What follows belongs to an exercise in optimizing a design on an open flow for small area, a short achievable clock period and few clock cycles; a production flow would make more cautious choices. Function was checked by simulation only, so behaviour that the tests miss may differ from the original. Some runs may be left out. An edit can pass the tests and still lose a function that they never use. Power and IR drop assume default switching activity.

Run 1, signal routing as the flow saved it:
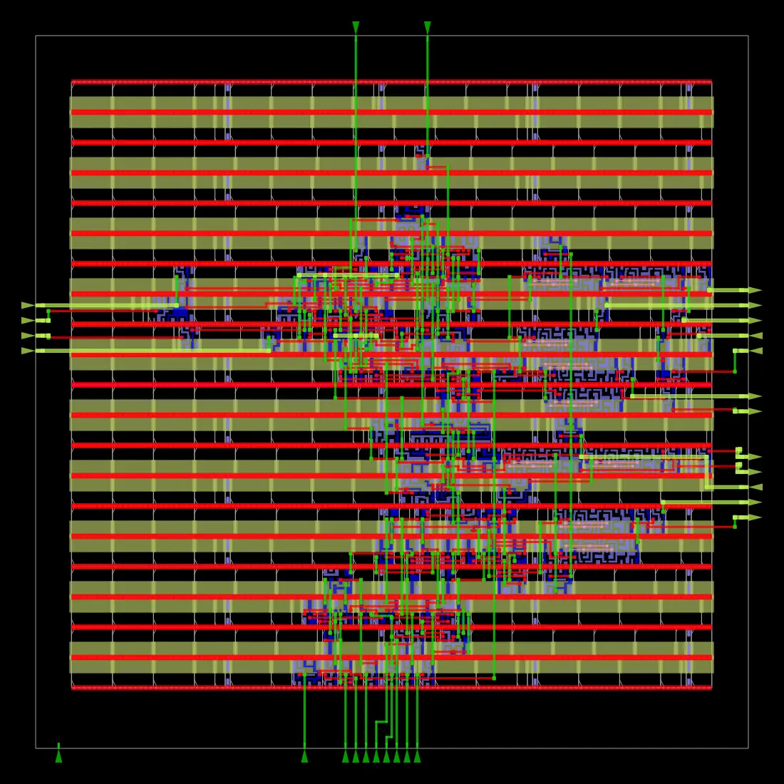
Run 1, the metal 1 layer:
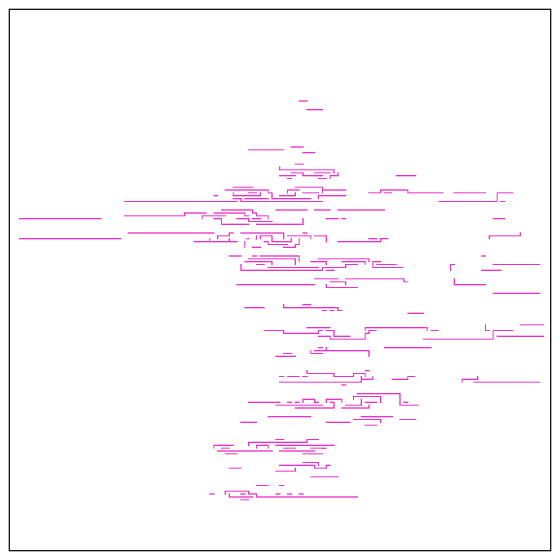
Run 1, routed metal per tile:
13 x 13 tiles, from black (low) to pale yellow (high), scaled to the fullest tile. Values are wire area over tile area, all layers added.
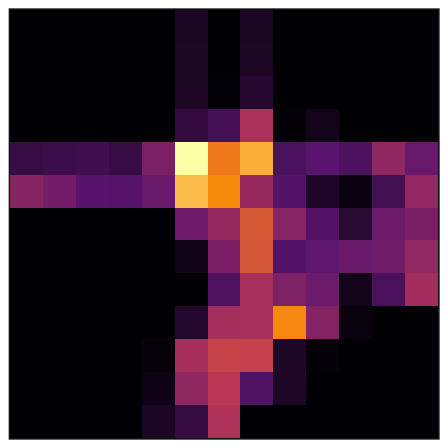
===== design/flow/config.mk =====
export PLATFORM = sky130hd
export DESIGN_NAME = dut
export DESIGN_NICKNAME = dut
export VERILOG_FILES = /design/flow/design.v
export SDC_FILE = /design/flow/constraint.sdc
export NUM_CORES = 4
export LEC_CHECK = 0
export CAP_MARGIN = 20
export CORE_AREA = 3 3 61 61
export DIE_AREA = 0 0 64 64
export SETUP_SLACK_MARGIN = 3.1
export SLEW_MARGIN = 20

===== design/flow/constraint.sdc =====
create_clock -name core_clock -period 5.0 [get_ports {clk}]
set_input_delay 1.0000 -clock core_clock [delete_from_list [all_inputs] [get_ports {clk}]]
set_output_delay 1.0000 -clock core_clock [all_outputs]
set_load 0.01 [all_outputs]

===== design/flow/design.v =====
`timescale 1ns/1ps
module dut (
    input clk,
    input rst,
    input start,
    input [7:0] a,
    input [7:0] b,
    output reg [7:0] y,
    output reg ready
);
    wire [2:0] L = a[2:0];
    wire [3:0] H = a[6:3];
    wire [5:0] L2 = L * L;
    wire [3:0] P = H * L;                  
    wire c2 = b[7] | b[6];                                         
    wire c1 = (~b[7] & ~b[6] & (b[5] | b[4] | b[3]))               
            | (b[7] & b[6] & (b[5] | (b[4] & b[3])));              
    wire r1 = ~b[7] & ~b[6] & ~b[5] & ~b[4] & ~b[3] & (b[2] | b[1] | b[0]);   
    wire r3 = ~b[7] & ~b[6] & (b[5] | (b[4] & b[3] & (b[2] | (b[1] & b[0]))));  
    wire r5 = (~b[7] & b[6] & b[5] & b[4] & b[3] & b[2] & (b[1] | b[0]))       
            | (b[7] & ~(b[6] & (b[5] | (b[4] & b[3]))));                        
    wire c0 = r1 | r3 | r5;
    wire [5:0] lo = L2 + {3'd0, c2, c1, c0};
    wire [3:0] hi = P + {a[3], 2'b00} + {2'b00, lo[5:4]};
    always @(posedge clk) begin
        y     <= {hi, lo[3:0]};
        ready <= start & ~rst;
    end
endmodule

===== design/flow/flow/run.sh =====
#!/bin/bash
# The standard ORFS layout (standard.sh) with three changes:
#  - synthesis maps the logic with flow/map.abc (see flow/mysynth.tcl);
#  - no full-adder extraction (ADDER_MAP_FILE empty), so ABC sees all logic;
#  - the port buffers are plain buf_1 cells.
set -euo pipefail
here=$(pwd)
bash standard.sh "SYNTH_SCRIPT=$here/flow/mysynth.tcl" ADDER_MAP_FILE= \
  "BUFFER_PORTS_ARGS=-buffer_cell sky130_fd_sc_hd__buf_1" finish > standard_flow.log 2>&1

===== design/flow/flow/map.abc =====
strash
&get -n
&deepsyn -T 30
&put
if -g
strash
dch
map
topo
stime -c

===== design/flow/flow/mysynth.tcl =====
# The standard synthesis script (synth_recipe.tcl), with ORFS's ABC mapping
# script replaced by flow/map.abc.
set my_abc_script [file join [file dirname [file normalize [info script]]] map.abc]
proc synth {args} { yosys synth -nofsm -noshare {*}$args }
proc abc {args} {
  set i [lsearch -exact $args -script]
  if { $i >= 0 } { lset args [expr {$i + 1}] $::my_abc_script }
  yosys abc {*}$args
}
source $::env(SCRIPTS_DIR)/synth.tcl
# left out here: clear keep_hierarchy, flatten, clean up, hide names made inside functions, write 1_2_yosys.v

===== design/flow/standard.sh =====
#!/bin/bash
# synth_recipe.tcl (not shown) runs the flow's synth.tcl, then flattens the netlist and writes it again
# the make line also repeats each setting of config.mk as NAME=value (left out here)
make -C /OpenROAD-flow-scripts/flow DESIGN_CONFIG=/design/flow/config.mk WORK_HOME=/design/flow/orfs CLKGATE_MAP_FILE= SYNTH_SCRIPT=/design/flow/synth_recipe.tcl "${@:-finish}"

==> out/results.ini, run 1 <==
[route]
vias_per_cell = 3.948
top_layer_used = met3
drtAntennaViolNets = 0
drcViolationCount = 0
drtPass1Iterations = 4
drtIter0Drc = 12

[power_and_ir_drop]
fin_total_pwr_uw = 189.3
power_switching_uw = 55.27
clk-power_uw = 51.9
vdd_drop_max_v = 0.00004086
seqPwrFrac_pct = 43.7
clkPwrFrac_pct = 27.4
p_seq_uw = 82.7
power_leader = registers
power_leakage_nw = 0.3179
swShare_pct = 29.20
combPwrFrac_pct = 28.9
p_comb_uw = 54.6
internal-power_uw = 134.0
powerDensity_mw_per_mm2 = 244.0

[sta]
setup-violations-final = 0
slew_headroom_pct = 84.36
hold_violations = 0
hold_slack_ns = 0.8978
tightest_slew_ns = 0.2309
fin_ws_ns = 3.146
slew_violations = 0
fmax_ghz = 0.5394
post-route-min-period_ns = 1.854
rsz0062_at_grt = no
tns_ns = 0
fin_crit_sh_pct = 37.08

[die]
die_area_sq_mm = 0.004096
die_w_um = 64
ios = 28
die_h_um = 64
nWellTaps = 44
num_rows = 20
core_area_sq_mm = 0.003128
start_util_pct = 17.68

[worst_setup_path]
cp.required_ns = 5.15
crit_chain = buf_2, and2b_2, o22ai_4, a21oi_2, o21bai_1, o211a_1, nor2_1
startpoint = a[2]
end_kind = flip-flop
worstSetupPathType = input pin to flip-flop
cp_num_cells = 7
worstSetupStartpointType = input pin
cpLargestDelayFamily = compound AO/OA/AOI/OAI gates
critPathBufInv = 1
critPathSlowestCell = and2b_2
cp.arrival_ns = 2.00
critical_path_peak_fanout = 6
cp_slowest_stage_delay_ns = 0.23
crit_path_end = y[7]

[synth]
synth_area_sq_um = 553.0
synthMuxAreaShare_pct = 0
ys_ff_latch = 9
synthAdderAreaFrac_pct = 0
synth.top_cells.by_count = nand2_1 (18), clkinv_1 (10), dfxtp_1 (9), nor2_1 (9), a21oi_1 (7)
synth_top_area_share_pct = 32.58
synth.most_common_cell = nand2_1
synth_cell_types = 21
syn-num-nets = 100
synth_top_family_by_area = simple AND/OR/NAND/NOR gates
ys_top_cells_by_area = dfxtp_1 (33%), nand2_1 (12%), clkinv_1 (6.8%)
synthFlopType = dfxtp_1
seq_area_frac_synth_pct = 32.58
yosys.area.top_type = dfxtp_1
synth_compound_area_share_pct = 22.17
synth-xor-area-share_pct = 9.502
yosys.area_share.simple_pct = 28.96
syn_avg_cell_area_sq_um = 6.828
ys_warn_count = 1
syn_inst = 81
synth-async-reset-ratio_pct = 0
synth-edff-count = 0

[cts]
cts_buffer_depth = 2
post_cts_resized = 6
cts-buffers-inserted = 3
clkTransAtPathRegs_ns = 0.05
cts_tree = yes
cts-hold-fix-buffers = 0
clock-sinks = 9
htree_levels = 1
cts-root-buf = clkbuf_4
cts_setup_buffers = 0

[placement]
dp_hpwl_um = 1039
dp_cells = 151
gp_congestion = 0.8261
portBuffers = 26
place_area_sq_um = 705.7
pre_cts_ws_ns = 2.553

[cells_and_area]
nNonClkBuffers = 26
n_fill_cell = 352
top_regs = y (8), ready (1)
fin_nets = 131
fin_util_pct = 24.80
largest_register = y
seq_area_sq_um = 180.2
fin_cells = 155
multi_input_gates = 62
layout.cells.most_common = buf_1
final_layout_size_suffix_gt1_share_pct = 18.02
largest_class = multi-input combinational cells
final_area_sq_um = 775.7
synthToLayoutAreaGrowth_pct = 40.27
bufAreaShareNonClock_pct = 14.52
seq_cell_count = 9
clkbuf_count = 4
multi_input_area_share_pct = 46.61
clock_area_share_pct = 3.387
multi_input_area_sq_um = 361.6
largest_register_ff_count = 8
diodes = 0
seq_area_share_pct = 23.23
final_cell_mix = buf_1 (21), nand2_1 (18), nor2_1 (9), dfxtp_1 (9), clkinv_1 (7)
inv_count = 10

[global_route]
grt_util_met3_pct = 1.757
grt_pass1_wl_um = 2028
top_usage_layer = met2
met2_usage_pct = 8.645
antenna_found_initial = 0
grt_overflow_total = 0
grt_max_degree = 10
grt_pass1_vias = 511

[min_path]
hold_depth = 2
min_to = ready
hp-class = input pin to flip-flop
hold_start = rst

[run]
cap_violations = 0

[status]
status = finished clean

Testbench counts for the RTL of run 1, summed over its fixed seeds: cycles 768.
-- 'signal routing as the flow saved it' (at the start) --
wire per inst: 8.219 um
met2 wire length: 548 um
via count: 612
DRT met1 WL: 614 um
metal3 WL: 111 um

-- 'the metal 1 layer' (at the start) --
- wire length on this layer: 614 um
- longest straight run: 13.3 um
- main direction: horizontal
- nets with wire on the layer: 108
DRT Wirelength: 1274 um
grt met1 use: 7.962%

-- 'routed metal per tile' (at the start) --
- emptiest ninth of the die: bottom left
- densest ninth of the die: middle
- mean over tiles: 0.051
- tiles over half the peak: 5.9%
gr usage total: 6.119%

Run 1, clock distribution:
The bar under the picture is 20 um long.
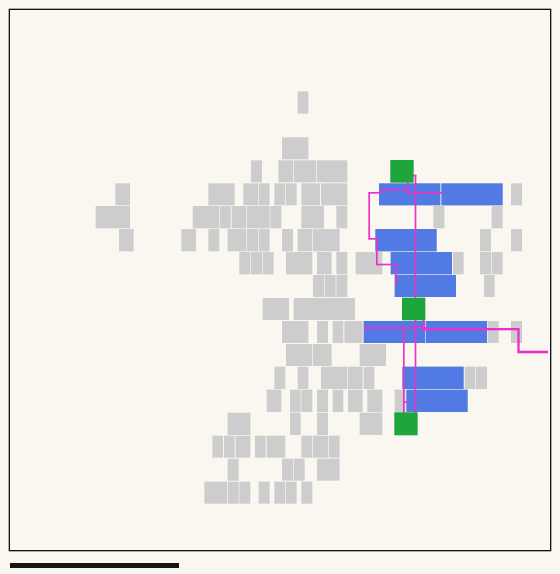

--- run 2 (diff from run 1) ---
--- a/design/flow/config.mk
+++ b/design/flow/config.mk
@@ -9,4 +9,4 @@
 export CORE_AREA = 3 3 61 61
 export DIE_AREA = 0 0 64 64
-export SETUP_SLACK_MARGIN = 3.1
+export SETUP_SLACK_MARGIN = 3.3
 export SLEW_MARGIN = 20
Run 2, clock distribution:
The bar under the picture is 20 um long.
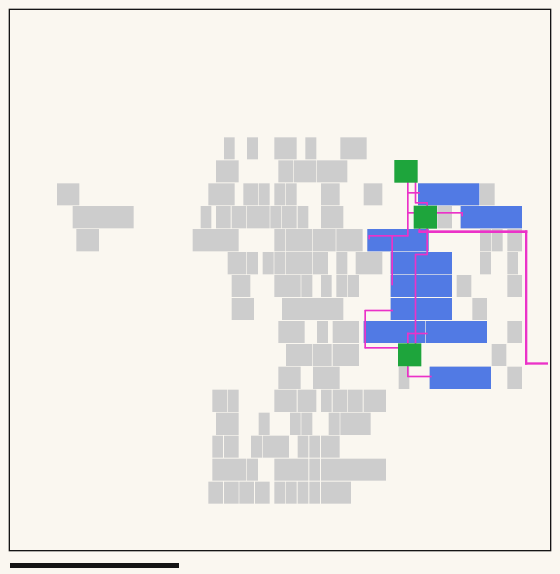
- green: clock-net drivers (count 3)
- magenta: clock wires (length 110 um)
- blue: flip-flops (count 9)
- routed clock nets: 4
clock power share: 25.9%
Clock group: 52.5 uW

==> run 2 against run 1 <==
Effect of this change: still clean on timing, DRC and antenna; design area rose by 17%; non-clock buffer count rose by 6; count of clock-buffer cells in the layout did not move; core utilization rose by 4.2 points; wire length rose by 6.4%; final cell count rose by 3.9%; synthesized area did not move; sequential share of layout area fell by 3.4 points; worst hold slack got worse by 0.0025 ns; global-route usage rose by 0.43 points; critical path depth did not move; critical endpoint unchanged; largest power group unchanged.
==> out/results.ini, run 2 <==
[cts]
cts-buffers-inserted = 3
post_cts_resized = 22
cts-root-buf = clkbuf_4
clock-sinks = 9
cts_setup_buffers = 4
clkTransAtPathRegs_ns = 0.05

[synth]
synth_area_sq_um = 553.0
yosys.area_share.simple_pct = 28.96
synth_cell_types = 21
ys_warn_count = 1
synth-async-reset-ratio_pct = 0
synth-xor-area-share_pct = 9.502
syn_avg_cell_area_sq_um = 6.828
synthAdderAreaFrac_pct = 0
synthMuxAreaShare_pct = 0
ys_ff_latch = 9
synth_top_area_share_pct = 32.58
synth_compound_area_share_pct = 22.17

[route]
drtAntennaViolNets = 0
met2_length_um = 603
top_layer_used = met4
finalWirelength_um = 1356
wl_met3_um = 100
drcViolationCount = 0
drtPass1Iterations = 4

[die]
die_w_um = 64
start_util_pct = 17.68
nWellTaps = 44
num_rows = 20

[worst_setup_path]
cp.required_ns = 5.15
end_kind = flip-flop
worstSetupPathType = input pin to flip-flop
cp_num_cells = 7
cpLargestDelayFamily = compound AO/OA/AOI/OAI gates
critical_path_peak_fanout = 7
cp_slowest_stage_delay_ns = 0.22
crit_path_end = y[7]
cp.arrival_ns = 1.96
startpoint = a[4]
crit_chain = buf_4, and2_4, o22ai_4, a21oi_2, o21bai_1, o211a_1, nor2_2
critPathBufInv = 1

[placement]
gp_congestion = 0.8255
place_area_sq_um = 726.9
dp_cells = 151
dp_hpwl_um = 1043

[cells_and_area]
largest_register = y
final_area_sq_um = 907.1
multi_input_gates = 62
multi_input_area_share_pct = 44.14
synthToLayoutAreaGrowth_pct = 64.03
fin_util_pct = 29.00
n_fill_cell = 341
seq_area_sq_um = 180.2
top_regs = y (8), ready (1)
diodes = 0
nNonClkBuffers = 32
multi_input_area_sq_um = 400.4

[power_and_ir_drop]
fin_total_pwr_uw = 202.8
p_seq_uw = 82.3
vdd_drop_max_v = 0.00005525
powerDensity_mw_per_mm2 = 223.6
power_leakage_nw = 0.4049
power_switching_uw = 58.71
p_comb_uw = 68.1

[sta]
setup-violations-final = 0
tns_ns = 0
rsz0062_at_grt = yes
slew_violations = 0
fin_crit_sh_pct = 36.38

[min_path]
hold_depth = 2

[global_route]
antenna_found_initial = 0
grt_pass1_wl_um = 2159

[status]
status = finished clean

Run 2, metal layers overlaid:
The bar under the picture is 20 um long. Two of the layers only.
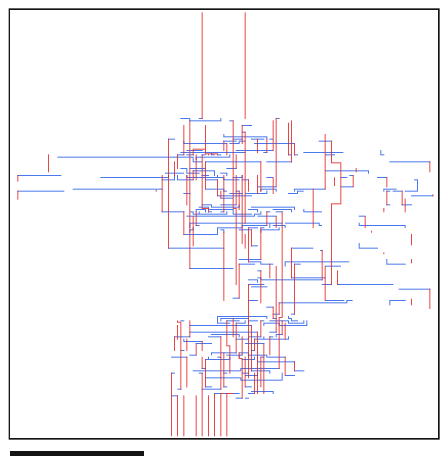
- blue: M1 (wire length 637 um)
- red: M2 (wire length 603 um)
gr usage total: 6.554%
wire per inst: 8.422 um
via count: 628

Run 2, the metal 1 layer:
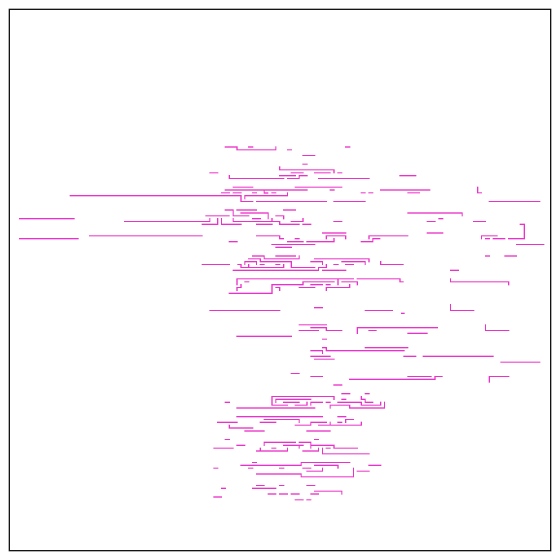

--- run 3 (diff from run 2) ---
--- a/design/flow/config.mk
+++ b/design/flow/config.mk
@@ -9,4 +9,4 @@
 export CORE_AREA = 3 3 61 61
 export DIE_AREA = 0 0 64 64
-export SETUP_SLACK_MARGIN = 3.3
+export SETUP_SLACK_MARGIN = 3.6
 export SLEW_MARGIN = 20
Run 3, the metal 1 layer:
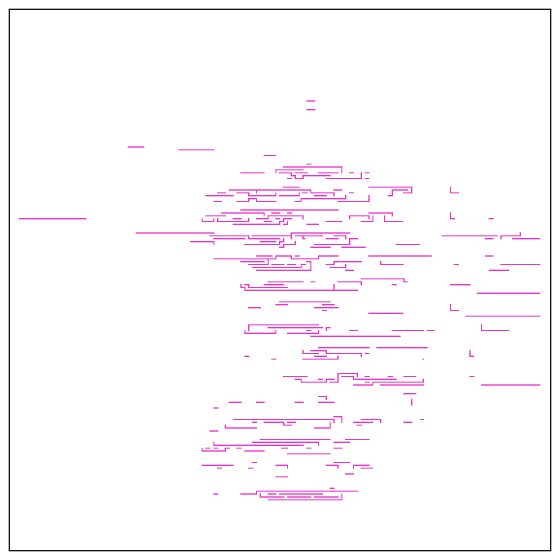
- longest straight run: 13.3 um
- share of all routed wire: 43%
- main direction: horizontal
via count: 652
DRT Wirelength: 1510 um
grt met1 use: 7.970%

==> run 3 against run 2 <==
Effect of this change: sequential power about the same; first-iteration DRC count decreased by 80%; clock power increased by 1%; combinational power increased by 13%; synthesized area unchanged; non-clock buffer count increased by 2; sequential share of layout area decreased by 1.9 points; global-route usage increased by 0.56 points; design area increased by 10%; die area unchanged; via count increased by 3.8%; final cell count increased by 1.2%; critical path type unchanged.
==> out/results.ini, run 3 <==
[global_route]
grt_max_degree = 10
grt_overflow_total = 0
top_usage_layer = met2
grt_pass1_wl_um = 2297
grt_util_met3_pct = 2.636

[power_and_ir_drop]
clk-power_uw = 53.1
swShare_pct = 29.33
vdd_drop_max_v = 0.00005356
power_switching_uw = 62.32
p_seq_uw = 82.1
combPwrFrac_pct = 36.4
internal-power_uw = 150.1
power_leader = registers
fin_total_pwr_uw = 212.4

[cells_and_area]
clkbuf_count = 4
n_fill_cell = 323
multi_input_area_sq_um = 427.9
largest_register = y
fin_cells = 163
clock_area_share_pct = 2.625
seq_area_share_pct = 18.00
layout.cells.most_common = nand2_1
diodes = 0
final_cell_mix = nand2_1 (14), buf_4 (9), buf_2 (9), dfxtp_1 (9)
fin_nets = 139
final_area_sq_mm = 0.001001
largest_register_ff_count = 8

[worst_setup_path]
worstSetupStartpointType = input pin
critical_path_peak_fanout = 6
critPathSlowestCell = and2b_2
startpoint = a[2]
crit_chain = buf_12, and2b_2, o22ai_4, a21oi_2, o21bai_1, o211a_1, nor2_1

[sta]
fmax_ghz = 0.5579
fin_crit_sh_pct = 35.85
rsz0062_at_grt = yes
setup-violations-final = 0

[route]
drcViolationCount = 0
drtPass1Iterations = 2

[placement]
dp_cells = 151
portBuffers = 26
place_area_sq_um = 730.7
pre_cts_ws_ns = 2.633
gp_congestion = 0.8119

[synth]
syn_avg_cell_area_sq_um = 6.828
synth_cell_types = 21
ys_warn_count = 1
seq_area_frac_synth_pct = 32.58
ys_ff_latch = 9
synth_top_family_by_area = simple AND/OR/NAND/NOR gates
yosys.area.top_type = dfxtp_1
synth_area_sq_um = 553.0

[cts]
cts-hold-fix-buffers = 0
htree_levels = 1
cts-root-buf = clkbuf_4
clock-sinks = 9
cts-buffers-inserted = 3
post_cts_resized = 50
cts_buffer_depth = 2
cts_setup_buffers = 8

[min_path]
hold_start = rst

[status]
status = finished clean

Run 3, metal layers overlaid:
The bar under the picture is 20 um long. Two of the layers only.
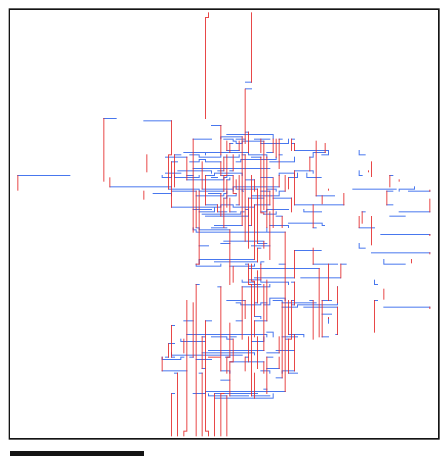
- red: M2 (wire length 706 um)
- blue: M1 (wire length 650 um)
gr usage total: 7.111%
wire per inst: 9.264 um

Run 3, clock distribution:
The bar under the picture is 20 um long.
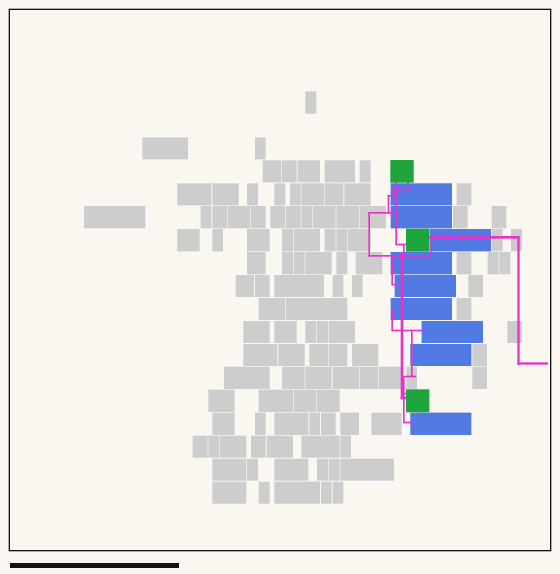

--- run 4 (diff from run 3) ---
--- a/design/flow/config.mk
+++ b/design/flow/config.mk
@@ -9,4 +9,4 @@
 export CORE_AREA = 3 3 61 61
 export DIE_AREA = 0 0 64 64
-export SETUP_SLACK_MARGIN = 3.6
+export SETUP_SLACK_MARGIN = 2.9
 export SLEW_MARGIN = 20
Run 4, clock distribution:
The bar under the picture is 20 um long.
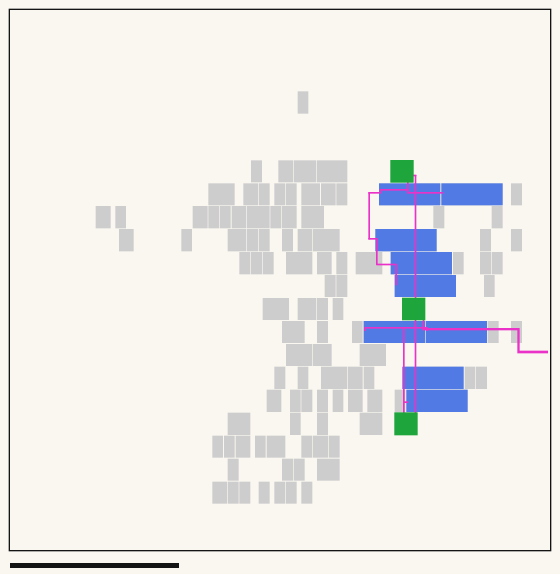
- blue: flip-flops (count 9)
- green: clock-net drivers (count 3)
- magenta: clock wires (length 101 um)
- flops lie: right middle
Clock group: 52.0 uW
clock power share: 28.3%

==> run 4 against run 3 <==
Effect of this change: via count down 9.2%; core utilization down 8.5 points; die area unchanged; worst hold slack better by 0.0058 ns; synthesized area unchanged; clock power down 2%; synthesized cell count unchanged; critical path type unchanged.
==> out/results.ini, run 4 <==
[global_route]
use_met1_pct = 7.962
grt_overflow_total = 0
grt_pass1_vias = 511
grt_util_met3_pct = 1.757
grt_pass1_wl_um = 2028
top_usage_layer = met2
met2_usage_pct = 8.645
antenna_found_initial = 0
grt_max_degree = 10

[route]
vias_per_cell = 3.819
met2_length_um = 505
wl_met3_um = 111
drcViolationCount = 0
finalWirelength_um = 1226
dr_total_vias = 592
route.detailed.wl_per_inst_um = 7.910
met1_length_um = 609
drtPass1Iterations = 6
drtAntennaViolNets = 0

[cts]
cts-hold-fix-buffers = 0
cts_setup_buffers = 0
cts_buffer_depth = 2
cts-buffers-inserted = 3
post_cts_resized = 1
clkTransAtPathRegs_ns = 0.05
cts-root-buf = clkbuf_4
cts_tree = yes
clock-sinks = 9
htree_levels = 1

[synth]
synth-async-reset-ratio_pct = 0
yosys.area.top_type = dfxtp_1
syn_avg_cell_area_sq_um = 6.828
synthAdderAreaFrac_pct = 0
syn_inst = 81
seq_area_frac_synth_pct = 32.58
synth_cell_types = 21
synth_area_sq_um = 553.0
ys_ff_latch = 9
synthMuxAreaShare_pct = 0
synth_top_family_by_area = simple AND/OR/NAND/NOR gates
ys_top_cells_by_area = dfxtp_1 (33%), nand2_1 (12%), clkinv_1 (6.8%)
ys_warn_count = 1
synth_top_area_share_pct = 32.58
synth_compound_area_share_pct = 22.17
syn-num-nets = 100
synth.top_cells.by_count = nand2_1 (18), clkinv_1 (10), dfxtp_1 (9), nor2_1 (9), a21oi_1 (7)
synth-edff-count = 0
synth-xor-area-share_pct = 9.502
synth.most_common_cell = nand2_1
synthFlopType = dfxtp_1
yosys.area_share.simple_pct = 28.96

[placement]
dp_cells = 151
portBuffers = 26
place_area_sq_um = 705.7
gp_congestion = 0.8261
pre_cts_ws_ns = 2.553
dp_hpwl_um = 1039

[worst_setup_path]
end_kind = flip-flop
critPathSlowestCell = o22ai_1
worstSetupPathType = input pin to flip-flop
crit_chain = buf_2, clkinv_1, o22ai_1, a21oi_1, o21bai_1, o211a_1, nor2_1
cp_num_cells = 7
startpoint = a[0]
critical_path_peak_fanout = 9
cp.required_ns = 5.14
cp.arrival_ns = 2.10
cp_slowest_stage_delay_ns = 0.24
cpLargestDelayFamily = compound AO/OA/AOI/OAI gates
critPathBufInv = 2
worstSetupStartpointType = input pin
crit_path_end = y[7]

[power_and_ir_drop]
powerDensity_mw_per_mm2 = 249.9
swShare_pct = 28.71
vdd_drop_max_v = 0.00004078
power_leakage_nw = 0.2966
p_comb_uw = 49.1
power_switching_uw = 52.78
fin_total_pwr_uw = 183.9
power_leader = registers
p_seq_uw = 82.7
seqPwrFrac_pct = 45.0
combPwrFrac_pct = 26.7
internal-power_uw = 131.1

[die]
core_area_sq_mm = 0.003128
die_w_um = 64
die_area_sq_mm = 0.004096
num_rows = 20
nWellTaps = 44
start_util_pct = 17.68
die_h_um = 64
ios = 28

[cells_and_area]
synthToLayoutAreaGrowth_pct = 33.03
seq_cell_count = 9
largest_register = y
seq_area_sq_um = 180.2
final_layout_size_suffix_gt1_share_pct = 9.910
final_area_sq_um = 735.7
fin_cells = 155
multi_input_area_share_pct = 45.58
bufAreaShareNonClock_pct = 13.78
clock_area_share_pct = 3.571
largest_class = multi-input combinational cells
seq_area_share_pct = 24.49
inv_count = 10
largest_register_ff_count = 8
multi_input_gates = 62
top_regs = y (8), ready (1)
clkbuf_count = 4
n_fill_cell = 358
diodes = 0
final_cell_mix = buf_1 (23), nand2_1 (18), clkinv_1 (10)
multi_input_area_sq_um = 335.3
fin_util_pct = 23.52
fin_nets = 131
layout.cells.most_common = buf_1
nNonClkBuffers = 26

[sta]
fin_crit_sh_pct = 39.08
fin_ws_ns = 3.046
slew_headroom_pct = 79.70
hold_slack_ns = 0.8975
tightest_slew_ns = 0.3006
setup-violations-final = 0
post-route-min-period_ns = 1.954
rsz0062_at_grt = no
hold_violations = 0
fmax_ghz = 0.5117
tns_ns = 0
slew_violations = 0

[min_path]
min_to = ready
hold_depth = 2
hp-class = input pin to flip-flop
hold_start = rst

[status]
status = finished clean

[run]
cap_violations = 0

Run 4, signal routing as the flow saved it:
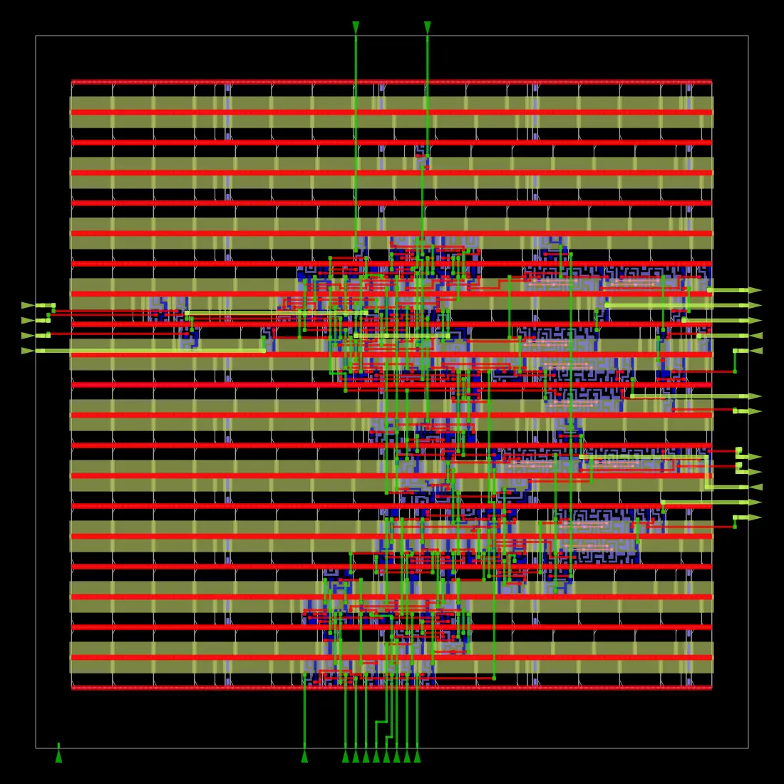
gr usage total: 6.119%
top routing layer used: met3

Run 4, metal layers overlaid:
The bar under the picture is 20 um long. Two of the layers only.
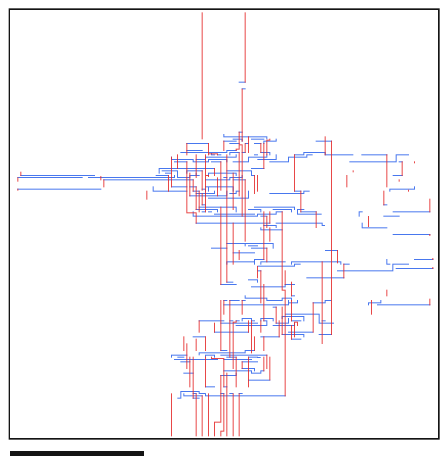

--- run 5 (diff from run 4) ---
--- a/design/flow/config.mk
+++ b/design/flow/config.mk
@@ -9,4 +9,4 @@
 export CORE_AREA = 3 3 61 61
 export DIE_AREA = 0 0 64 64
-export SETUP_SLACK_MARGIN = 2.9
+export SETUP_SLACK_MARGIN = 2.5
 export SLEW_MARGIN = 20
Run 5, metal layers overlaid:
The bar under the picture is 20 um long. Two of the layers only.
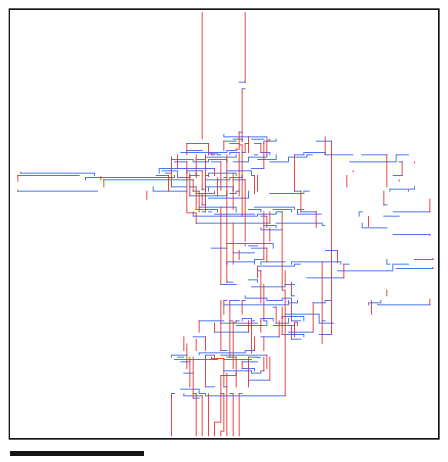
- blue: M1 (wire length 609 um)
- red: M2 (wire length 506 um)
wire per inst: 7.910 um
DRT Wirelength: 1226 um
via count: 592

==> run 5 against run 4 <==
Effect of this change: still clean; largest cell class unchanged; wire length unchanged; design area decreased by 0.51%; global-route usage unchanged; sequential cell count unchanged; sequential share of layout area increased by 0.13 points; non-clock buffer count unchanged; core utilization decreased by 0.12 points; clock power about the same; synthesized area unchanged.
==> out/results.ini, run 5 <==
[status]
status = finished clean

[route]
met1_length_um = 608
vias_per_cell = 3.819
drtAntennaViolNets = 0
top_layer_used = met3
drtPass1Iterations = 6
met2_length_um = 505
drtIter0Drc = 15
drcViolationCount = 0

[sta]
hold_slack_ns = 0.8975
slew_headroom_pct = 73.43
tns_ns = 0
hold_violations = 0
setup-violations-final = 0
tightest_slew_ns = 0.3986
fin_crit_sh_pct = 43.41

[cells_and_area]
fin_nets = 131
synthToLayoutAreaGrowth_pct = 32.35
final_layout_size_suffix_gt1_share_pct = 7.207
n_fill_cell = 360
largest_class = multi-input combinational cells
largest_register_ff_count = 8
largest_register = y
final_cell_mix = buf_1 (26), nand2_1 (18), clkinv_1 (10)
seq_cell_count = 9
multi_input_gates = 62
multi_input_area_share_pct = 45.81
fin_cells = 155

[power_and_ir_drop]
fin_total_pwr_uw = 183.5
internal-power_uw = 130.7
combPwrFrac_pct = 26.6
seqPwrFrac_pct = 45.1
powerDensity_mw_per_mm2 = 250.7
p_seq_uw = 82.7
clk-power_uw = 52.0
vdd_drop_max_v = 0.00004077

[worst_setup_path]
cp_num_cells = 7
startpoint = a[0]
critPathSlowestCell = buf_1
crit_chain = buf_1, clkinv_1, o22ai_1, a21oi_1, o21bai_1, o211a_1, nor2_1
end_kind = flip-flop
cp_slowest_stage_delay_ns = 0.31
cp.required_ns = 5.14
crit_path_end = y[7]

[global_route]
grt_overflow_total = 0
grt_pass1_vias = 511
top_usage_layer = met2
use_met1_pct = 7.962
grt_max_degree = 10
track_usage_pct = 6.119
grt_util_met3_pct = 1.757

[die]
core_area_sq_mm = 0.003128
nWellTaps = 44
num_rows = 20
die_w_um = 64

[placement]
dp_hpwl_um = 1039
pre_cts_ws_ns = 2.553

[cts]
clock-sinks = 9
post_cts_resized = 0
cts_tree = yes
cts-hold-fix-buffers = 0
cts_setup_buffers = 0

[synth]
synth_compound_area_share_pct = 22.17
syn_avg_cell_area_sq_um = 6.828
yosys.area.top_type = dfxtp_1
synth.most_common_cell = nand2_1
syn_inst = 81
ys_ff_latch = 9
synth_area_sq_um = 553.0
syn-num-nets = 100

[min_path]
hold_start = rst
hold_depth = 2

[run]
cap_violations = 0

Run 5, routed metal per tile:
13 x 13 tiles, from black (low) to pale yellow (high), scaled to the fullest tile. Values are wire area over tile area, all layers added.
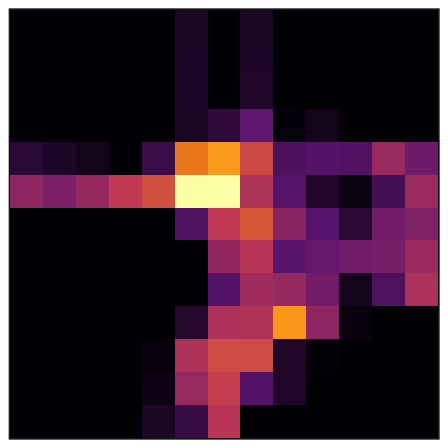
- mean over tiles: 0.049
- nearly empty tiles: 56%
- fullest tile: 0.35
- tiles over half the peak: 7.7%
- emptiest ninth of the die: bottom left

--- run 6 (diff from run 5) ---
--- a/design/flow/config.mk
+++ b/design/flow/config.mk
@@ -9,4 +9,3 @@
 export CORE_AREA = 3 3 61 61
 export DIE_AREA = 0 0 64 64
-export SETUP_SLACK_MARGIN = 2.5
 export SLEW_MARGIN = 20
Run 6, the metal 1 layer:
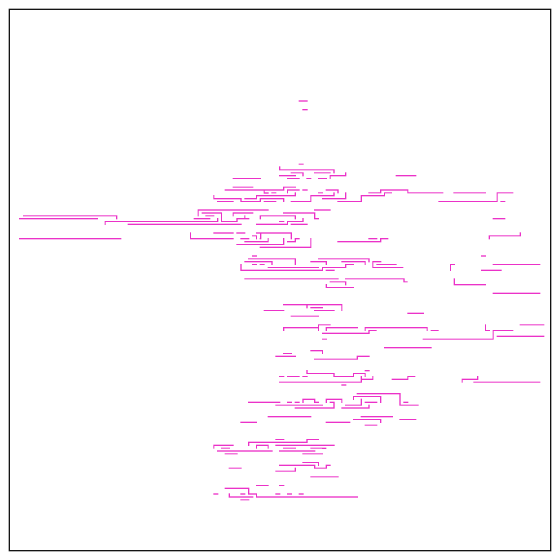
- share of all routed wire: 50%
- wire length on this layer: 609 um
grt met1 use: 7.962%

Run 6, signal routing as the flow saved it:
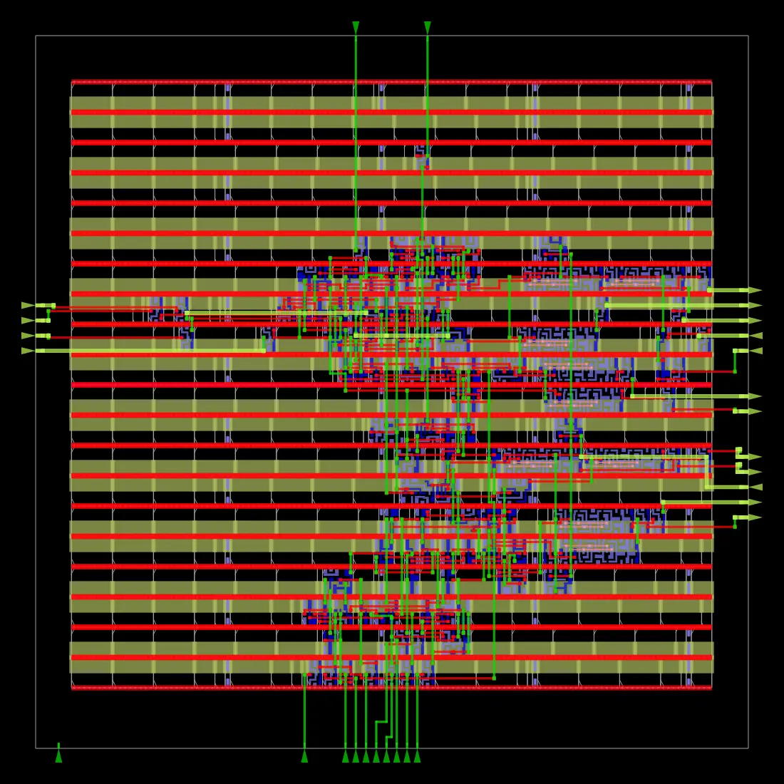
met2 wire length: 505 um
DRT met1 WL: 608 um

==> run 6 against run 5 <==
Effect of this change: die area did not move; design area unchanged; combinational power about the same; count of clock-buffer cells in the layout unchanged; power unchanged; non-clock buffer count unchanged; worst setup slack is the same; via count stayed put; sequential cell count did not move; fmax stayed put; wire length unchanged; largest cell class unchanged; largest power group unchanged.
==> out/results.ini, run 6 <==
[status]
status = finished clean

[cells_and_area]
final_layout_size_suffix_gt1_share_pct = 7.207
fin_nets = 131
fin_util_pct = 23.40
n_fill_cell = 360
seq_area_sq_um = 180.2
inv_count = 10
nNonClkBuffers = 26
final_cell_mix = buf_1 (26), nand2_1 (18), clkinv_1 (10)
synthToLayoutAreaGrowth_pct = 32.35
multi_input_gates = 62
clock_area_share_pct = 3.590
clkbuf_count = 4
diodes = 0
multi_input_area_share_pct = 45.81
top_regs = y (8), ready (1)
layout.cells.most_common = buf_1
seq_area_share_pct = 24.62
largest_register_ff_count = 8
fin_cells = 155
final_area_sq_um = 732.0
seq_cell_count = 9
largest_register = y
multi_input_area_sq_um = 335.3
bufAreaShareNonClock_pct = 13.33
largest_class = multi-input combinational cells

[min_path]
hold_depth = 2
hold_start = rst
min_to = ready
hp-class = input pin to flip-flop

[cts]
cts-root-buf = clkbuf_4
cts_buffer_depth = 2
clkTransAtPathRegs_ns = 0.05
cts-buffers-inserted = 3
clock-sinks = 9
cts_setup_buffers = 0
cts_tree = yes
htree_levels = 1
post_cts_resized = 0
cts-hold-fix-buffers = 0

[global_route]
grt_pass1_wl_um = 2028
grt_overflow_total = 0
top_usage_layer = met2
track_usage_pct = 6.119
grt_max_degree = 10
grt_util_met3_pct = 1.757
grt_pass1_vias = 511
antenna_found_initial = 0
met2_usage_pct = 8.645

[synth]
synth.top_cells.by_count = nand2_1 (18), clkinv_1 (10), dfxtp_1 (9), nor2_1 (9), a21oi_1 (7)
synth_area_sq_um = 553.0
synth-edff-count = 0
seq_area_frac_synth_pct = 32.58
syn_inst = 81
synth_top_family_by_area = simple AND/OR/NAND/NOR gates
synth.most_common_cell = nand2_1
synthFlopType = dfxtp_1
syn-num-nets = 100
synthAdderAreaFrac_pct = 0
synth_top_area_share_pct = 32.58
ys_ff_latch = 9
yosys.area.top_type = dfxtp_1
synth-xor-area-share_pct = 9.502
syn_avg_cell_area_sq_um = 6.828
synthMuxAreaShare_pct = 0
synth_cell_types = 21
ys_warn_count = 1
ys_top_cells_by_area = dfxtp_1 (33%), nand2_1 (12%), clkinv_1 (6.8%)
synth_compound_area_share_pct = 22.17
yosys.area_share.simple_pct = 28.96
synth-async-reset-ratio_pct = 0

[worst_setup_path]
cp.arrival_ns = 2.31
crit_chain = buf_1, clkinv_1, o22ai_1, a21oi_1, o21bai_1, o211a_1, nor2_1
crit_path_end = y[7]
critPathSlowestCell = buf_1
cpLargestDelayFamily = compound AO/OA/AOI/OAI gates
critPathBufInv = 2
worstSetupPathType = input pin to flip-flop
startpoint = a[0]
cp_num_cells = 7
cp_slowest_stage_delay_ns = 0.31
cp.required_ns = 5.14
end_kind = flip-flop
critical_path_peak_fanout = 9
worstSetupStartpointType = input pin

[power_and_ir_drop]
power_switching_uw = 52.77
seqPwrFrac_pct = 45.1
vdd_drop_max_v = 0.00004077
clk-power_uw = 52.0
powerDensity_mw_per_mm2 = 250.7
power_leader = registers
fin_total_pwr_uw = 183.5
combPwrFrac_pct = 26.6
swShare_pct = 28.76
clkPwrFrac_pct = 28.4
power_leakage_nw = 0.2879
p_seq_uw = 82.7
p_comb_uw = 48.8
internal-power_uw = 130.7

[sta]
hold_violations = 0
post-route-min-period_ns = 2.171
setup-violations-final = 0
fmax_ghz = 0.4607
slew_violations = 0
fin_ws_ns = 2.829
slew_headroom_pct = 73.43
fin_crit_sh_pct = 43.41
tns_ns = 0
hold_slack_ns = 0.8975
rsz0062_at_grt = no
tightest_slew_ns = 0.3986

[die]
num_rows = 20
ios = 28
die_area_sq_mm = 0.004096
die_w_um = 64
start_util_pct = 17.68
nWellTaps = 44
core_area_sq_mm = 0.003128
die_h_um = 64

[route]
drtIter0Drc = 15
route.detailed.wl_per_inst_um = 7.910
drtPass1Iterations = 6
finalWirelength_um = 1226
vias_per_cell = 3.819
wl_met3_um = 111
dr_total_vias = 592
top_layer_used = met3
drcViolationCount = 0
drtAntennaViolNets = 0

[placement]
gp_congestion = 0.8261
place_area_sq_um = 705.7
portBuffers = 26
dp_hpwl_um = 1039
pre_cts_ws_ns = 2.553
dp_cells = 151

[run]
cap_violations = 0

Run 6, clock distribution:
The bar under the picture is 20 um long.
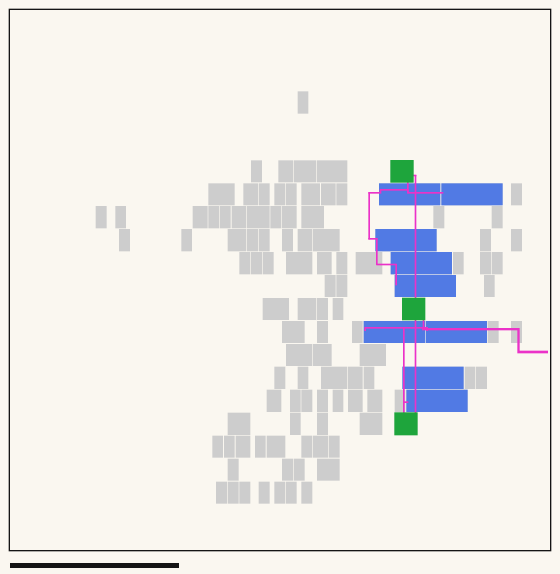

--- run 7 (diff from run 6) ---
==> design/flow/flow/map.abc (replaced) <==
strash
&get -n
&deepsyn -T 30
&put
dch
map
topo
stime -c
--- a/design/flow/config.mk
+++ b/design/flow/config.mk
@@ -9,3 +9,4 @@
 export CORE_AREA = 3 3 61 61
 export DIE_AREA = 0 0 64 64
+export SETUP_SLACK_MARGIN = 2.9
 export SLEW_MARGIN = 20
Run 7, clock distribution:
The bar under the picture is 20 um long.
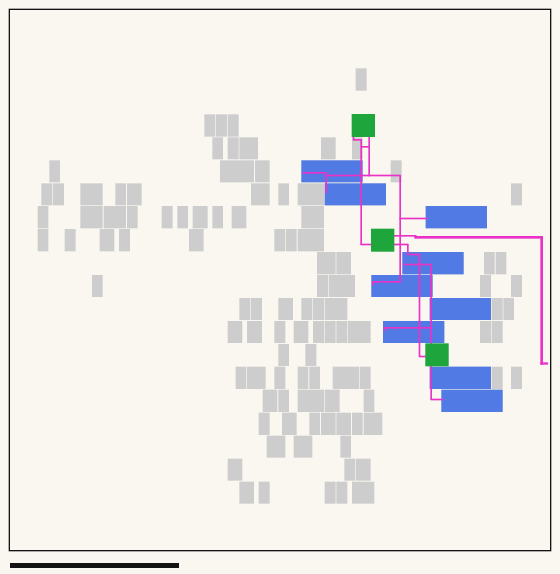
- magenta: clock wires (length 138 um)
- green: clock-net drivers (count 3)
- blue: flip-flops (count 9)
- flops lie: right middle
Clock group: 53.9 uW
clock power share: 29.0%

==> run 7 against run 6 <==
Effect of this change: wire length is 13% higher; synthesized area is 0.45% higher; worst hold slack got worse by 0.0044 ns; critical endpoint unchanged; highest routed layer is now met4.
==> out/results.ini, run 7 <==
[die]
die_area_sq_mm = 0.004096
num_rows = 20
ios = 28
nWellTaps = 44
die_h_um = 64
core_area_sq_mm = 0.003128
die_w_um = 64

[route]
met1_length_um = 730
met2_length_um = 566
drcViolationCount = 0
drtAntennaViolNets = 0
drtIter0Drc = 22
wl_met3_um = 77

[cells_and_area]
seq_area_sq_um = 180.2
top_regs = y (8), ready (1)
seq_area_share_pct = 24.41
multi_input_area_share_pct = 45.25
seq_cell_count = 9
bufAreaShareNonClock_pct = 13.73
synthToLayoutAreaGrowth_pct = 32.88
multi_input_area_sq_um = 334.1
final_cell_mix = buf_1 (23), nand2_1 (22), clkinv_1 (10)
largest_register = y
nNonClkBuffers = 26
largest_class = multi-input combinational cells
fin_nets = 133
final_layout_size_suffix_gt1_share_pct = 8.850
final_area_sq_um = 738.2
fin_cells = 157

[sta]
slew_violations = 0
hold_slack_ns = 0.8932
tightest_slew_ns = 0.2584
fin_crit_sh_pct = 38.56
hold_violations = 0
post-route-min-period_ns = 1.928
slew_headroom_pct = 82.78
fmax_ghz = 0.5187

[min_path]
hold_depth = 2
hold_start = rst

[cts]
cts-hold-fix-buffers = 0
cts_buffer_depth = 2
post_cts_resized = 0
cts-root-buf = clkbuf_4
clock-sinks = 9
htree_levels = 1
cts-buffers-inserted = 3
clkTransAtPathRegs_ns = 0.05

[worst_setup_path]
worstSetupStartpointType = input pin
crit_path_end = y[7]
cp.arrival_ns = 2.07
critical_path_peak_fanout = 11
end_kind = flip-flop
startpoint = a[0]
worstSetupPathType = input pin to flip-flop
crit_chain = clkbuf_2, nand2_1, nand3_1, nand2_1, nand3_1, nand3_1, clkinv_1, o22ai_1, nand2_1

[synth]
ys_warn_count = 1
synthFlopType = dfxtp_1
synth_area_sq_um = 555.5
synthMuxAreaShare_pct = 0
synth_cell_types = 19
synth-edff-count = 0
yosys.area_share.simple_pct = 29.05
syn_avg_cell_area_sq_um = 6.693
synth.most_common_cell = nand2_1
synth_compound_area_share_pct = 24.77
synth_top_area_share_pct = 32.43
synthAdderAreaFrac_pct = 0

[global_route]
grt_util_met3_pct = 2.109
use_met1_pct = 9.968
grt_pass1_vias = 560
antenna_found_initial = 0
grt_pass1_wl_um = 2415

[placement]
dp_hpwl_um = 1136
portBuffers = 26
gp_congestion = 0.8136
place_area_sq_um = 708.2
dp_cells = 153

[power_and_ir_drop]
fin_total_pwr_uw = 185.7
power_leakage_nw = 0.2905
vdd_drop_max_v = 0.00004177
powerDensity_mw_per_mm2 = 251.5
seqPwrFrac_pct = 44.4
power_leader = registers
combPwrFrac_pct = 26.6
p_comb_uw = 49.3
p_seq_uw = 82.5

[status]
status = finished clean

[run]
cap_violations = 0

Run 7, metal layers overlaid:
The bar under the picture is 20 um long. Two of the layers only.
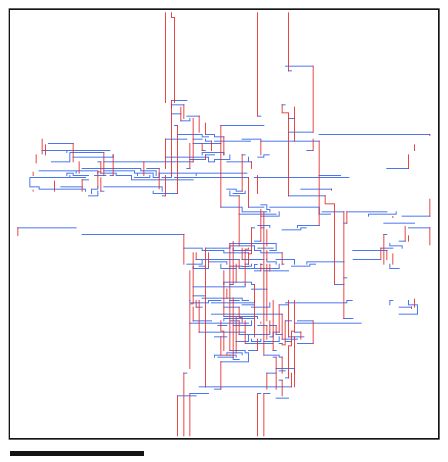
- red: M2 (wire length 567 um)
- blue: M1 (wire length 731 um)
DRT Wirelength: 1389 um
via count: 631
wire per inst: 8.847 um
gr usage total: 7.582%

Run 7, the metal 1 layer:
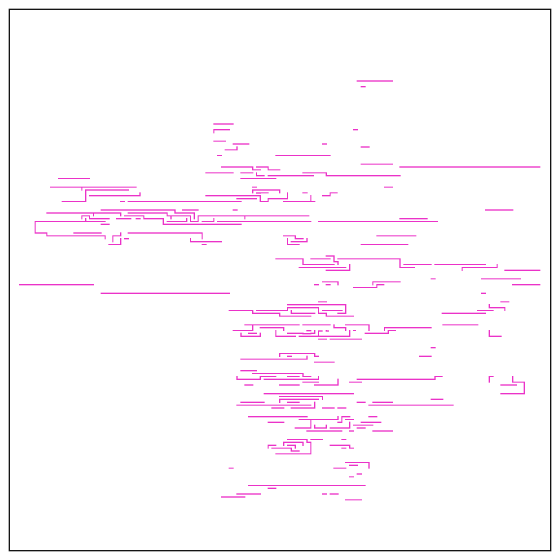

--- run 8 (diff from run 7) ---
==> design/flow/flow/map.abc (replaced) <==
strash
&get -n
&deepsyn -T 30
&put
if -g
strash
dch
map -a
topo
stime -c
Run 8, the metal 1 layer:
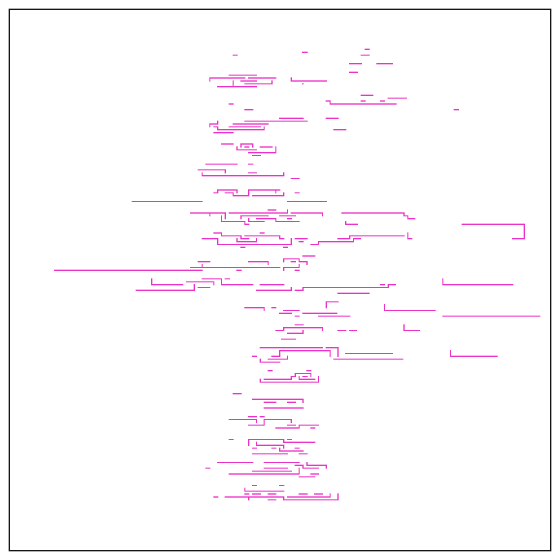
- main direction: horizontal
- wire length on this layer: 571 um
- nets with wire on the layer: 105
- share of all routed wire: 40%
- longest straight run: 17.5 um
via count: 580
grt met1 use: 6.908%
DRT Wirelength: 1416 um

==> run 8 against run 7 <==
Effect of this change: still clean on timing, DRC and antenna; core utilization up 1.5 points; first-iteration DRC count down 68%; critical path depth down 2; count of clock-buffer cells in the layout down 1.
==> out/results.ini, run 8 <==
[synth]
synth-edff-count = 0
seq_area_frac_synth_pct = 35.73
synth_area_sq_um = 504.2
synthFlopType = dfxtp_1
synthAdderAreaFrac_pct = 0
ys_top_cells_by_area = dfxtp_1 (36%), nor2_1 (11%), nand2_1 (10%)
syn-num-nets = 93
ys_warn_count = 1
synth-async-reset-ratio_pct = 0
syn_inst = 74
synth_cell_types = 15
yosys.area.top_type = dfxtp_1
synthMuxAreaShare_pct = 0
ys_ff_latch = 9
synth_compound_area_share_pct = 19.85
syn_avg_cell_area_sq_um = 6.814
yosys.area_share.simple_pct = 24.07
synth_top_area_share_pct = 35.73
synth_top_family_by_area = simple AND/OR/NAND/NOR gates

[worst_setup_path]
critPathSlowestCell = o22ai_1
critPathBufInv = 2
crit_chain = buf_2, clkinv_2, o22ai_1, a21oi_2, o2111ai_2, o31ai_2, xor2_1
cpLargestDelayFamily = compound AO/OA/AOI/OAI gates
cp.arrival_ns = 2.20
startpoint = a[0]
critical_path_peak_fanout = 8
cp_num_cells = 7

[power_and_ir_drop]
p_seq_uw = 83.2
p_comb_uw = 56.7
power_leader = registers
powerDensity_mw_per_mm2 = 246.4
vdd_drop_max_v = 0.00005722
internal-power_uw = 132.9
seqPwrFrac_pct = 43.0
power_switching_uw = 60.33
swShare_pct = 31.22

[cts]
cts_setup_buffers = 0
cts-hold-fix-buffers = 0
clock-sinks = 9
htree_levels = 1
cts_tree = yes
cts_buffer_depth = 2
post_cts_resized = 6
cts-root-buf = clkbuf_4

[cells_and_area]
clock_area_share_pct = 3.509
seq_area_share_pct = 22.97
bufAreaShareNonClock_pct = 17.07
layout.cells.most_common = buf_1
diodes = 0
seq_cell_count = 9
n_fill_cell = 363
final_area_sq_um = 784.5
top_regs = y (8), ready (1)
clkbuf_count = 3
final_cell_mix = buf_1 (21), nand2_1 (13), nor2_1 (10)
synthToLayoutAreaGrowth_pct = 55.58
multi_input_area_share_pct = 44.02
multi_input_gates = 54
largest_class = multi-input combinational cells
fin_cells = 152
largest_register_ff_count = 8
inv_count = 11

[run]
cap_violations = 0

[die]
die_h_um = 64
start_util_pct = 16.12
core_area_sq_mm = 0.003128
num_rows = 20
nWellTaps = 44
ios = 28

[route]
drtPass1Iterations = 3
route.detailed.wl_per_inst_um = 9.316
drcViolationCount = 0
met1_length_um = 570
met2_length_um = 701
top_layer_used = met4
drtAntennaViolNets = 0
wl_met3_um = 122
vias_per_cell = 3.816
drtIter0Drc = 7

[status]
status = finished clean

[global_route]
grt_pass1_wl_um = 2056
top_usage_layer = met2
grt_max_degree = 9
antenna_found_initial = 0
met2_usage_pct = 9.935
grt_overflow_total = 0
grt_pass1_vias = 527
grt_util_met3_pct = 2.285

[sta]
tightest_slew_ns = 0.3660
post-route-min-period_ns = 2.068
hold_violations = 0
fin_crit_sh_pct = 41.35
setup-violations-final = 0
slew_violations = 0
tns_ns = 0
hold_slack_ns = 0.8978
fmax_ghz = 0.4836

[min_path]
hp-class = input pin to flip-flop
hold_depth = 2
hold_start = rst
min_to = ready

[placement]
portBuffers = 26
gp_congestion = 0.8458
pre_cts_ws_ns = 2.456
dp_hpwl_um = 1066

Run 8, clock distribution:
The bar under the picture is 20 um long.
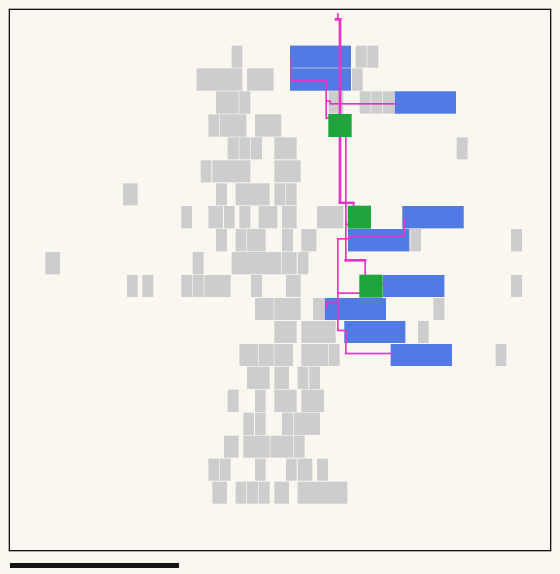
- blue: flip-flops (count 9)
- magenta: clock wires (length 107 um)
- green: clock-net drivers (count 3)
- routed clock nets: 4
clock power share: 27.6%
Clock group: 53.4 uW

Run 8, metal layers overlaid:
The bar under the picture is 20 um long. Two of the layers only.
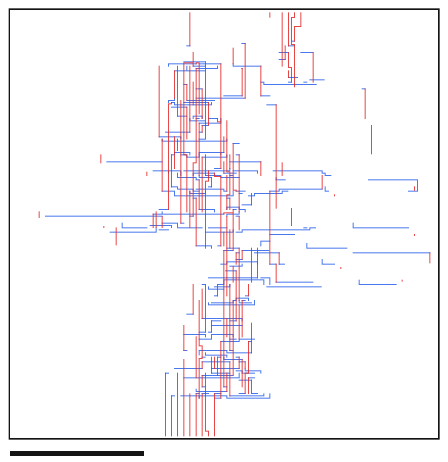

--- run 9 (diff from run 8) ---
==> design/flow/flow/map.abc (replaced) <==
strash
&get -n
&deepsyn -J 1000
&put
if -g
strash
dch
map
topo
stime -c
--- a/design/flow/config.mk
+++ b/design/flow/config.mk
@@ -9,4 +9,4 @@
 export CORE_AREA = 3 3 61 61
 export DIE_AREA = 0 0 64 64
-export SETUP_SLACK_MARGIN = 2.9
+export SETUP_SLACK_MARGIN = 3.1
 export SLEW_MARGIN = 20
Run 9, metal layers overlaid:
The bar under the picture is 20 um long. Two of the layers only.
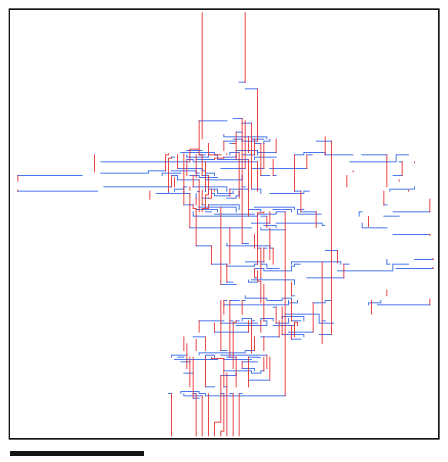
- red: M2 (wire length 549 um)
- blue: M1 (wire length 614 um)
gr usage total: 6.119%
via count: 612

==> run 9 against run 8 <==
Effect of this change: still clean; via count up 5.5%; combinational power is 3.7% lower; worst setup slack better by 0.21 ns; count of clock-buffer cells in the layout increased by 1; critical path depth is the same; core utilization is 0.28 points lower.
==> out/results.ini, run 9 <==
[worst_setup_path]
crit_chain = buf_2, and2b_2, o22ai_4, a21oi_2, o21bai_1, o211a_1, nor2_1
critPathSlowestCell = and2b_2
cp.arrival_ns = 2.00
worstSetupPathType = input pin to flip-flop
critPathBufInv = 1
cp_num_cells = 7
cp.required_ns = 5.15

[synth]
ys_top_cells_by_area = dfxtp_1 (33%), nand2_1 (12%), clkinv_1 (6.8%)
ys_ff_latch = 9
ys_warn_count = 1
synth_compound_area_share_pct = 22.17
synthFlopType = dfxtp_1
seq_area_frac_synth_pct = 32.58
synth_area_sq_um = 553.0
synth-edff-count = 0
synth.top_cells.by_count = nand2_1 (18), clkinv_1 (10), dfxtp_1 (9), nor2_1 (9), a21oi_1 (7)
yosys.area.top_type = dfxtp_1
synth-async-reset-ratio_pct = 0
synth_top_family_by_area = simple AND/OR/NAND/NOR gates
synth-xor-area-share_pct = 9.502
synth.most_common_cell = nand2_1
synth_cell_types = 21

[cells_and_area]
synthToLayoutAreaGrowth_pct = 40.27
seq_area_sq_um = 180.2
nNonClkBuffers = 26
fin_util_pct = 24.80
bufAreaShareNonClock_pct = 14.52
multi_input_area_sq_um = 361.6
clock_area_share_pct = 3.387
top_regs = y (8), ready (1)
final_cell_mix = buf_1 (21), nand2_1 (18), nor2_1 (9), dfxtp_1 (9), clkinv_1 (7)
largest_register_ff_count = 8
largest_register = y
inv_count = 10
diodes = 0
multi_input_area_share_pct = 46.61
clkbuf_count = 4
fin_nets = 131
final_layout_size_suffix_gt1_share_pct = 18.02
fin_cells = 155
multi_input_gates = 62

[cts]
clock-sinks = 9
cts-hold-fix-buffers = 0
cts-buffers-inserted = 3
post_cts_resized = 6

[min_path]
hp-class = input pin to flip-flop

[route]
met1_length_um = 614
met2_length_um = 548
drtAntennaViolNets = 0
finalWirelength_um = 1274
drcViolationCount = 0
drtIter0Drc = 12
top_layer_used = met3
drtPass1Iterations = 4
vias_per_cell = 3.948
route.detailed.wl_per_inst_um = 8.219
wl_met3_um = 111

[sta]
fmax_ghz = 0.5394
post-route-min-period_ns = 1.854
slew_headroom_pct = 84.36
slew_violations = 0
tns_ns = 0
hold_slack_ns = 0.8978
hold_violations = 0

[die]
start_util_pct = 17.68
core_area_sq_mm = 0.003128
die_h_um = 64
die_w_um = 64
ios = 28

[power_and_ir_drop]
vdd_drop_max_v = 0.00004086
combPwrFrac_pct = 28.9
swShare_pct = 29.20
fin_total_pwr_uw = 189.3

[placement]
gp_congestion = 0.8261
dp_hpwl_um = 1039
portBuffers = 26
place_area_sq_um = 705.7

[global_route]
antenna_found_initial = 0
grt_pass1_vias = 511
grt_overflow_total = 0
grt_util_met3_pct = 1.757
grt_max_degree = 10

[status]
status = finished clean

--- run 10 (diff from run 9) ---
==> design/flow/flow/map.abc (replaced) <==
strash
&get -n
&deepsyn -J 1000
&put
dch
map
topo
stime -c
--- a/design/flow/config.mk
+++ b/design/flow/config.mk
@@ -9,4 +9,5 @@
 export CORE_AREA = 3 3 61 61
 export DIE_AREA = 0 0 64 64
+export GPL_TIMING_DRIVEN = 1
 export SETUP_SLACK_MARGIN = 3.1
 export SLEW_MARGIN = 20
Run 10, metal layers overlaid:
The bar under the picture is 20 um long. Two of the layers only.
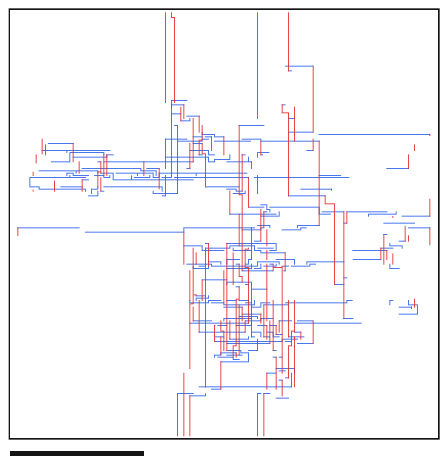
- blue: M1 (wire length 719 um)
- red: M2 (wire length 588 um)
DRT Wirelength: 1396 um
via count: 629
wire per inst: 8.892 um
gr usage total: 7.582%

Run 10, the metal 1 layer:
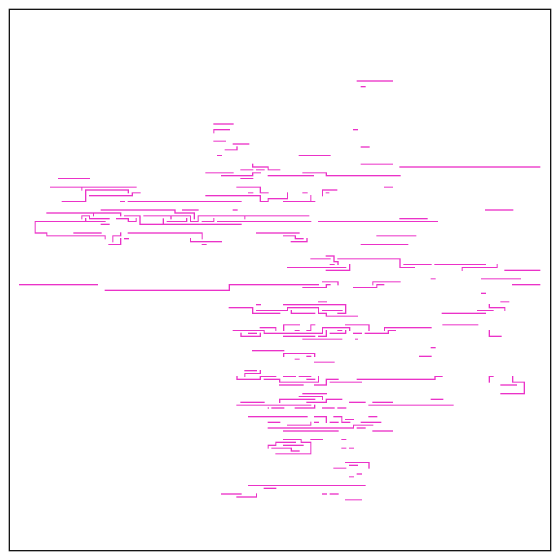
- nets with wire on the layer: 110
- main direction: horizontal
- longest straight run: 16.6 um
- wire length on this layer: 719 um
grt met1 use: 9.968%

==> run 10 against run 9 <==
Effect of this change: critical path type unchanged; critical endpoint unchanged; highest routed layer is now met4; core utilization shrank 0.68 points; sequential cell count is the same; sequential share of layout area grew 0.65 points.
==> out/results.ini, run 10 <==
[sta]
slew_headroom_pct = 83.87
setup-violations-final = 0
fmax_ghz = 0.5457
tightest_slew_ns = 0.2419
tns_ns = 0
slew_violations = 0
hold_violations = 0
fin_crit_sh_pct = 36.65
rsz0062_at_grt = yes
fin_ws_ns = 3.168

[global_route]
grt_max_degree = 12
top_usage_layer = met2
grt_overflow_total = 0
antenna_found_initial = 0
grt_util_met3_pct = 2.109

[cells_and_area]
synthToLayoutAreaGrowth_pct = 35.81
seq_cell_count = 9
largest_class = multi-input combinational cells
final_cell_mix = buf_1 (21), nand2_1 (20), clkinv_1 (9), dfxtp_1 (9), a21oi_1 (6)
multi_input_gates = 63
inv_count = 11
diodes = 0
largest_register = y
largest_register_ff_count = 8
final_layout_size_suffix_gt1_share_pct = 15.04
n_fill_cell = 365
layout.cells.most_common = buf_1
fin_cells = 157
top_regs = y (8), ready (1)
clock_area_share_pct = 3.483
clkbuf_count = 4

[synth]
syn_inst = 83
seq_area_frac_synth_pct = 32.43
synth-xor-area-share_pct = 6.306
synth-async-reset-ratio_pct = 0
synth_top_area_share_pct = 32.43
syn_avg_cell_area_sq_um = 6.693
synthMuxAreaShare_pct = 0
synth_top_family_by_area = simple AND/OR/NAND/NOR gates
synth_compound_area_share_pct = 24.77
synthFlopType = dfxtp_1
synth_cell_types = 19
synth_area_sq_um = 555.5
syn-num-nets = 102
synth-edff-count = 0
yosys.area.top_type = dfxtp_1
yosys.area_share.simple_pct = 29.05

[min_path]
min_to = ready
hold_depth = 2

[worst_setup_path]
critPathSlowestCell = nand2_1
cp_slowest_stage_delay_ns = 0.18
worstSetupPathType = input pin to flip-flop
crit_chain = buf_2, nand2_2, o21ai_0, nand2_1, nand3_2, nand3_1, clkinv_1, o22ai_1, nand2_1
critPathBufInv = 2
critical_path_peak_fanout = 10
cp_num_cells = 9
cp.required_ns = 5.14
startpoint = a[1]
crit_path_end = y[7]
end_kind = flip-flop

[power_and_ir_drop]
internal-power_uw = 130.0
fin_total_pwr_uw = 187.0
power_leakage_nw = 0.2994
seqPwrFrac_pct = 44.1
clkPwrFrac_pct = 28.8
clk-power_uw = 53.9
swShare_pct = 30.48
combPwrFrac_pct = 27.1
powerDensity_mw_per_mm2 = 247.9
power_switching_uw = 57.00
power_leader = registers

[cts]
cts_setup_buffers = 0
cts-hold-fix-buffers = 0
cts_buffer_depth = 2
post_cts_resized = 6
cts-buffers-inserted = 3

[die]
die_w_um = 64
die_area_sq_mm = 0.004096
num_rows = 20
start_util_pct = 17.76
core_area_sq_mm = 0.003128
ios = 28

[status]
status = finished clean

[placement]
gp_congestion = 0.8136
dp_cells = 153
portBuffers = 26

[route]
drtPass1Iterations = 4
top_layer_used = met4
drtIter0Drc = 25
drcViolationCount = 0
met2_length_um = 588
met1_length_um = 718

[run]
cap_violations = 0

Run 10, clock distribution:
The bar under the picture is 20 um long.
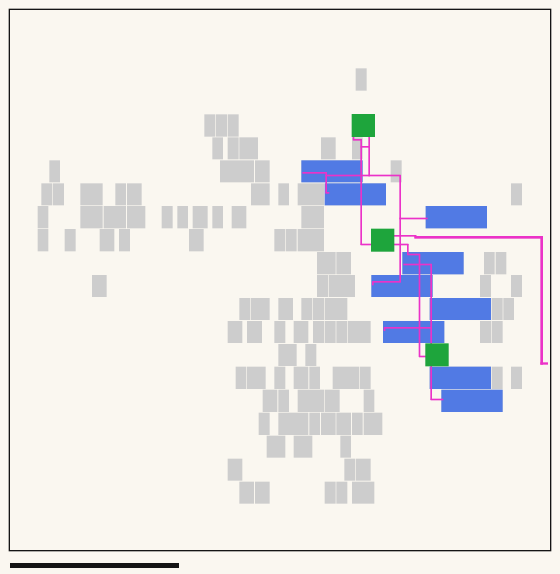

--- run 11 (diff from run 10) ---
--- a/design/flow/config.mk
+++ b/design/flow/config.mk
@@ -9,5 +9,4 @@
 export CORE_AREA = 3 3 61 61
 export DIE_AREA = 0 0 64 64
-export GPL_TIMING_DRIVEN = 1
-export SETUP_SLACK_MARGIN = 3.1
+export SETUP_SLACK_MARGIN = 3.3
 export SLEW_MARGIN = 20
Run 11, clock distribution:
The bar under the picture is 20 um long.
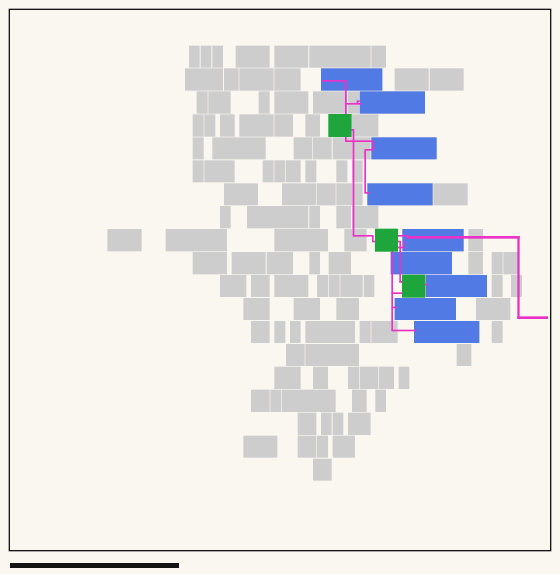
- magenta: clock wires (length 96.8 um)
- blue: flip-flops (count 9)
- green: clock-net drivers (count 3)
- routed clock nets: 4
Clock group: 51.7 uW
clock power share: 23.8%

Run 11, metal layers overlaid:
The bar under the picture is 20 um long. Two of the layers only.
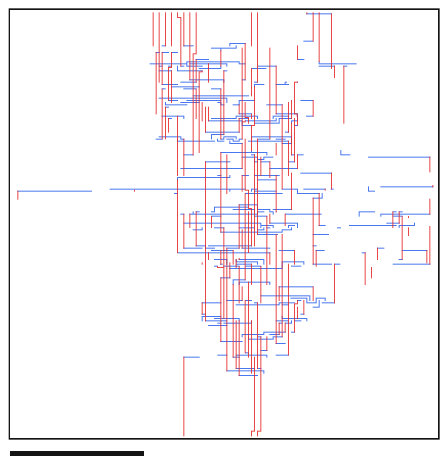
- red: M2 (wire length 807 um)
- blue: M1 (wire length 671 um)
gr usage total: 7.295%
via count: 671

==> run 11 against run 10 <==
Effect of this change: still clean; critical path depth fell by 2; fmax rose by 8.1%; sequential power rose by 2%; via count rose by 6.7%; first-iteration DRC count fell by 24%; worst setup slack improved by 0.14 ns; design area rose by 39%; sequential cell count did not move; worst hold slack improved by 0.0068 ns; power rose by 16%; critical endpoint unchanged; largest power group unchanged.
==> out/results.ini, run 11 <==
[status]
status = finished clean

[power_and_ir_drop]
p_comb_uw = 82.1
swShare_pct = 30.19
p_seq_uw = 83.9
power_leader = registers
power_switching_uw = 65.71
powerDensity_mw_per_mm2 = 207.9
power_leakage_nw = 0.4257
seqPwrFrac_pct = 38.5
fin_total_pwr_uw = 217.7
combPwrFrac_pct = 37.7

[worst_setup_path]
cp_slowest_stage_delay_ns = 0.21
cp_num_cells = 7
critPathSlowestCell = a31oi_1
cpLargestDelayFamily = compound AO/OA/AOI/OAI gates
critPathBufInv = 2
cp.required_ns = 5.13
critical_path_peak_fanout = 11
startpoint = a[0]
crit_chain = buf_6, nand2_2, clkinv_1, a31oi_1, o21ai_1, nand3_1, nand2_1
cp.arrival_ns = 1.83
end_kind = flip-flop

[cells_and_area]
fin_util_pct = 33.48
diodes = 0
largest_class = multi-input combinational cells
largest_register_ff_count = 8
n_fill_cell = 330
synthToLayoutAreaGrowth_pct = 88.51
largest_register = y
seq_area_sq_um = 185.2
nNonClkBuffers = 30
clock_area_share_pct = 2.509
final_area_sq_mm = 0.001047
final_cell_mix = nand2_1 (15), buf_6 (11), buf_1 (8)
multi_input_area_share_pct = 45.88
clkbuf_count = 4
layout.cells.most_common = nand2_1
fin_nets = 137
fin_cells = 161
seq_cell_count = 9
multi_input_area_sq_um = 480.5

[min_path]
hold_start = rst
hold_depth = 2
min_to = ready
hp-class = input pin to flip-flop

[synth]
synth-async-reset-ratio_pct = 0
ys_ff_latch = 9
synth.most_common_cell = nand2_1
synthAdderAreaFrac_pct = 0
yosys.area_share.simple_pct = 29.05
synth_cell_types = 19
ys_top_cells_by_area = dfxtp_1 (32%), nand2_1 (15%), clkinv_1 (7.4%)
synth-edff-count = 0
synthFlopType = dfxtp_1
synth-xor-area-share_pct = 6.306
syn-num-nets = 102
ys_warn_count = 1
synth.top_cells.by_count = nand2_1 (22), clkinv_1 (11), dfxtp_1 (9)
yosys.area.top_type = dfxtp_1
synth_top_area_share_pct = 32.43
seq_area_frac_synth_pct = 32.43
syn_avg_cell_area_sq_um = 6.693
synthMuxAreaShare_pct = 0

[die]
ios = 28
start_util_pct = 17.76
die_area_sq_mm = 0.004096
num_rows = 20
nWellTaps = 44
die_w_um = 64
core_area_sq_mm = 0.003128

[route]
drtPass1Iterations = 4
wl_met3_um = 69
met2_length_um = 806
met1_length_um = 670
route.detailed.wl_per_inst_um = 9.665
drtIter0Drc = 19
finalWirelength_um = 1556
drcViolationCount = 0
top_layer_used = met4

[run]
cap_violations = 0

[placement]
dp_hpwl_um = 1185
portBuffers = 26
dp_cells = 153
gp_congestion = 0.7619
place_area_sq_um = 788.3

[global_route]
use_met1_pct = 8.820
grt_overflow_total = 0
grt_util_met3_pct = 2.285
grt_pass1_vias = 595
grt_max_degree = 12
met2_usage_pct = 10.97
grt_pass1_wl_um = 2373
top_usage_layer = met2

[cts]
clock-sinks = 9
post_cts_resized = 24
cts-buffers-inserted = 3
cts-hold-fix-buffers = 0
htree_levels = 1
clkTransAtPathRegs_ns = 0.05
cts-root-buf = clkbuf_4
cts_setup_buffers = 1

[sta]
tightest_slew_ns = 0.2727
fin_crit_sh_pct = 33.91
fin_ws_ns = 3.304
hold_slack_ns = 0.9000
fmax_ghz = 0.5898
tns_ns = 0
setup-violations-final = 0
post-route-min-period_ns = 1.696

Run 11, routed metal per tile:
13 x 13 tiles, from black (low) to pale yellow (high), scaled to the fullest tile. Values are wire area over tile area, all layers added.
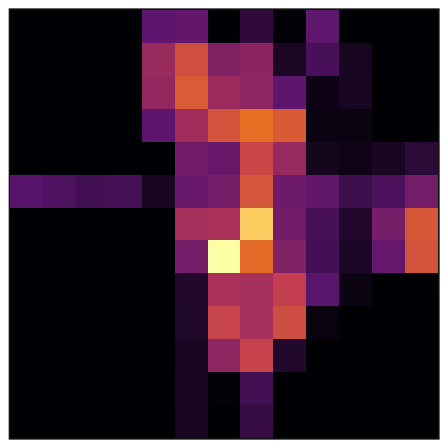

--- run 12 (diff from run 11) ---
--- a/design/flow/config.mk
+++ b/design/flow/config.mk
@@ -9,4 +9,4 @@
 export CORE_AREA = 3 3 61 61
 export DIE_AREA = 0 0 64 64
-export SETUP_SLACK_MARGIN = 3.3
+export SETUP_SLACK_MARGIN = 3.2
 export SLEW_MARGIN = 20
Run 12, routed metal per tile:
13 x 13 tiles, from black (low) to pale yellow (high), scaled to the fullest tile. Values are wire area over tile area, all layers added.
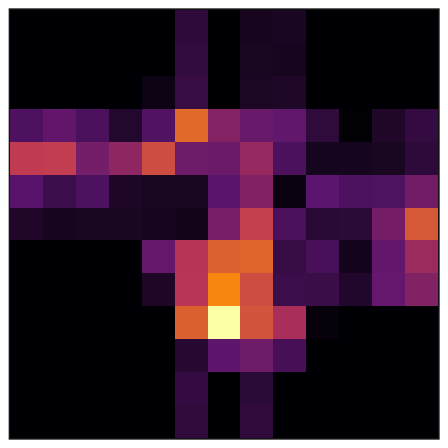
- mean over tiles: 0.055
- fullest tile: 0.41
- nearly empty tiles: 46%
DRT Wirelength: 1401 um
via count: 648

==> run 12 against run 11 <==
Effect of this change: critical endpoint unchanged; worst setup slack got worse by 0.059 ns; critical path depth is 2 higher; still clean; highest routed layer unchanged; clock power hardly changed; critical path type unchanged.
==> out/results.ini, run 12 <==
[status]
status = finished clean

[cts]
cts_buffer_depth = 2
cts-buffers-inserted = 3
clkTransAtPathRegs_ns = 0.05
cts-hold-fix-buffers = 0
cts-root-buf = clkbuf_4
post_cts_resized = 5

[power_and_ir_drop]
fin_total_pwr_uw = 192.3
swShare_pct = 30.34
clkPwrFrac_pct = 26.8
power_leakage_nw = 0.3299
p_seq_uw = 82.2
vdd_drop_max_v = 0.00005650
clk-power_uw = 51.6
powerDensity_mw_per_mm2 = 232.8

[cells_and_area]
diodes = 0
n_fill_cell = 362
fin_util_pct = 26.40
largest_class = multi-input combinational cells
clock_area_share_pct = 3.182
layout.cells.most_common = buf_1
seq_area_share_pct = 21.82
final_cell_mix = buf_1 (20), nand2_1 (18), dfxtp_1 (9)
fin_nets = 136
synthToLayoutAreaGrowth_pct = 48.65
largest_register = y
largest_register_ff_count = 8
final_area_sq_um = 825.8
seq_cell_count = 9
bufAreaShareNonClock_pct = 16.36
fin_cells = 160
clkbuf_count = 4
inv_count = 11
seq_area_sq_um = 180.2
final_layout_size_suffix_gt1_share_pct = 27.59
multi_input_area_sq_um = 384.1
multi_input_area_share_pct = 46.52

[route]
drtAntennaViolNets = 0
met2_length_um = 558
met1_length_um = 731
vias_per_cell = 4.050
top_layer_used = met4

[worst_setup_path]
cp_slowest_stage_delay_ns = 0.16
cp.required_ns = 5.13
worstSetupStartpointType = input pin
cp.arrival_ns = 1.89
critical_path_peak_fanout = 11
cp_num_cells = 9
cpLargestDelayFamily = simple AND/OR/NAND/NOR gates
crit_path_end = y[7]
worstSetupPathType = input pin to flip-flop
critPathSlowestCell = buf_4
end_kind = flip-flop

[sta]
tns_ns = 0
slew_headroom_pct = 87.09
rsz0062_at_grt = no
tightest_slew_ns = 0.1924
fmax_ghz = 0.5700
fin_ws_ns = 3.245
hold_slack_ns = 0.9031

[global_route]
met2_usage_pct = 10.19
grt_util_met3_pct = 1.933
antenna_found_initial = 0
grt_overflow_total = 0
grt_pass1_vias = 556
use_met1_pct = 9.033
top_usage_layer = met2
grt_pass1_wl_um = 2263
grt_max_degree = 12

[die]
ios = 28
nWellTaps = 44
core_area_sq_mm = 0.003128
die_h_um = 64
die_w_um = 64
start_util_pct = 17.76

[synth]
ys_warn_count = 1
ys_ff_latch = 9
synth_top_area_share_pct = 32.43
synthMuxAreaShare_pct = 0
yosys.area.top_type = dfxtp_1
syn-num-nets = 102
synth_top_family_by_area = simple AND/OR/NAND/NOR gates
synth-edff-count = 0
synth.most_common_cell = nand2_1
synth_compound_area_share_pct = 24.77
synth.top_cells.by_count = nand2_1 (22), clkinv_1 (11), dfxtp_1 (9)
seq_area_frac_synth_pct = 32.43
synthAdderAreaFrac_pct = 0
syn_inst = 83
synth_area_sq_um = 555.5

[placement]
dp_cells = 153
place_area_sq_um = 728.2
dp_hpwl_um = 1137
gp_congestion = 0.8351
pre_cts_ws_ns = 2.693
portBuffers = 26

[min_path]
hold_start = rst
min_to = ready
hp-class = input pin to flip-flop

[run]
cap_violations = 0

Run 12, metal layers overlaid:
The bar under the picture is 20 um long. Two of the layers only.
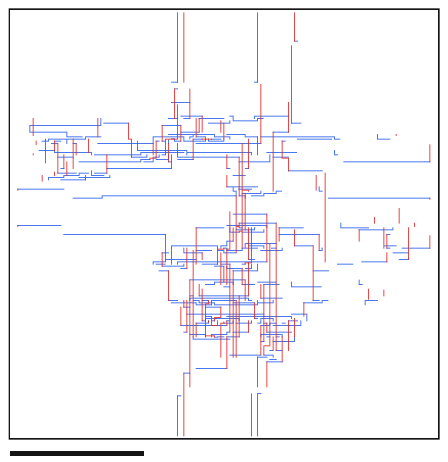
- blue: M1 (wire length 732 um)
- red: M2 (wire length 559 um)
wire per inst: 8.756 um
gr usage total: 6.965%

Run 12, signal routing as the flow saved it:
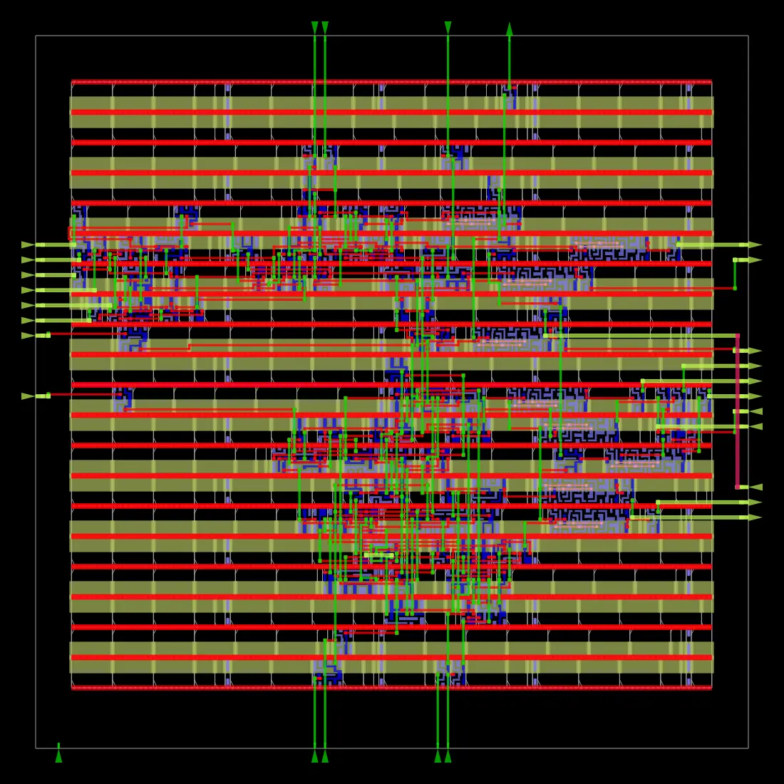

--- run 13 (diff from run 12) ---
--- a/design/flow/config.mk
+++ b/design/flow/config.mk
@@ -9,4 +9,4 @@
 export CORE_AREA = 3 3 61 61
 export DIE_AREA = 0 0 64 64
-export SETUP_SLACK_MARGIN = 3.2
+export SETUP_SLACK_MARGIN = 3.0
 export SLEW_MARGIN = 20
Run 13, signal routing as the flow saved it:
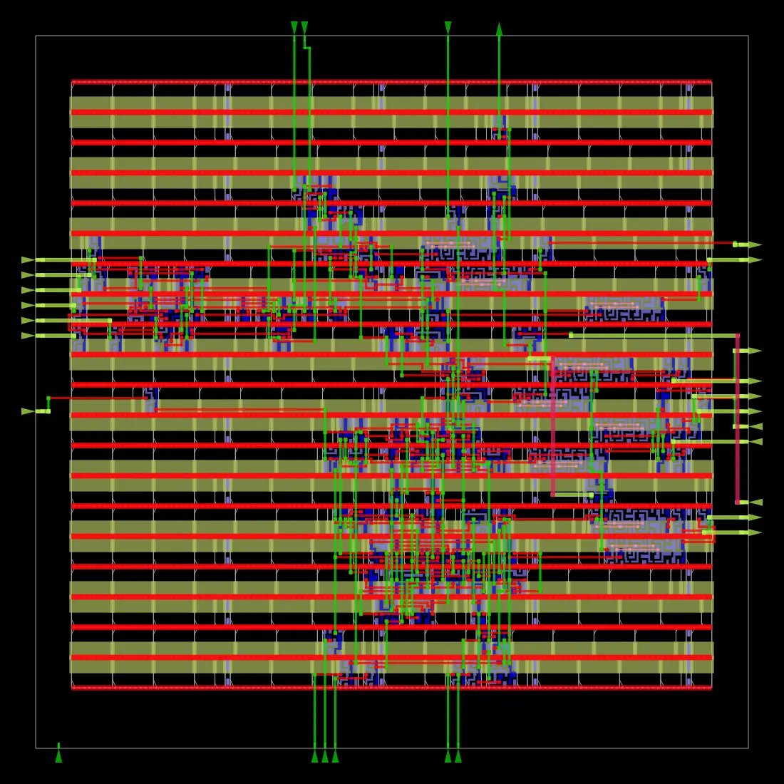
met2 wire length: 584 um
gr usage total: 7.582%
DRT met1 WL: 694 um
DRT Wirelength: 1386 um

Run 13, the metal 1 layer:
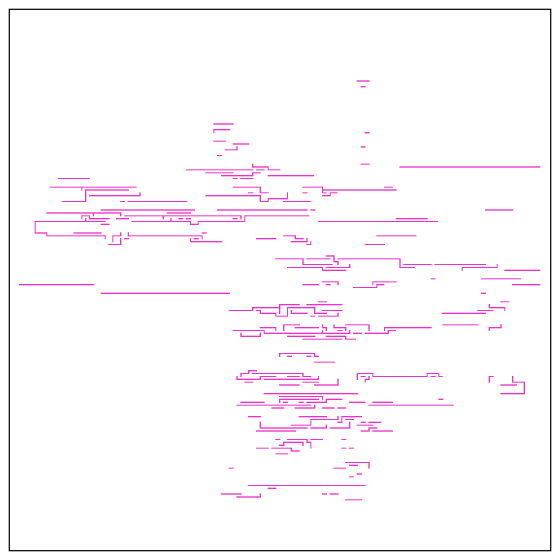
- wire length on this layer: 695 um
- share of all routed wire: 50%
via count: 642

==> run 13 against run 12 <==
Effect of this change: still clean on timing, DRC and antenna; power is 3.0% lower; critical path depth stayed put; sequential power barely moved; worst setup slack worse by 0.11 ns; fmax shrank 6.1%; design area fell by 10%; final cell count fell by 1.9%; wire length down 1.1%; synthesized area did not move; sequential cell count is the same; core utilization fell by 2.6 points; critical endpoint unchanged; largest cell class unchanged.
==> out/results.ini, run 13 <==
[global_route]
grt_max_degree = 12
use_met1_pct = 9.968
grt_pass1_vias = 560
antenna_found_initial = 0

[sta]
setup-violations-final = 0
fin_ws_ns = 3.132
hold_slack_ns = 0.8915
fin_crit_sh_pct = 37.35
hold_violations = 0
post-route-min-period_ns = 1.868
tightest_slew_ns = 0.2418

[status]
status = finished clean

[min_path]
min_to = ready
hold_depth = 2
hold_start = rst

[cts]
htree_levels = 1
cts-buffers-inserted = 3
cts-root-buf = clkbuf_4
post_cts_resized = 3

[worst_setup_path]
cpLargestDelayFamily = compound AO/OA/AOI/OAI gates
cp.required_ns = 5.20
cp.arrival_ns = 2.07
crit_path_end = y[7]
crit_chain = clkbuf_2, clkinv_1, o21ai_0, nand2_1, nand3_2, nand2_1, a21oi_1, o22ai_1, nand2_1
worstSetupStartpointType = input pin
critPathBufInv = 2
critical_path_peak_fanout = 6

[route]
vias_per_cell = 4.089
drtPass1Iterations = 2
route.detailed.wl_per_inst_um = 8.828
drcViolationCount = 0

[synth]
yosys.area.top_type = dfxtp_1
synth_compound_area_share_pct = 24.77
syn-num-nets = 102
synth_top_area_share_pct = 32.43
synth_area_sq_um = 555.5
ys_top_cells_by_area = dfxtp_1 (32%), nand2_1 (15%), clkinv_1 (7.4%)
synth_top_family_by_area = simple AND/OR/NAND/NOR gates
synthFlopType = dfxtp_1
ys_ff_latch = 9
synthAdderAreaFrac_pct = 0

[cells_and_area]
fin_nets = 133
diodes = 0
final_cell_mix = buf_1 (23), nand2_1 (22), clkinv_1 (10)
synthToLayoutAreaGrowth_pct = 33.78
final_layout_size_suffix_gt1_share_pct = 9.735
final_area_sq_um = 743.2
fin_util_pct = 23.76
multi_input_area_share_pct = 45.62
largest_class = multi-input combinational cells
layout.cells.most_common = buf_1
multi_input_area_sq_um = 339.1
multi_input_gates = 63
seq_area_share_pct = 24.24
seq_cell_count = 9
inv_count = 11

[power_and_ir_drop]
clk-power_uw = 54.5
vdd_drop_max_v = 0.00004185
seqPwrFrac_pct = 44.2
swShare_pct = 30.59
internal-power_uw = 129.5
combPwrFrac_pct = 26.6
p_seq_uw = 82.4
powerDensity_mw_per_mm2 = 251.1

[die]
num_rows = 20
start_util_pct = 17.76
die_w_um = 64
nWellTaps = 44
core_area_sq_mm = 0.003128
ios = 28
die_area_sq_mm = 0.004096

[placement]
dp_cells = 153
gp_congestion = 0.8136

Run 13, routed metal per tile:
13 x 13 tiles, from black (low) to pale yellow (high), scaled to the fullest tile. Values are wire area over tile area, all layers added.
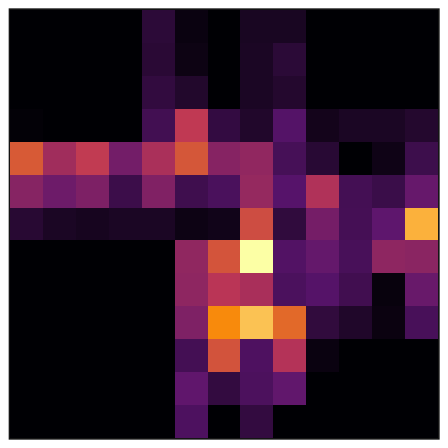

--- run 14 (diff from run 13) ---
--- a/design/flow/config.mk
+++ b/design/flow/config.mk
@@ -9,4 +9,5 @@
 export CORE_AREA = 3 3 61 61
 export DIE_AREA = 0 0 64 64
-export SETUP_SLACK_MARGIN = 3.0
+export PLACE_DENSITY = 0.7
+export SETUP_SLACK_MARGIN = 3.1
 export SLEW_MARGIN = 20
Run 14, routed metal per tile:
13 x 13 tiles, from black (low) to pale yellow (high), scaled to the fullest tile. Values are wire area over tile area, all layers added.
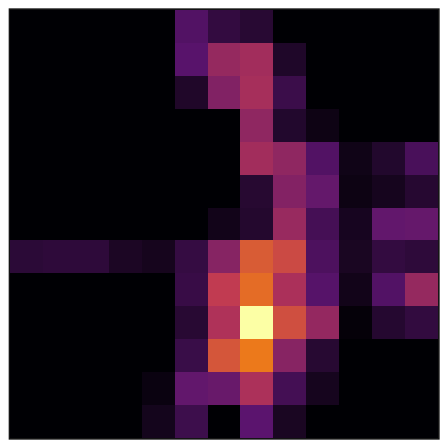
- fullest tile: 0.48
- mean over tiles: 0.053
- tiles over half the peak: 4.7%
- nearly empty tiles: 55%
gr usage total: 6.818%
wire per inst: 8.506 um
via count: 649
DRT Wirelength: 1344 um

Run 14, clock distribution:
The bar under the picture is 20 um long.
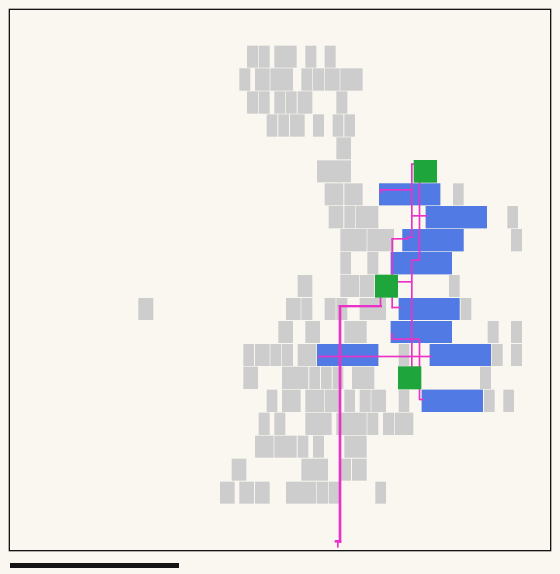
- blue: flip-flops (count 9)
- green: clock-net drivers (count 3)
- magenta: clock wires (length 116 um)
- routed clock nets: 4
clock power share: 28.0%
Clock group: 52.1 uW

==> run 14 against run 13 <==
Effect of this change: fmax is 1.5% higher; non-clock buffer count grew 1; power decreased by 0.13%; design area increased by 3.2%; final cell count up 0.64%; wire length down 3.0%; worst hold slack better by 0.020 ns; sequential cell count did not move; synthesized area did not move; core utilization increased by 0.76 points; critical path type unchanged; largest power group unchanged.
==> out/results.ini, run 14 <==
[cells_and_area]
fin_util_pct = 24.52
bufAreaShareNonClock_pct = 14.52
largest_class = multi-input combinational cells
seq_area_share_pct = 23.49
n_fill_cell = 362
fin_nets = 134
multi_input_area_sq_um = 350.3
multi_input_area_share_pct = 45.68
final_area_sq_um = 767.0
clkbuf_count = 4
fin_cells = 158
synthToLayoutAreaGrowth_pct = 38.06
largest_register = y
seq_area_sq_um = 180.2
final_layout_size_suffix_gt1_share_pct = 15.79
inv_count = 11
top_regs = y (8), ready (1)

[worst_setup_path]
worstSetupPathType = input pin to flip-flop
critical_path_peak_fanout = 6
cp.required_ns = 5.14
critPathSlowestCell = a41oi_1
startpoint = a[2]
crit_path_end = y[7]
cpLargestDelayFamily = compound AO/OA/AOI/OAI gates
cp_slowest_stage_delay_ns = 0.20
crit_chain = buf_2, clkinv_2, o21ai_0, nand2_1, a41oi_1, o21ai_0, nand3_1, nand2_1

[min_path]
hold_depth = 2
hold_start = rst

[sta]
tightest_slew_ns = 0.2244
fin_crit_sh_pct = 36.80
setup-violations-final = 0
fin_ws_ns = 3.160
hold_slack_ns = 0.9112
rsz0062_at_grt = no
hold_violations = 0
post-route-min-period_ns = 1.840
fmax_ghz = 0.5434
slew_violations = 0
slew_headroom_pct = 85.04

[placement]
pre_cts_ws_ns = 2.694
gp_congestion = 0.7635
portBuffers = 26
place_area_sq_um = 708.2
dp_cells = 153

[die]
core_area_sq_mm = 0.003128
die_h_um = 64
num_rows = 20
die_area_sq_mm = 0.004096
die_w_um = 64
start_util_pct = 17.76
ios = 28

[power_and_ir_drop]
p_seq_uw = 82.3
power_switching_uw = 55.73
combPwrFrac_pct = 27.8
seqPwrFrac_pct = 44.2
power_leader = registers
p_comb_uw = 51.9
vdd_drop_max_v = 0.00004621
internal-power_uw = 130.6
swShare_pct = 29.91
powerDensity_mw_per_mm2 = 243.0

[global_route]
met2_usage_pct = 10.71
grt_overflow_total = 0
top_usage_layer = met2
grt_util_met3_pct = 1.757
use_met1_pct = 7.333
antenna_found_initial = 0

[synth]
synthAdderAreaFrac_pct = 0
synth_top_area_share_pct = 32.43
synth_cell_types = 19
synth_compound_area_share_pct = 24.77
synthMuxAreaShare_pct = 0
yosys.area.top_type = dfxtp_1
seq_area_frac_synth_pct = 32.43
syn-num-nets = 102
synth.top_cells.by_count = nand2_1 (22), clkinv_1 (11), dfxtp_1 (9)
synthFlopType = dfxtp_1
synth_top_family_by_area = simple AND/OR/NAND/NOR gates
ys_warn_count = 1
syn_inst = 83
ys_ff_latch = 9
synth-async-reset-ratio_pct = 0

[cts]
post_cts_resized = 7
cts_buffer_depth = 2
cts_setup_buffers = 0
clock-sinks = 9
clkTransAtPathRegs_ns = 0.05
htree_levels = 1
cts-buffers-inserted = 3
cts-hold-fix-buffers = 0
cts-root-buf = clkbuf_4

[route]
met2_length_um = 670
wl_met3_um = 74
met1_length_um = 570
drcViolationCount = 0
top_layer_used = met4
drtPass1Iterations = 4

[status]
status = finished clean

Run 14, signal routing as the flow saved it:
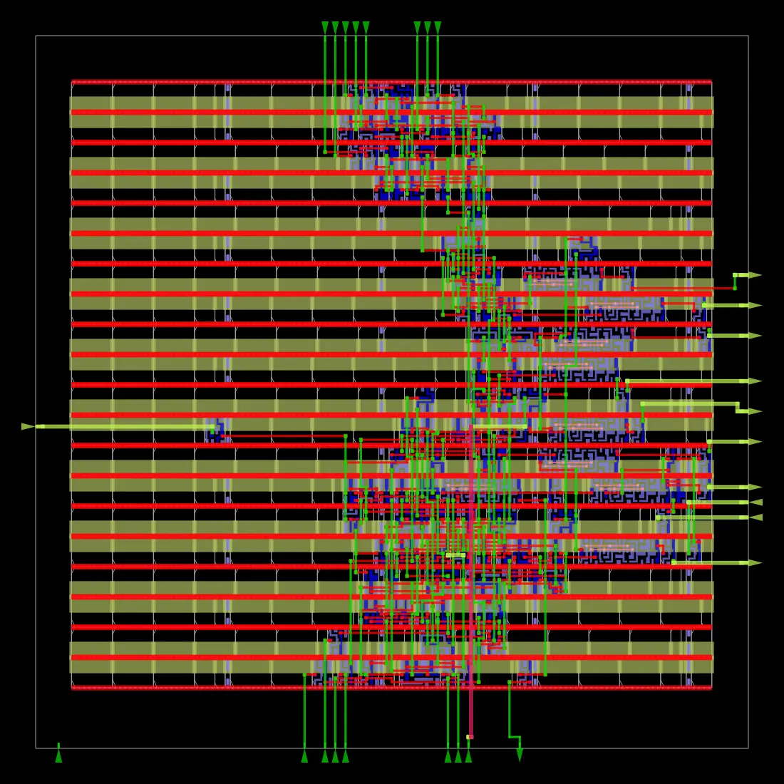

--- run 15 (diff from run 14) ---
--- a/design/flow/config.mk
+++ b/design/flow/config.mk
@@ -9,5 +9,4 @@
 export CORE_AREA = 3 3 61 61
 export DIE_AREA = 0 0 64 64
-export PLACE_DENSITY = 0.7
 export SETUP_SLACK_MARGIN = 3.1
 export SLEW_MARGIN = 20
Run 15, signal routing as the flow saved it:
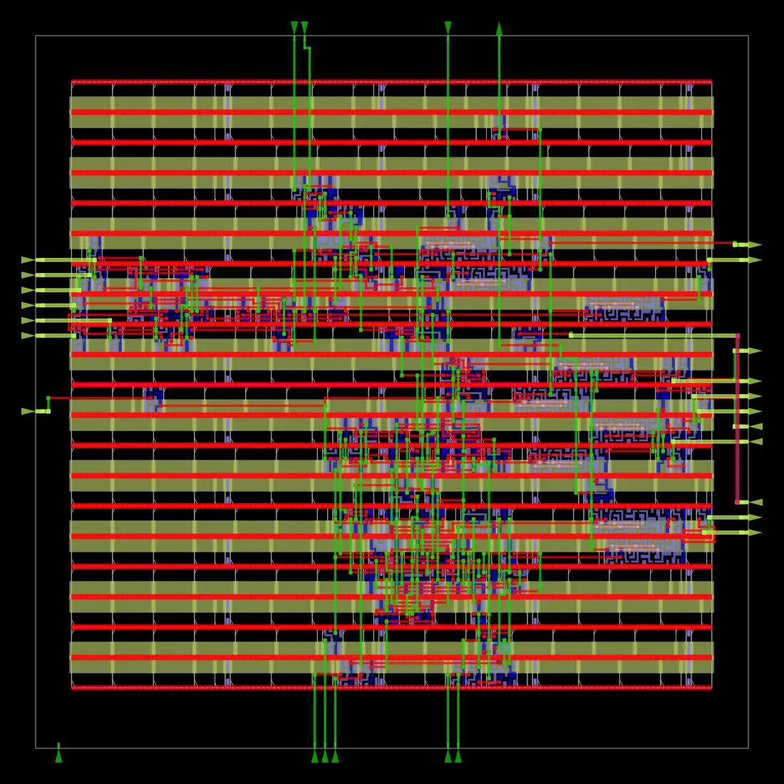
DRT met1 WL: 718 um
metal3 WL: 74 um
top routing layer used: met4

==> run 15 against run 14 <==
Effect of this change: sequential cell count unchanged; core utilization decreased by 0.40 points; highest routed layer unchanged; critical path type unchanged; count of clock-buffer cells in the layout unchanged; largest cell class unchanged; design area decreased by 1.6%; sequential share of layout area increased by 0.39 points; global-route usage increased by 0.76 points; synthesized cell count unchanged; critical path depth increased by 1; worst hold slack got worse by 0.018 ns; die area unchanged.
==> out/results.ini, run 15 <==
[worst_setup_path]
critPathSlowestCell = nand2_1
worstSetupStartpointType = input pin
cp.arrival_ns = 1.97
end_kind = flip-flop
cp_num_cells = 9
crit_path_end = y[7]
critPathBufInv = 2
cpLargestDelayFamily = simple AND/OR/NAND/NOR gates
critical_path_peak_fanout = 10
cp_common_cell = nand2_1
startpoint = a[1]
worstSetupPathType = input pin to flip-flop
cp_slowest_stage_delay_ns = 0.18
crit_chain = buf_2, nand2_2, o21ai_0, nand2_1, nand3_2, nand3_1, clkinv_1, o22ai_1, nand2_1
cp.required_ns = 5.14

[die]
start_util_pct = 17.76
die_area_sq_mm = 0.004096
num_rows = 20
core_area_sq_mm = 0.003128
die_w_um = 64
die_h_um = 64
ios = 28
nWellTaps = 44

[cts]
cts_buffer_depth = 2
cts_setup_buffers = 0
post_cts_resized = 6
cts-root-buf = clkbuf_4
htree_levels = 1
cts-hold-fix-buffers = 0
cts-buffers-inserted = 3
cts_tree = yes
clock-sinks = 9
clkTransAtPathRegs_ns = 0.05

[cells_and_area]
seq_cell_count = 9
multi_input_gates = 63
synthToLayoutAreaGrowth_pct = 35.81
clock_area_share_pct = 3.483
multi_input_area_sq_um = 346.6
fin_util_pct = 24.12
largest_class = multi-input combinational cells
top_regs = y (8), ready (1)
bufAreaShareNonClock_pct = 13.76
final_area_sq_um = 754.5
clkbuf_count = 4
diodes = 0
final_cell_mix = buf_1 (21), nand2_1 (20), clkinv_1 (9), dfxtp_1 (9), a21oi_1 (6)
fin_cells = 157
fin_nets = 133
final_layout_size_suffix_gt1_share_pct = 15.04
layout.cells.most_common = buf_1
largest_register_ff_count = 8
nNonClkBuffers = 26
multi_input_area_share_pct = 45.94
seq_area_share_pct = 23.88
inv_count = 11
seq_area_sq_um = 180.2
n_fill_cell = 365
largest_register = y

[synth]
synth.top_cells.by_count = nand2_1 (22), clkinv_1 (11), dfxtp_1 (9)
yosys.area.top_type = dfxtp_1
synth_compound_area_share_pct = 24.77
synth_top_area_share_pct = 32.43
synthMuxAreaShare_pct = 0
syn_avg_cell_area_sq_um = 6.693
synth-edff-count = 0
ys_ff_latch = 9
synth_cell_types = 19
synth_area_sq_um = 555.5
seq_area_frac_synth_pct = 32.43
synth-async-reset-ratio_pct = 0
synth-xor-area-share_pct = 6.306
synth_top_family_by_area = simple AND/OR/NAND/NOR gates
synthFlopType = dfxtp_1
syn_inst = 83
ys_top_cells_by_area = dfxtp_1 (32%), nand2_1 (15%), clkinv_1 (7.4%)
syn-num-nets = 102
yosys.area_share.simple_pct = 29.05
ys_warn_count = 1
synthAdderAreaFrac_pct = 0
synth.most_common_cell = nand2_1

[global_route]
grt_util_met3_pct = 2.109
top_usage_layer = met2
grt_pass1_vias = 560
track_usage_pct = 7.582
grt_pass1_wl_um = 2415
antenna_found_initial = 0
grt_overflow_total = 0
grt_max_degree = 12
met2_usage_pct = 10.71
use_met1_pct = 9.968

[route]
drtPass1Iterations = 4
drcViolationCount = 0
met2_length_um = 588
drtAntennaViolNets = 0
drtIter0Drc = 25
vias_per_cell = 4.006

[sta]
tightest_slew_ns = 0.2419
fmax_ghz = 0.5457
fin_crit_sh_pct = 36.65
rsz0062_at_grt = yes
post-route-min-period_ns = 1.832
tns_ns = 0
slew_violations = 0
slew_headroom_pct = 83.87
fin_ws_ns = 3.168
hold_slack_ns = 0.8932
hold_violations = 0
setup-violations-final = 0

[power_and_ir_drop]
power_leader = registers
powerDensity_mw_per_mm2 = 247.9
clkPwrFrac_pct = 28.8
combPwrFrac_pct = 27.1
p_seq_uw = 82.5
seqPwrFrac_pct = 44.1
power_leakage_nw = 0.2994
p_comb_uw = 50.6
swShare_pct = 30.48
fin_total_pwr_uw = 187.0
internal-power_uw = 130.0
clk-power_uw = 53.9
power_switching_uw = 57.00
vdd_drop_max_v = 0.00004195

[status]
status = finished clean

[placement]
dp_cells = 153
dp_hpwl_um = 1136
place_area_sq_um = 708.2
gp_congestion = 0.8136
portBuffers = 26
pre_cts_ws_ns = 2.698

[min_path]
hold_depth = 2
hp-class = input pin to flip-flop
hold_start = rst
min_to = ready

[run]
cap_violations = 0

Run 15, routed metal per tile:
13 x 13 tiles, from black (low) to pale yellow (high), scaled to the fullest tile. Values are wire area over tile area, all layers added.
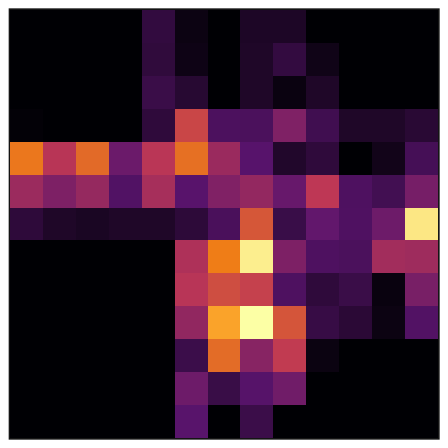
- nearly empty tiles: 43%
- emptiest ninth of the die: bottom left
- mean over tiles: 0.054
- fullest tile: 0.33
- tiles over half the peak: 9.5%
- densest ninth of the die: middle
via count: 629
wire per inst: 8.892 um
DRT Wirelength: 1396 um

--- run 16 (diff from run 15) ---
--- a/design/flow/config.mk
+++ b/design/flow/config.mk
@@ -9,4 +9,5 @@
 export CORE_AREA = 3 3 61 61
 export DIE_AREA = 0 0 64 64
+export PLACE_DENSITY = 0.9
 export SETUP_SLACK_MARGIN = 3.1
 export SLEW_MARGIN = 20
Run 16, clock distribution:
The bar under the picture is 20 um long.
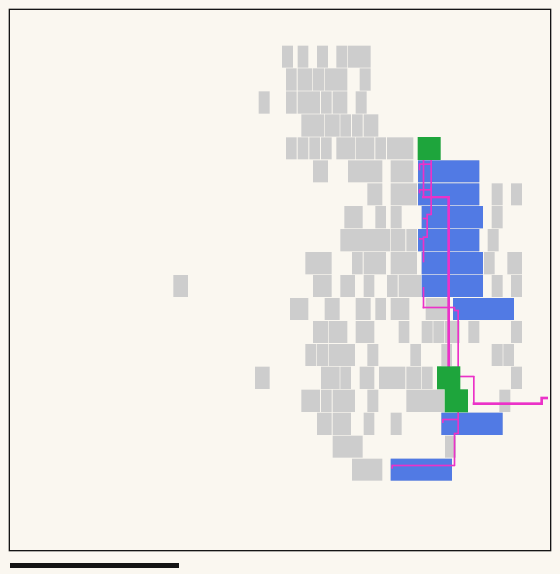
- blue: flip-flops (count 9)
- green: clock-net drivers (count 3)
- magenta: clock wires (length 104 um)
- routed clock nets: 4
clock power share: 27.9%
Clock group: 53.3 uW

==> run 16 against run 15 <==
Effect of this change: sequential share of layout area is 1.2 points lower; synthesized area stayed put; combinational power is about 10% higher; core utilization is 1.3 points higher; sequential cell count stayed put; worst setup slack better by 0.022 ns; sequential power hardly changed; largest power group unchanged.
==> out/results.ini, run 16 <==
[placement]
pre_cts_ws_ns = 2.732
place_area_sq_um = 708.2
gp_congestion = 0.8023
dp_cells = 153

[worst_setup_path]
crit_chain = clkbuf_4, nand2_2, nand3_1, nand2_2, nand3_2, nand3_2, clkinv_1, o22ai_2, nand2_1
critical_path_peak_fanout = 11
cpLargestDelayFamily = simple AND/OR/NAND/NOR gates
startpoint = a[0]
cp_slowest_stage_delay_ns = 0.17
cp.arrival_ns = 1.96
crit_path_end = y[7]

[cells_and_area]
fin_cells = 158
multi_input_gates = 63
nNonClkBuffers = 27
diodes = 0
seq_area_sq_um = 180.2
multi_input_area_sq_um = 375.4
clock_area_share_pct = 3.302
seq_area_share_pct = 22.64
seq_cell_count = 9
clkbuf_count = 4

[synth]
ys_ff_latch = 9
synthFlopType = dfxtp_1
synth_top_family_by_area = simple AND/OR/NAND/NOR gates
synth_compound_area_share_pct = 24.77
synth.top_cells.by_count = nand2_1 (22), clkinv_1 (11), dfxtp_1 (9)
synthAdderAreaFrac_pct = 0
ys_top_cells_by_area = dfxtp_1 (32%), nand2_1 (15%), clkinv_1 (7.4%)
synth.most_common_cell = nand2_1
syn_avg_cell_area_sq_um = 6.693
seq_area_frac_synth_pct = 32.43
yosys.area.top_type = dfxtp_1

[die]
die_area_sq_mm = 0.004096
core_area_sq_mm = 0.003128
die_h_um = 64

[global_route]
grt_overflow_total = 0
grt_util_met3_pct = 1.230
grt_pass1_wl_um = 2001
track_usage_pct = 5.932
top_usage_layer = met2

[sta]
post-route-min-period_ns = 1.810
fmax_ghz = 0.5525
tightest_slew_ns = 0.2131
setup-violations-final = 0
slew_violations = 0
slew_headroom_pct = 85.79

[route]
wl_met3_um = 99
finalWirelength_um = 1470
met2_length_um = 765
drtAntennaViolNets = 0
route.detailed.wl_per_inst_um = 9.304
drtIter0Drc = 19
vias_per_cell = 4.285

[cts]
cts-root-buf = clkbuf_4
cts_buffer_depth = 2
clock-sinks = 9

[power_and_ir_drop]
seqPwrFrac_pct = 43.0
combPwrFrac_pct = 29.2
p_comb_uw = 55.9
internal-power_uw = 132.0

[min_path]
min_to = ready

[run]
cap_violations = 0

[status]
status = finished clean

Run 16, the metal 1 layer:
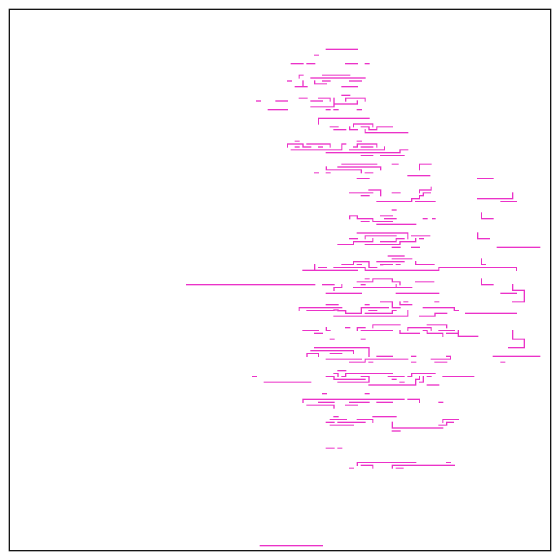
- main direction: horizontal
- nets with wire on the layer: 111
- longest straight run: 15.2 um
- wire length on this layer: 569 um
- share of all routed wire: 39%
via count: 677
grt met1 use: 6.462%

--- run 17 (diff from run 16) ---
--- a/design/flow/config.mk
+++ b/design/flow/config.mk
@@ -6,8 +6,7 @@
 export NUM_CORES = 4
 export LEC_CHECK = 0
-export CAP_MARGIN = 20
+export CAP_MARGIN = 0
 export CORE_AREA = 3 3 61 61
 export DIE_AREA = 0 0 64 64
-export PLACE_DENSITY = 0.9
 export SETUP_SLACK_MARGIN = 3.1
-export SLEW_MARGIN = 20
+export SLEW_MARGIN = 0
==> run 17 against run 16 <==
Effect of this change: synthesized cell count stayed put; die area stayed put; largest power group unchanged; combinational power is 9.5% lower; first-iteration DRC count is 32% higher; critical path depth stayed put; worst hold slack better by 0.00099 ns; sequential power hardly changed; final cell count is 0.63% lower; non-clock buffer count is 1 lower; wire length is 5.0% lower; global-route usage is 1.7 points higher; largest cell class unchanged; via count is 7.1% lower.
==> out/results.ini, run 17 <==
[status]
status = finished clean

[power_and_ir_drop]
clkPwrFrac_pct = 28.8
combPwrFrac_pct = 27.1
power_switching_uw = 57.00
clk-power_uw = 53.9
vdd_drop_max_v = 0.00004195
internal-power_uw = 130.0
seqPwrFrac_pct = 44.1
power_leader = registers
swShare_pct = 30.48
p_seq_uw = 82.5

[die]
num_rows = 20
die_area_sq_mm = 0.004096
core_area_sq_mm = 0.003128
nWellTaps = 44
die_h_um = 64

[cells_and_area]
clock_area_share_pct = 3.483
n_fill_cell = 365
inv_count = 11
nNonClkBuffers = 26
seq_cell_count = 9
fin_cells = 157
multi_input_area_sq_um = 346.6
final_layout_size_suffix_gt1_share_pct = 15.04
seq_area_share_pct = 23.88
largest_class = multi-input combinational cells
multi_input_area_share_pct = 45.94
multi_input_gates = 63
clkbuf_count = 4
top_regs = y (8), ready (1)
bufAreaShareNonClock_pct = 13.76
final_cell_mix = buf_1 (21), nand2_1 (20), clkinv_1 (9), dfxtp_1 (9), a21oi_1 (6)

[cts]
clock-sinks = 9
cts-hold-fix-buffers = 0
cts-root-buf = clkbuf_4
htree_levels = 1
clkTransAtPathRegs_ns = 0.05
cts-buffers-inserted = 3
cts_buffer_depth = 2

[sta]
tightest_slew_ns = 0.2419
fmax_ghz = 0.5457
post-route-min-period_ns = 1.832
hold_slack_ns = 0.8932
fin_crit_sh_pct = 36.65
rsz0062_at_grt = yes
slew_violations = 0
hold_violations = 0

[synth]
synth_cell_types = 19
synthMuxAreaShare_pct = 0
synth-edff-count = 0
synth.most_common_cell = nand2_1
synthFlopType = dfxtp_1
synth-async-reset-ratio_pct = 0
yosys.area_share.simple_pct = 29.05
syn_inst = 83
synth-xor-area-share_pct = 6.306
syn-num-nets = 102
synth_top_family_by_area = simple AND/OR/NAND/NOR gates
synth_top_area_share_pct = 32.43
seq_area_frac_synth_pct = 32.43
yosys.area.top_type = dfxtp_1

[route]
wl_met3_um = 74
drcViolationCount = 0
vias_per_cell = 4.006
drtIter0Drc = 25
route.detailed.wl_per_inst_um = 8.892
drtAntennaViolNets = 0
dr_total_vias = 629

[global_route]
grt_util_met3_pct = 2.109
use_met1_pct = 9.968
met2_usage_pct = 10.71
antenna_found_initial = 0
track_usage_pct = 7.582
grt_pass1_vias = 560
grt_max_degree = 12

[placement]
portBuffers = 26
pre_cts_ws_ns = 2.698
place_area_sq_um = 708.2
dp_hpwl_um = 1136

[worst_setup_path]
cpLargestDelayFamily = simple AND/OR/NAND/NOR gates
startpoint = a[1]
worstSetupPathType = input pin to flip-flop
cp.required_ns = 5.14
end_kind = flip-flop
worstSetupStartpointType = input pin
cp_common_cell = nand2_1

[min_path]
hp-class = input pin to flip-flop
hold_start = rst
hold_depth = 2

[run]
cap_violations = 0

--- run 18 (diff from run 17) ---
--- a/design/flow/flow/run.sh
+++ b/design/flow/flow/run.sh
@@ -6,4 +6,4 @@
 set -euo pipefail
 here=$(pwd)
-bash standard.sh "SYNTH_SCRIPT=$here/flow/mysynth.tcl" ADDER_MAP_FILE= \
+bash standard.sh "SYNTH_SCRIPT=$here/flow/mysynth.tcl" ADDER_MAP_FILE= SETUP_MOVE_SEQUENCE=sizeup,swap \
   "BUFFER_PORTS_ARGS=-buffer_cell sky130_fd_sc_hd__buf_1" finish > standard_flow.log 2>&1
--- a/design/flow/config.mk
+++ b/design/flow/config.mk
@@ -6,7 +6,7 @@
 export NUM_CORES = 4
 export LEC_CHECK = 0
-export CAP_MARGIN = 0
+export CAP_MARGIN = 20
 export CORE_AREA = 3 3 61 61
 export DIE_AREA = 0 0 64 64
 export SETUP_SLACK_MARGIN = 3.1
-export SLEW_MARGIN = 0
+export SLEW_MARGIN = 20
==> run 18 against run 17 <==
Effect of this change: global-route usage unchanged; synthesized cell count unchanged; combinational power about the same; critical endpoint unchanged; largest cell class unchanged.
==> out/results.ini, run 18 <==
[status]
status = finished clean

[route]
drtAntennaViolNets = 0
dr_total_vias = 629
finalWirelength_um = 1396
met2_length_um = 588
wl_met3_um = 74
drtPass1Iterations = 4
route.detailed.wl_per_inst_um = 8.892
met1_length_um = 718
vias_per_cell = 4.006
top_layer_used = met4
drtIter0Drc = 25
drcViolationCount = 0

[sta]
fin_ws_ns = 3.168
fin_crit_sh_pct = 36.65
rsz0062_at_grt = yes
slew_headroom_pct = 83.87
tightest_slew_ns = 0.2419
slew_violations = 0
hold_slack_ns = 0.8932
tns_ns = 0
post-route-min-period_ns = 1.832
setup-violations-final = 0
fmax_ghz = 0.5457

[synth]
synth-async-reset-ratio_pct = 0
synth_top_family_by_area = simple AND/OR/NAND/NOR gates
yosys.area_share.simple_pct = 29.05
synthFlopType = dfxtp_1
ys_warn_count = 1
syn-num-nets = 102
synth-xor-area-share_pct = 6.306
synthMuxAreaShare_pct = 0
seq_area_frac_synth_pct = 32.43
syn_avg_cell_area_sq_um = 6.693
ys_ff_latch = 9
synth_compound_area_share_pct = 24.77
yosys.area.top_type = dfxtp_1
synth_cell_types = 19
synth-edff-count = 0
synth_area_sq_um = 555.5
synth.most_common_cell = nand2_1
synth_top_area_share_pct = 32.43

[worst_setup_path]
cp.required_ns = 5.14
startpoint = a[1]
critPathSlowestCell = nand2_1
cp_num_cells = 9
critPathBufInv = 2
cpLargestDelayFamily = simple AND/OR/NAND/NOR gates
end_kind = flip-flop
critical_path_peak_fanout = 10
crit_chain = buf_2, nand2_2, o21ai_0, nand2_1, nand3_2, nand3_1, clkinv_1, o22ai_1, nand2_1
worstSetupPathType = input pin to flip-flop
crit_path_end = y[7]
cp_slowest_stage_delay_ns = 0.18
cp_common_cell = nand2_1
cp.arrival_ns = 1.97
worstSetupStartpointType = input pin

[die]
die_h_um = 64
core_area_sq_mm = 0.003128
die_area_sq_mm = 0.004096
die_w_um = 64
start_util_pct = 17.76
nWellTaps = 44
num_rows = 20
ios = 28

[cells_and_area]
final_layout_size_suffix_gt1_share_pct = 15.04
fin_nets = 133
clock_area_share_pct = 3.483
largest_register_ff_count = 8
fin_cells = 157
seq_area_sq_um = 180.2
diodes = 0
multi_input_area_share_pct = 45.94
final_cell_mix = buf_1 (21), nand2_1 (20), clkinv_1 (9), dfxtp_1 (9), a21oi_1 (6)
fin_util_pct = 24.12
seq_area_share_pct = 23.88
synthToLayoutAreaGrowth_pct = 35.81
final_area_sq_um = 754.5
nNonClkBuffers = 26
seq_cell_count = 9
top_regs = y (8), ready (1)
n_fill_cell = 365
multi_input_gates = 63
inv_count = 11
largest_class = multi-input combinational cells
clkbuf_count = 4
largest_register = y
multi_input_area_sq_um = 346.6

[cts]
cts_buffer_depth = 2
cts-buffers-inserted = 3
cts_setup_buffers = 0
cts_tree = yes
htree_levels = 1
clkTransAtPathRegs_ns = 0.05
post_cts_resized = 6
cts-root-buf = clkbuf_4
cts-hold-fix-buffers = 0
clock-sinks = 9

[min_path]
hp-class = input pin to flip-flop
hold_depth = 2
min_to = ready
hold_start = rst

[global_route]
top_usage_layer = met2
grt_max_degree = 12
grt_overflow_total = 0
grt_pass1_wl_um = 2415
track_usage_pct = 7.582
met2_usage_pct = 10.71
grt_util_met3_pct = 2.109
grt_pass1_vias = 560
antenna_found_initial = 0
use_met1_pct = 9.968

[power_and_ir_drop]
powerDensity_mw_per_mm2 = 247.9
seqPwrFrac_pct = 44.1
power_leader = registers
clkPwrFrac_pct = 28.8
power_switching_uw = 57.00
swShare_pct = 30.48
combPwrFrac_pct = 27.1
power_leakage_nw = 0.2994
fin_total_pwr_uw = 187.0
internal-power_uw = 130.0
clk-power_uw = 53.9
vdd_drop_max_v = 0.00004195
p_comb_uw = 50.6
p_seq_uw = 82.5

[placement]
place_area_sq_um = 708.2
gp_congestion = 0.8136
portBuffers = 26
dp_cells = 153
pre_cts_ws_ns = 2.698
dp_hpwl_um = 1136

[run]
cap_violations = 0

--- run 19 (diff from run 18) ---
==> design/flow/design.v (replaced) <==
`timescale 1ns/1ps
module dut (
    input clk,
    input rst,
    input start,
    input [7:0] a,
    input [7:0] b,
    output reg [7:0] y,
    output reg ready
);
    wire [2:0] L = a[2:0];
    wire [3:0] H = a[6:3];
    wire [5:0] L2 = L * L;
    wire [3:0] P = H * L;                  
    wire ge24  = b[4] & b[3];
    wire hi216 = b[5] | ge24;              
    wire c2 = b[7] | b[6];                 
    wire c1 = b[7] ? (b[6] & hi216)        
                   : (~b[6] & (b[5] | b[4] | b[3]));    
    wire z00 = b[5] | (ge24 & (b[2] | (b[1] & b[0])))
             | (~(b[5] | b[4] | b[3]) & (b[2] | b[1] | b[0]));
    wire z01 = b[5] & ge24 & b[2] & (b[1] | b[0]);
    wire c0 = b[7] ? ~(b[6] & hi216) : (b[6] ? z01 : z00);
    wire [5:0] lo = L2 + {3'd0, c2, c1, c0};
    wire [3:0] hi = P + {a[3], 2'b00} + {2'b00, lo[5:4]};
    always @(posedge clk) begin
        y     <= {hi, lo[3:0]};
        ready <= start & ~rst;
    end
endmodule
--- a/design/flow/flow/run.sh
+++ b/design/flow/flow/run.sh
@@ -6,4 +6,4 @@
 set -euo pipefail
 here=$(pwd)
-bash standard.sh "SYNTH_SCRIPT=$here/flow/mysynth.tcl" ADDER_MAP_FILE= SETUP_MOVE_SEQUENCE=sizeup,swap \
+bash standard.sh "SYNTH_SCRIPT=$here/flow/mysynth.tcl" ADDER_MAP_FILE= \
   "BUFFER_PORTS_ARGS=-buffer_cell sky130_fd_sc_hd__buf_1" finish > standard_flow.log 2>&1
Run 19, clock distribution:
The bar under the picture is 20 um long.
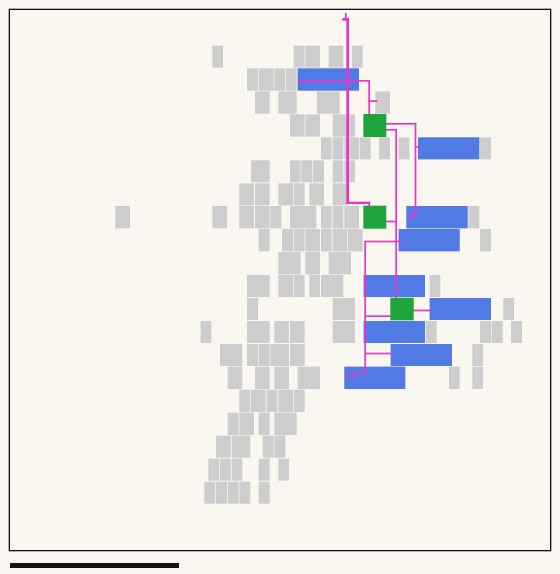
- magenta: clock wires (length 116 um)
- green: clock-net drivers (count 3)
- blue: flip-flops (count 9)
- routed clock nets: 4
- flops lie: right middle
Clock group: 53.9 uW
clock power share: 29.3%

==> run 19 against run 18 <==
Effect of this change: clock power is essentially flat; die area is the same; worst hold slack lost 0.0024 ns; count of clock-buffer cells in the layout shrank 1; final cell count grew 5.1%; combinational power shrank 2%; sequential share of layout area shrank 0.43 points; global-route usage is essentially flat; non-clock buffer count grew 3; first-iteration DRC count grew 60%; design area grew 1.8%; core utilization grew 0.44 points; critical endpoint is now y[6].
==> out/results.ini, run 19 <==
[cells_and_area]
fin_util_pct = 24.56
multi_input_area_sq_um = 327.8
layout.cells.most_common = buf_1
nNonClkBuffers = 29
fin_nets = 141
largest_register_ff_count = 8
n_fill_cell = 357
synthToLayoutAreaGrowth_pct = 39.86
seq_area_sq_um = 180.2
largest_class = multi-input combinational cells
seq_area_share_pct = 23.45
seq_cell_count = 9
inv_count = 12
largest_register = y
multi_input_gates = 67
bufAreaShareNonClock_pct = 16.78

[sta]
hold_slack_ns = 0.8907
post-route-min-period_ns = 1.792
tightest_slew_ns = 0.2692

[die]
nWellTaps = 44
die_area_sq_mm = 0.004096
start_util_pct = 17.56
num_rows = 20
die_w_um = 64
core_area_sq_mm = 0.003128
die_h_um = 64
ios = 28

[synth]
synth-edff-count = 0
ys_ff_latch = 9
synthMuxAreaShare_pct = 0
synth_top_area_share_pct = 32.80
syn-num-nets = 107
ys_warn_count = 1
syn_avg_cell_area_sq_um = 6.242
synth_cell_types = 15
synthAdderAreaFrac_pct = 0

[global_route]
antenna_found_initial = 0
grt_max_degree = 11
grt_pass1_wl_um = 2484
top_usage_layer = met2

[power_and_ir_drop]
internal-power_uw = 127.8
fin_total_pwr_uw = 184.2
combPwrFrac_pct = 26.8
power_switching_uw = 56.35
powerDensity_mw_per_mm2 = 239.7
seqPwrFrac_pct = 43.9
p_seq_uw = 80.9
p_comb_uw = 49.4

[worst_setup_path]
worstSetupStartpointType = input pin
critPathSlowestCell = clkbuf_4
critPathBufInv = 2
crit_chain = clkbuf_4, clkinvlp_4, nor2_1, o21ai_0, a21oi_1, nor2_1, nand2_1, nand2_1
cpLargestDelayFamily = buffers and inverters
cp.arrival_ns = 1.94
end_kind = flip-flop
startpoint = a[0]

[route]
drtAntennaViolNets = 0
finalWirelength_um = 1398
top_layer_used = met4

[cts]
cts-buffers-inserted = 3
cts_buffer_depth = 2
cts-hold-fix-buffers = 0
clkTransAtPathRegs_ns = 0.06
clock-sinks = 9
post_cts_resized = 1
cts_setup_buffers = 0

[status]
status = finished clean

[placement]
dp_cells = 158
place_area_sq_um = 701.9
dp_hpwl_um = 1159
portBuffers = 26
gp_congestion = 0.8019

[min_path]
min_to = ready
hp-class = input pin to flip-flop

Testbench counts for the RTL of run 19, summed over its fixed seeds: cycles 768.
Run 19, signal routing as the flow saved it:
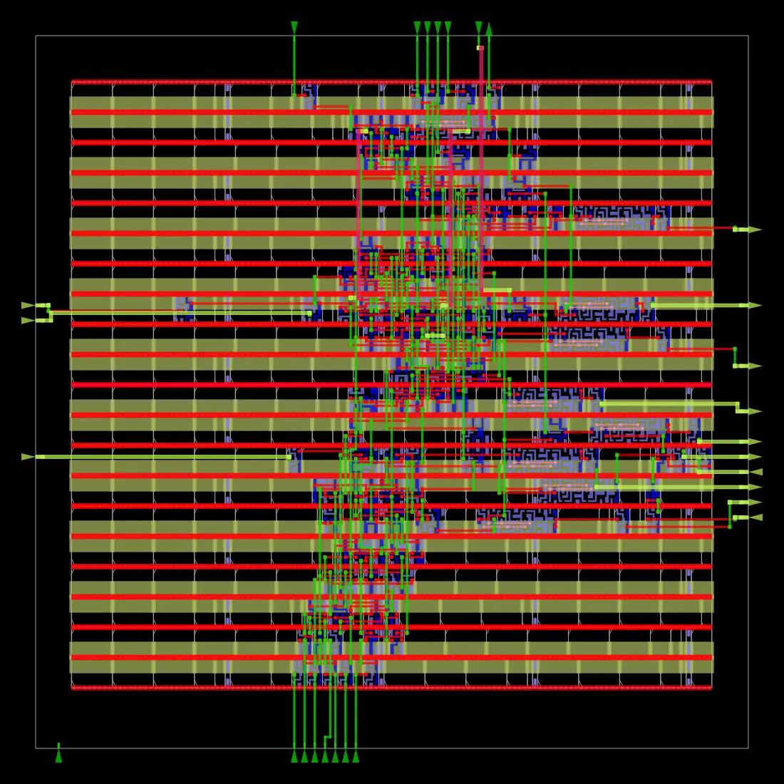
wire per inst: 8.473 um
gr usage total: 7.549%
via count: 688
met2 wire length: 627 um

Run 19, metal layers overlaid:
The bar under the picture is 20 um long. Two of the layers only.
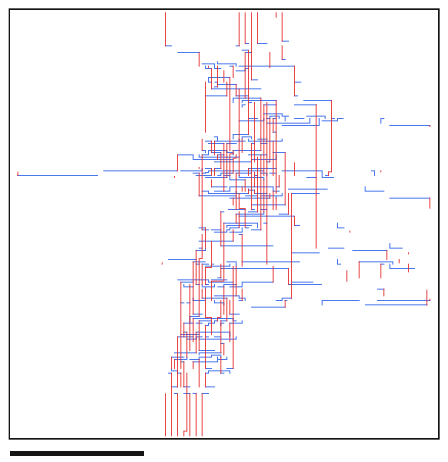

--- run 20 (diff from run 19) ---
==> design/flow/flow/map.abc (replaced) <==
strash
&get -n
&deepsyn -J 1000
&put
dch
map -a
topo
stime -c
Run 20, metal layers overlaid:
The bar under the picture is 20 um long. Two of the layers only.
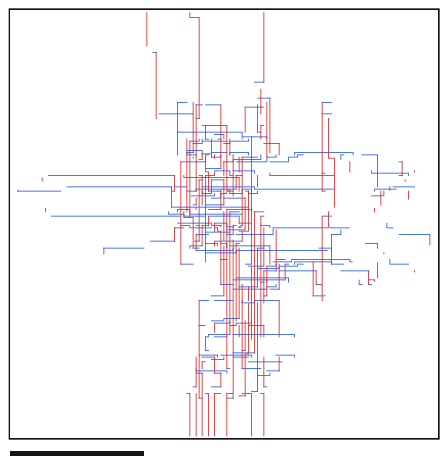
- red: M2 (wire length 710 um)
- blue: M1 (wire length 617 um)
gr usage total: 6.264%
DRT Wirelength: 1453 um
via count: 604
wire per inst: 9.497 um

Run 20, signal routing as the flow saved it:
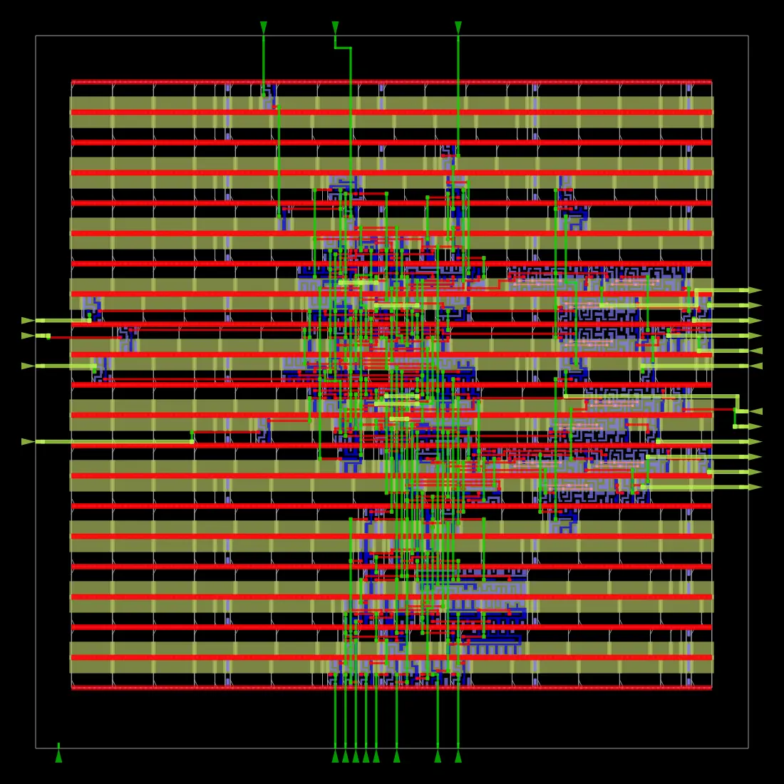
met2 wire length: 709 um
top routing layer used: met3
metal3 WL: 126 um

==> run 20 against run 19 <==
Effect of this change: clock power shrank 3%; synthesized area is 7.5% lower; first-iteration DRC count down 78%; via count shrank 12%; sequential cell count unchanged; worst setup slack worse by 0.14 ns; fmax shrank 7.2%; sequential power is 1% higher; core utilization is 1.7 points higher; wire length grew 3.9%; critical path depth up 1; highest routed layer is now met3.
==> out/results.ini, run 20 <==
[status]
status = finished clean

[worst_setup_path]
worstSetupPathType = input pin to flip-flop
critPathBufInv = 3
end_kind = flip-flop
critical_path_peak_fanout = 3
startpoint = b[3]
worstSetupStartpointType = input pin
cpLargestDelayFamily = simple AND/OR/NAND/NOR gates
cp.arrival_ns = 2.11

[cells_and_area]
inv_count = 17
top_regs = y (8), ready (1)
multi_input_area_share_pct = 44.36
seq_cell_count = 9
fin_util_pct = 26.24
synthToLayoutAreaGrowth_pct = 61.58
clkbuf_count = 4
seq_area_sq_um = 180.2
bufAreaShareNonClock_pct = 13.11
seq_area_share_pct = 21.95
clock_area_share_pct = 3.201
nNonClkBuffers = 26
layout.cells.most_common = buf_1
fin_cells = 153
multi_input_area_sq_um = 364.1
largest_class = multi-input combinational cells
n_fill_cell = 347
multi_input_gates = 53
final_cell_mix = buf_1 (20), nand2_1 (12), dfxtp_1 (9)
final_layout_size_suffix_gt1_share_pct = 29.36

[synth]
synth_top_family_by_area = compound AO/OA/AOI/OAI gates
ys_warn_count = 1
synth_area_sq_um = 508.0
yosys.area.top_type = dfxtp_1
synth_top_area_share_pct = 35.47
syn_avg_cell_area_sq_um = 6.430
syn-num-nets = 98
synthFlopType = dfxtp_1
synth.most_common_cell = clkinv_1
synth-async-reset-ratio_pct = 0
synthMuxAreaShare_pct = 0
seq_area_frac_synth_pct = 35.47
synthAdderAreaFrac_pct = 0
ys_ff_latch = 9

[min_path]
hp-class = input pin to flip-flop
hold_depth = 2
hold_start = rst
min_to = ready

[placement]
dp_hpwl_um = 1081
place_area_sq_um = 704.4
pre_cts_ws_ns = 2.559
gp_congestion = 0.8665

[die]
die_area_sq_mm = 0.004096
core_area_sq_mm = 0.003128
nWellTaps = 44
ios = 28
num_rows = 20
die_w_um = 64
die_h_um = 64
start_util_pct = 16.24

[sta]
tightest_slew_ns = 0.3856
fin_crit_sh_pct = 38.62
tns_ns = 0
hold_violations = 0
fin_ws_ns = 3.069
setup-violations-final = 0
rsz0062_at_grt = yes
fmax_ghz = 0.5178
post-route-min-period_ns = 1.931

[power_and_ir_drop]
p_seq_uw = 81.7
clkPwrFrac_pct = 27.1
swShare_pct = 31.50
combPwrFrac_pct = 30.6
power_switching_uw = 60.86
fin_total_pwr_uw = 193.2
clk-power_uw = 52.4
internal-power_uw = 132.3
powerDensity_mw_per_mm2 = 235.4
power_leader = registers

[global_route]
grt_pass1_wl_um = 2007
grt_overflow_total = 0
grt_util_met3_pct = 2.109
antenna_found_initial = 0
grt_pass1_vias = 506
met2_usage_pct = 9.161

[route]
drtPass1Iterations = 4

[cts]
post_cts_resized = 7
cts_buffer_depth = 2
cts_setup_buffers = 0

## port drivers added, routing unchanged
No port has a modelled driver above. Below, the same layouts with a new extraction and two added sets of constraints.
Step 1 sets driving cells, clkbuf_16 on the clock port and buf_2 on the other inputs (assumed; they add their load-dependent delay and slew).
Step 2, shift: input delay + t, output delay - t, t = (earliest + latest rising clock arrival at the registers) / 2. This alone moves slack from input paths to output paths.
Slacks: ideal / step 1 / step 2; pairs: ideal / step 1.
run | t, ns | setup WS [ns] | worst setup path after step 2 | worst slew at a driven data input, ns | cell pins on the clock port's net
run 1 | 0.265 | 3.146 / 3.140 / 2.875 | input to register | 0.04 | 1
run 2 | 0.267 | 3.181 / 3.138 / 2.871 | input to register | 0.06 | 1
run 3 | 0.271 | 3.207 / 3.166 / 2.896 | input to register | 0.06 | 1
run 4 | 0.265 | 3.046 / 3.041 / 2.776 | input to register | 0.04 | 1
run 5 | 0.265 | 2.829 / 2.823 / 2.558 | input to register | 0.04 | 1
run 6 | 0.265 | 2.829 / 2.823 / 2.558 | input to register | 0.04 | 1
run 7 | 0.272 | 3.072 / 3.065 / 2.794 | input to register | 0.03 | 1
run 8 | 0.269 | 2.932 / 2.927 / 2.658 | input to register | 0.04 | 1
run 9 | 0.265 | 3.146 / 3.140 / 2.875 | input to register | 0.04 | 1
run 10 | 0.272 | 3.168 / 3.166 / 2.894 | input to register | 0.03 | 1
run 11 | 0.266 | 3.304 / 3.281 / 3.016 | input to register | 0.07 | 1
run 12 | 0.265 | 3.245 / 3.240 / 2.976 | input to register | 0.03 | 1
run 13 | 0.274 | 3.132 / 3.125 / 2.851 | input to register | 0.03 | 1
run 14 | 0.268 | 3.160 / 3.156 / 2.888 | input to register | 0.03 | 1
run 15 | 0.272 | 3.168 / 3.166 / 2.894 | input to register | 0.03 | 1
run 16 | 0.268 | 3.190 / 3.181 / 2.913 | input to register | 0.03 | 1
run 17 | 0.272 | 3.168 / 3.166 / 2.894 | input to register | 0.03 | 1
run 18 | 0.272 | 3.168 / 3.166 / 2.894 | input to register | 0.03 | 1
run 19 | 0.271 | 3.208 / 3.198 / 2.928 | input to register | 0.04 | 1
run 20 | 0.264 | 3.069 / 3.059 / 2.795 | input to register | 0.03 | 1
After both steps setup and hold are still met in every run listed. The setup slack of run 3, which loses most, moves by -0.041 ns with the drivers and by -0.311 ns with both steps.
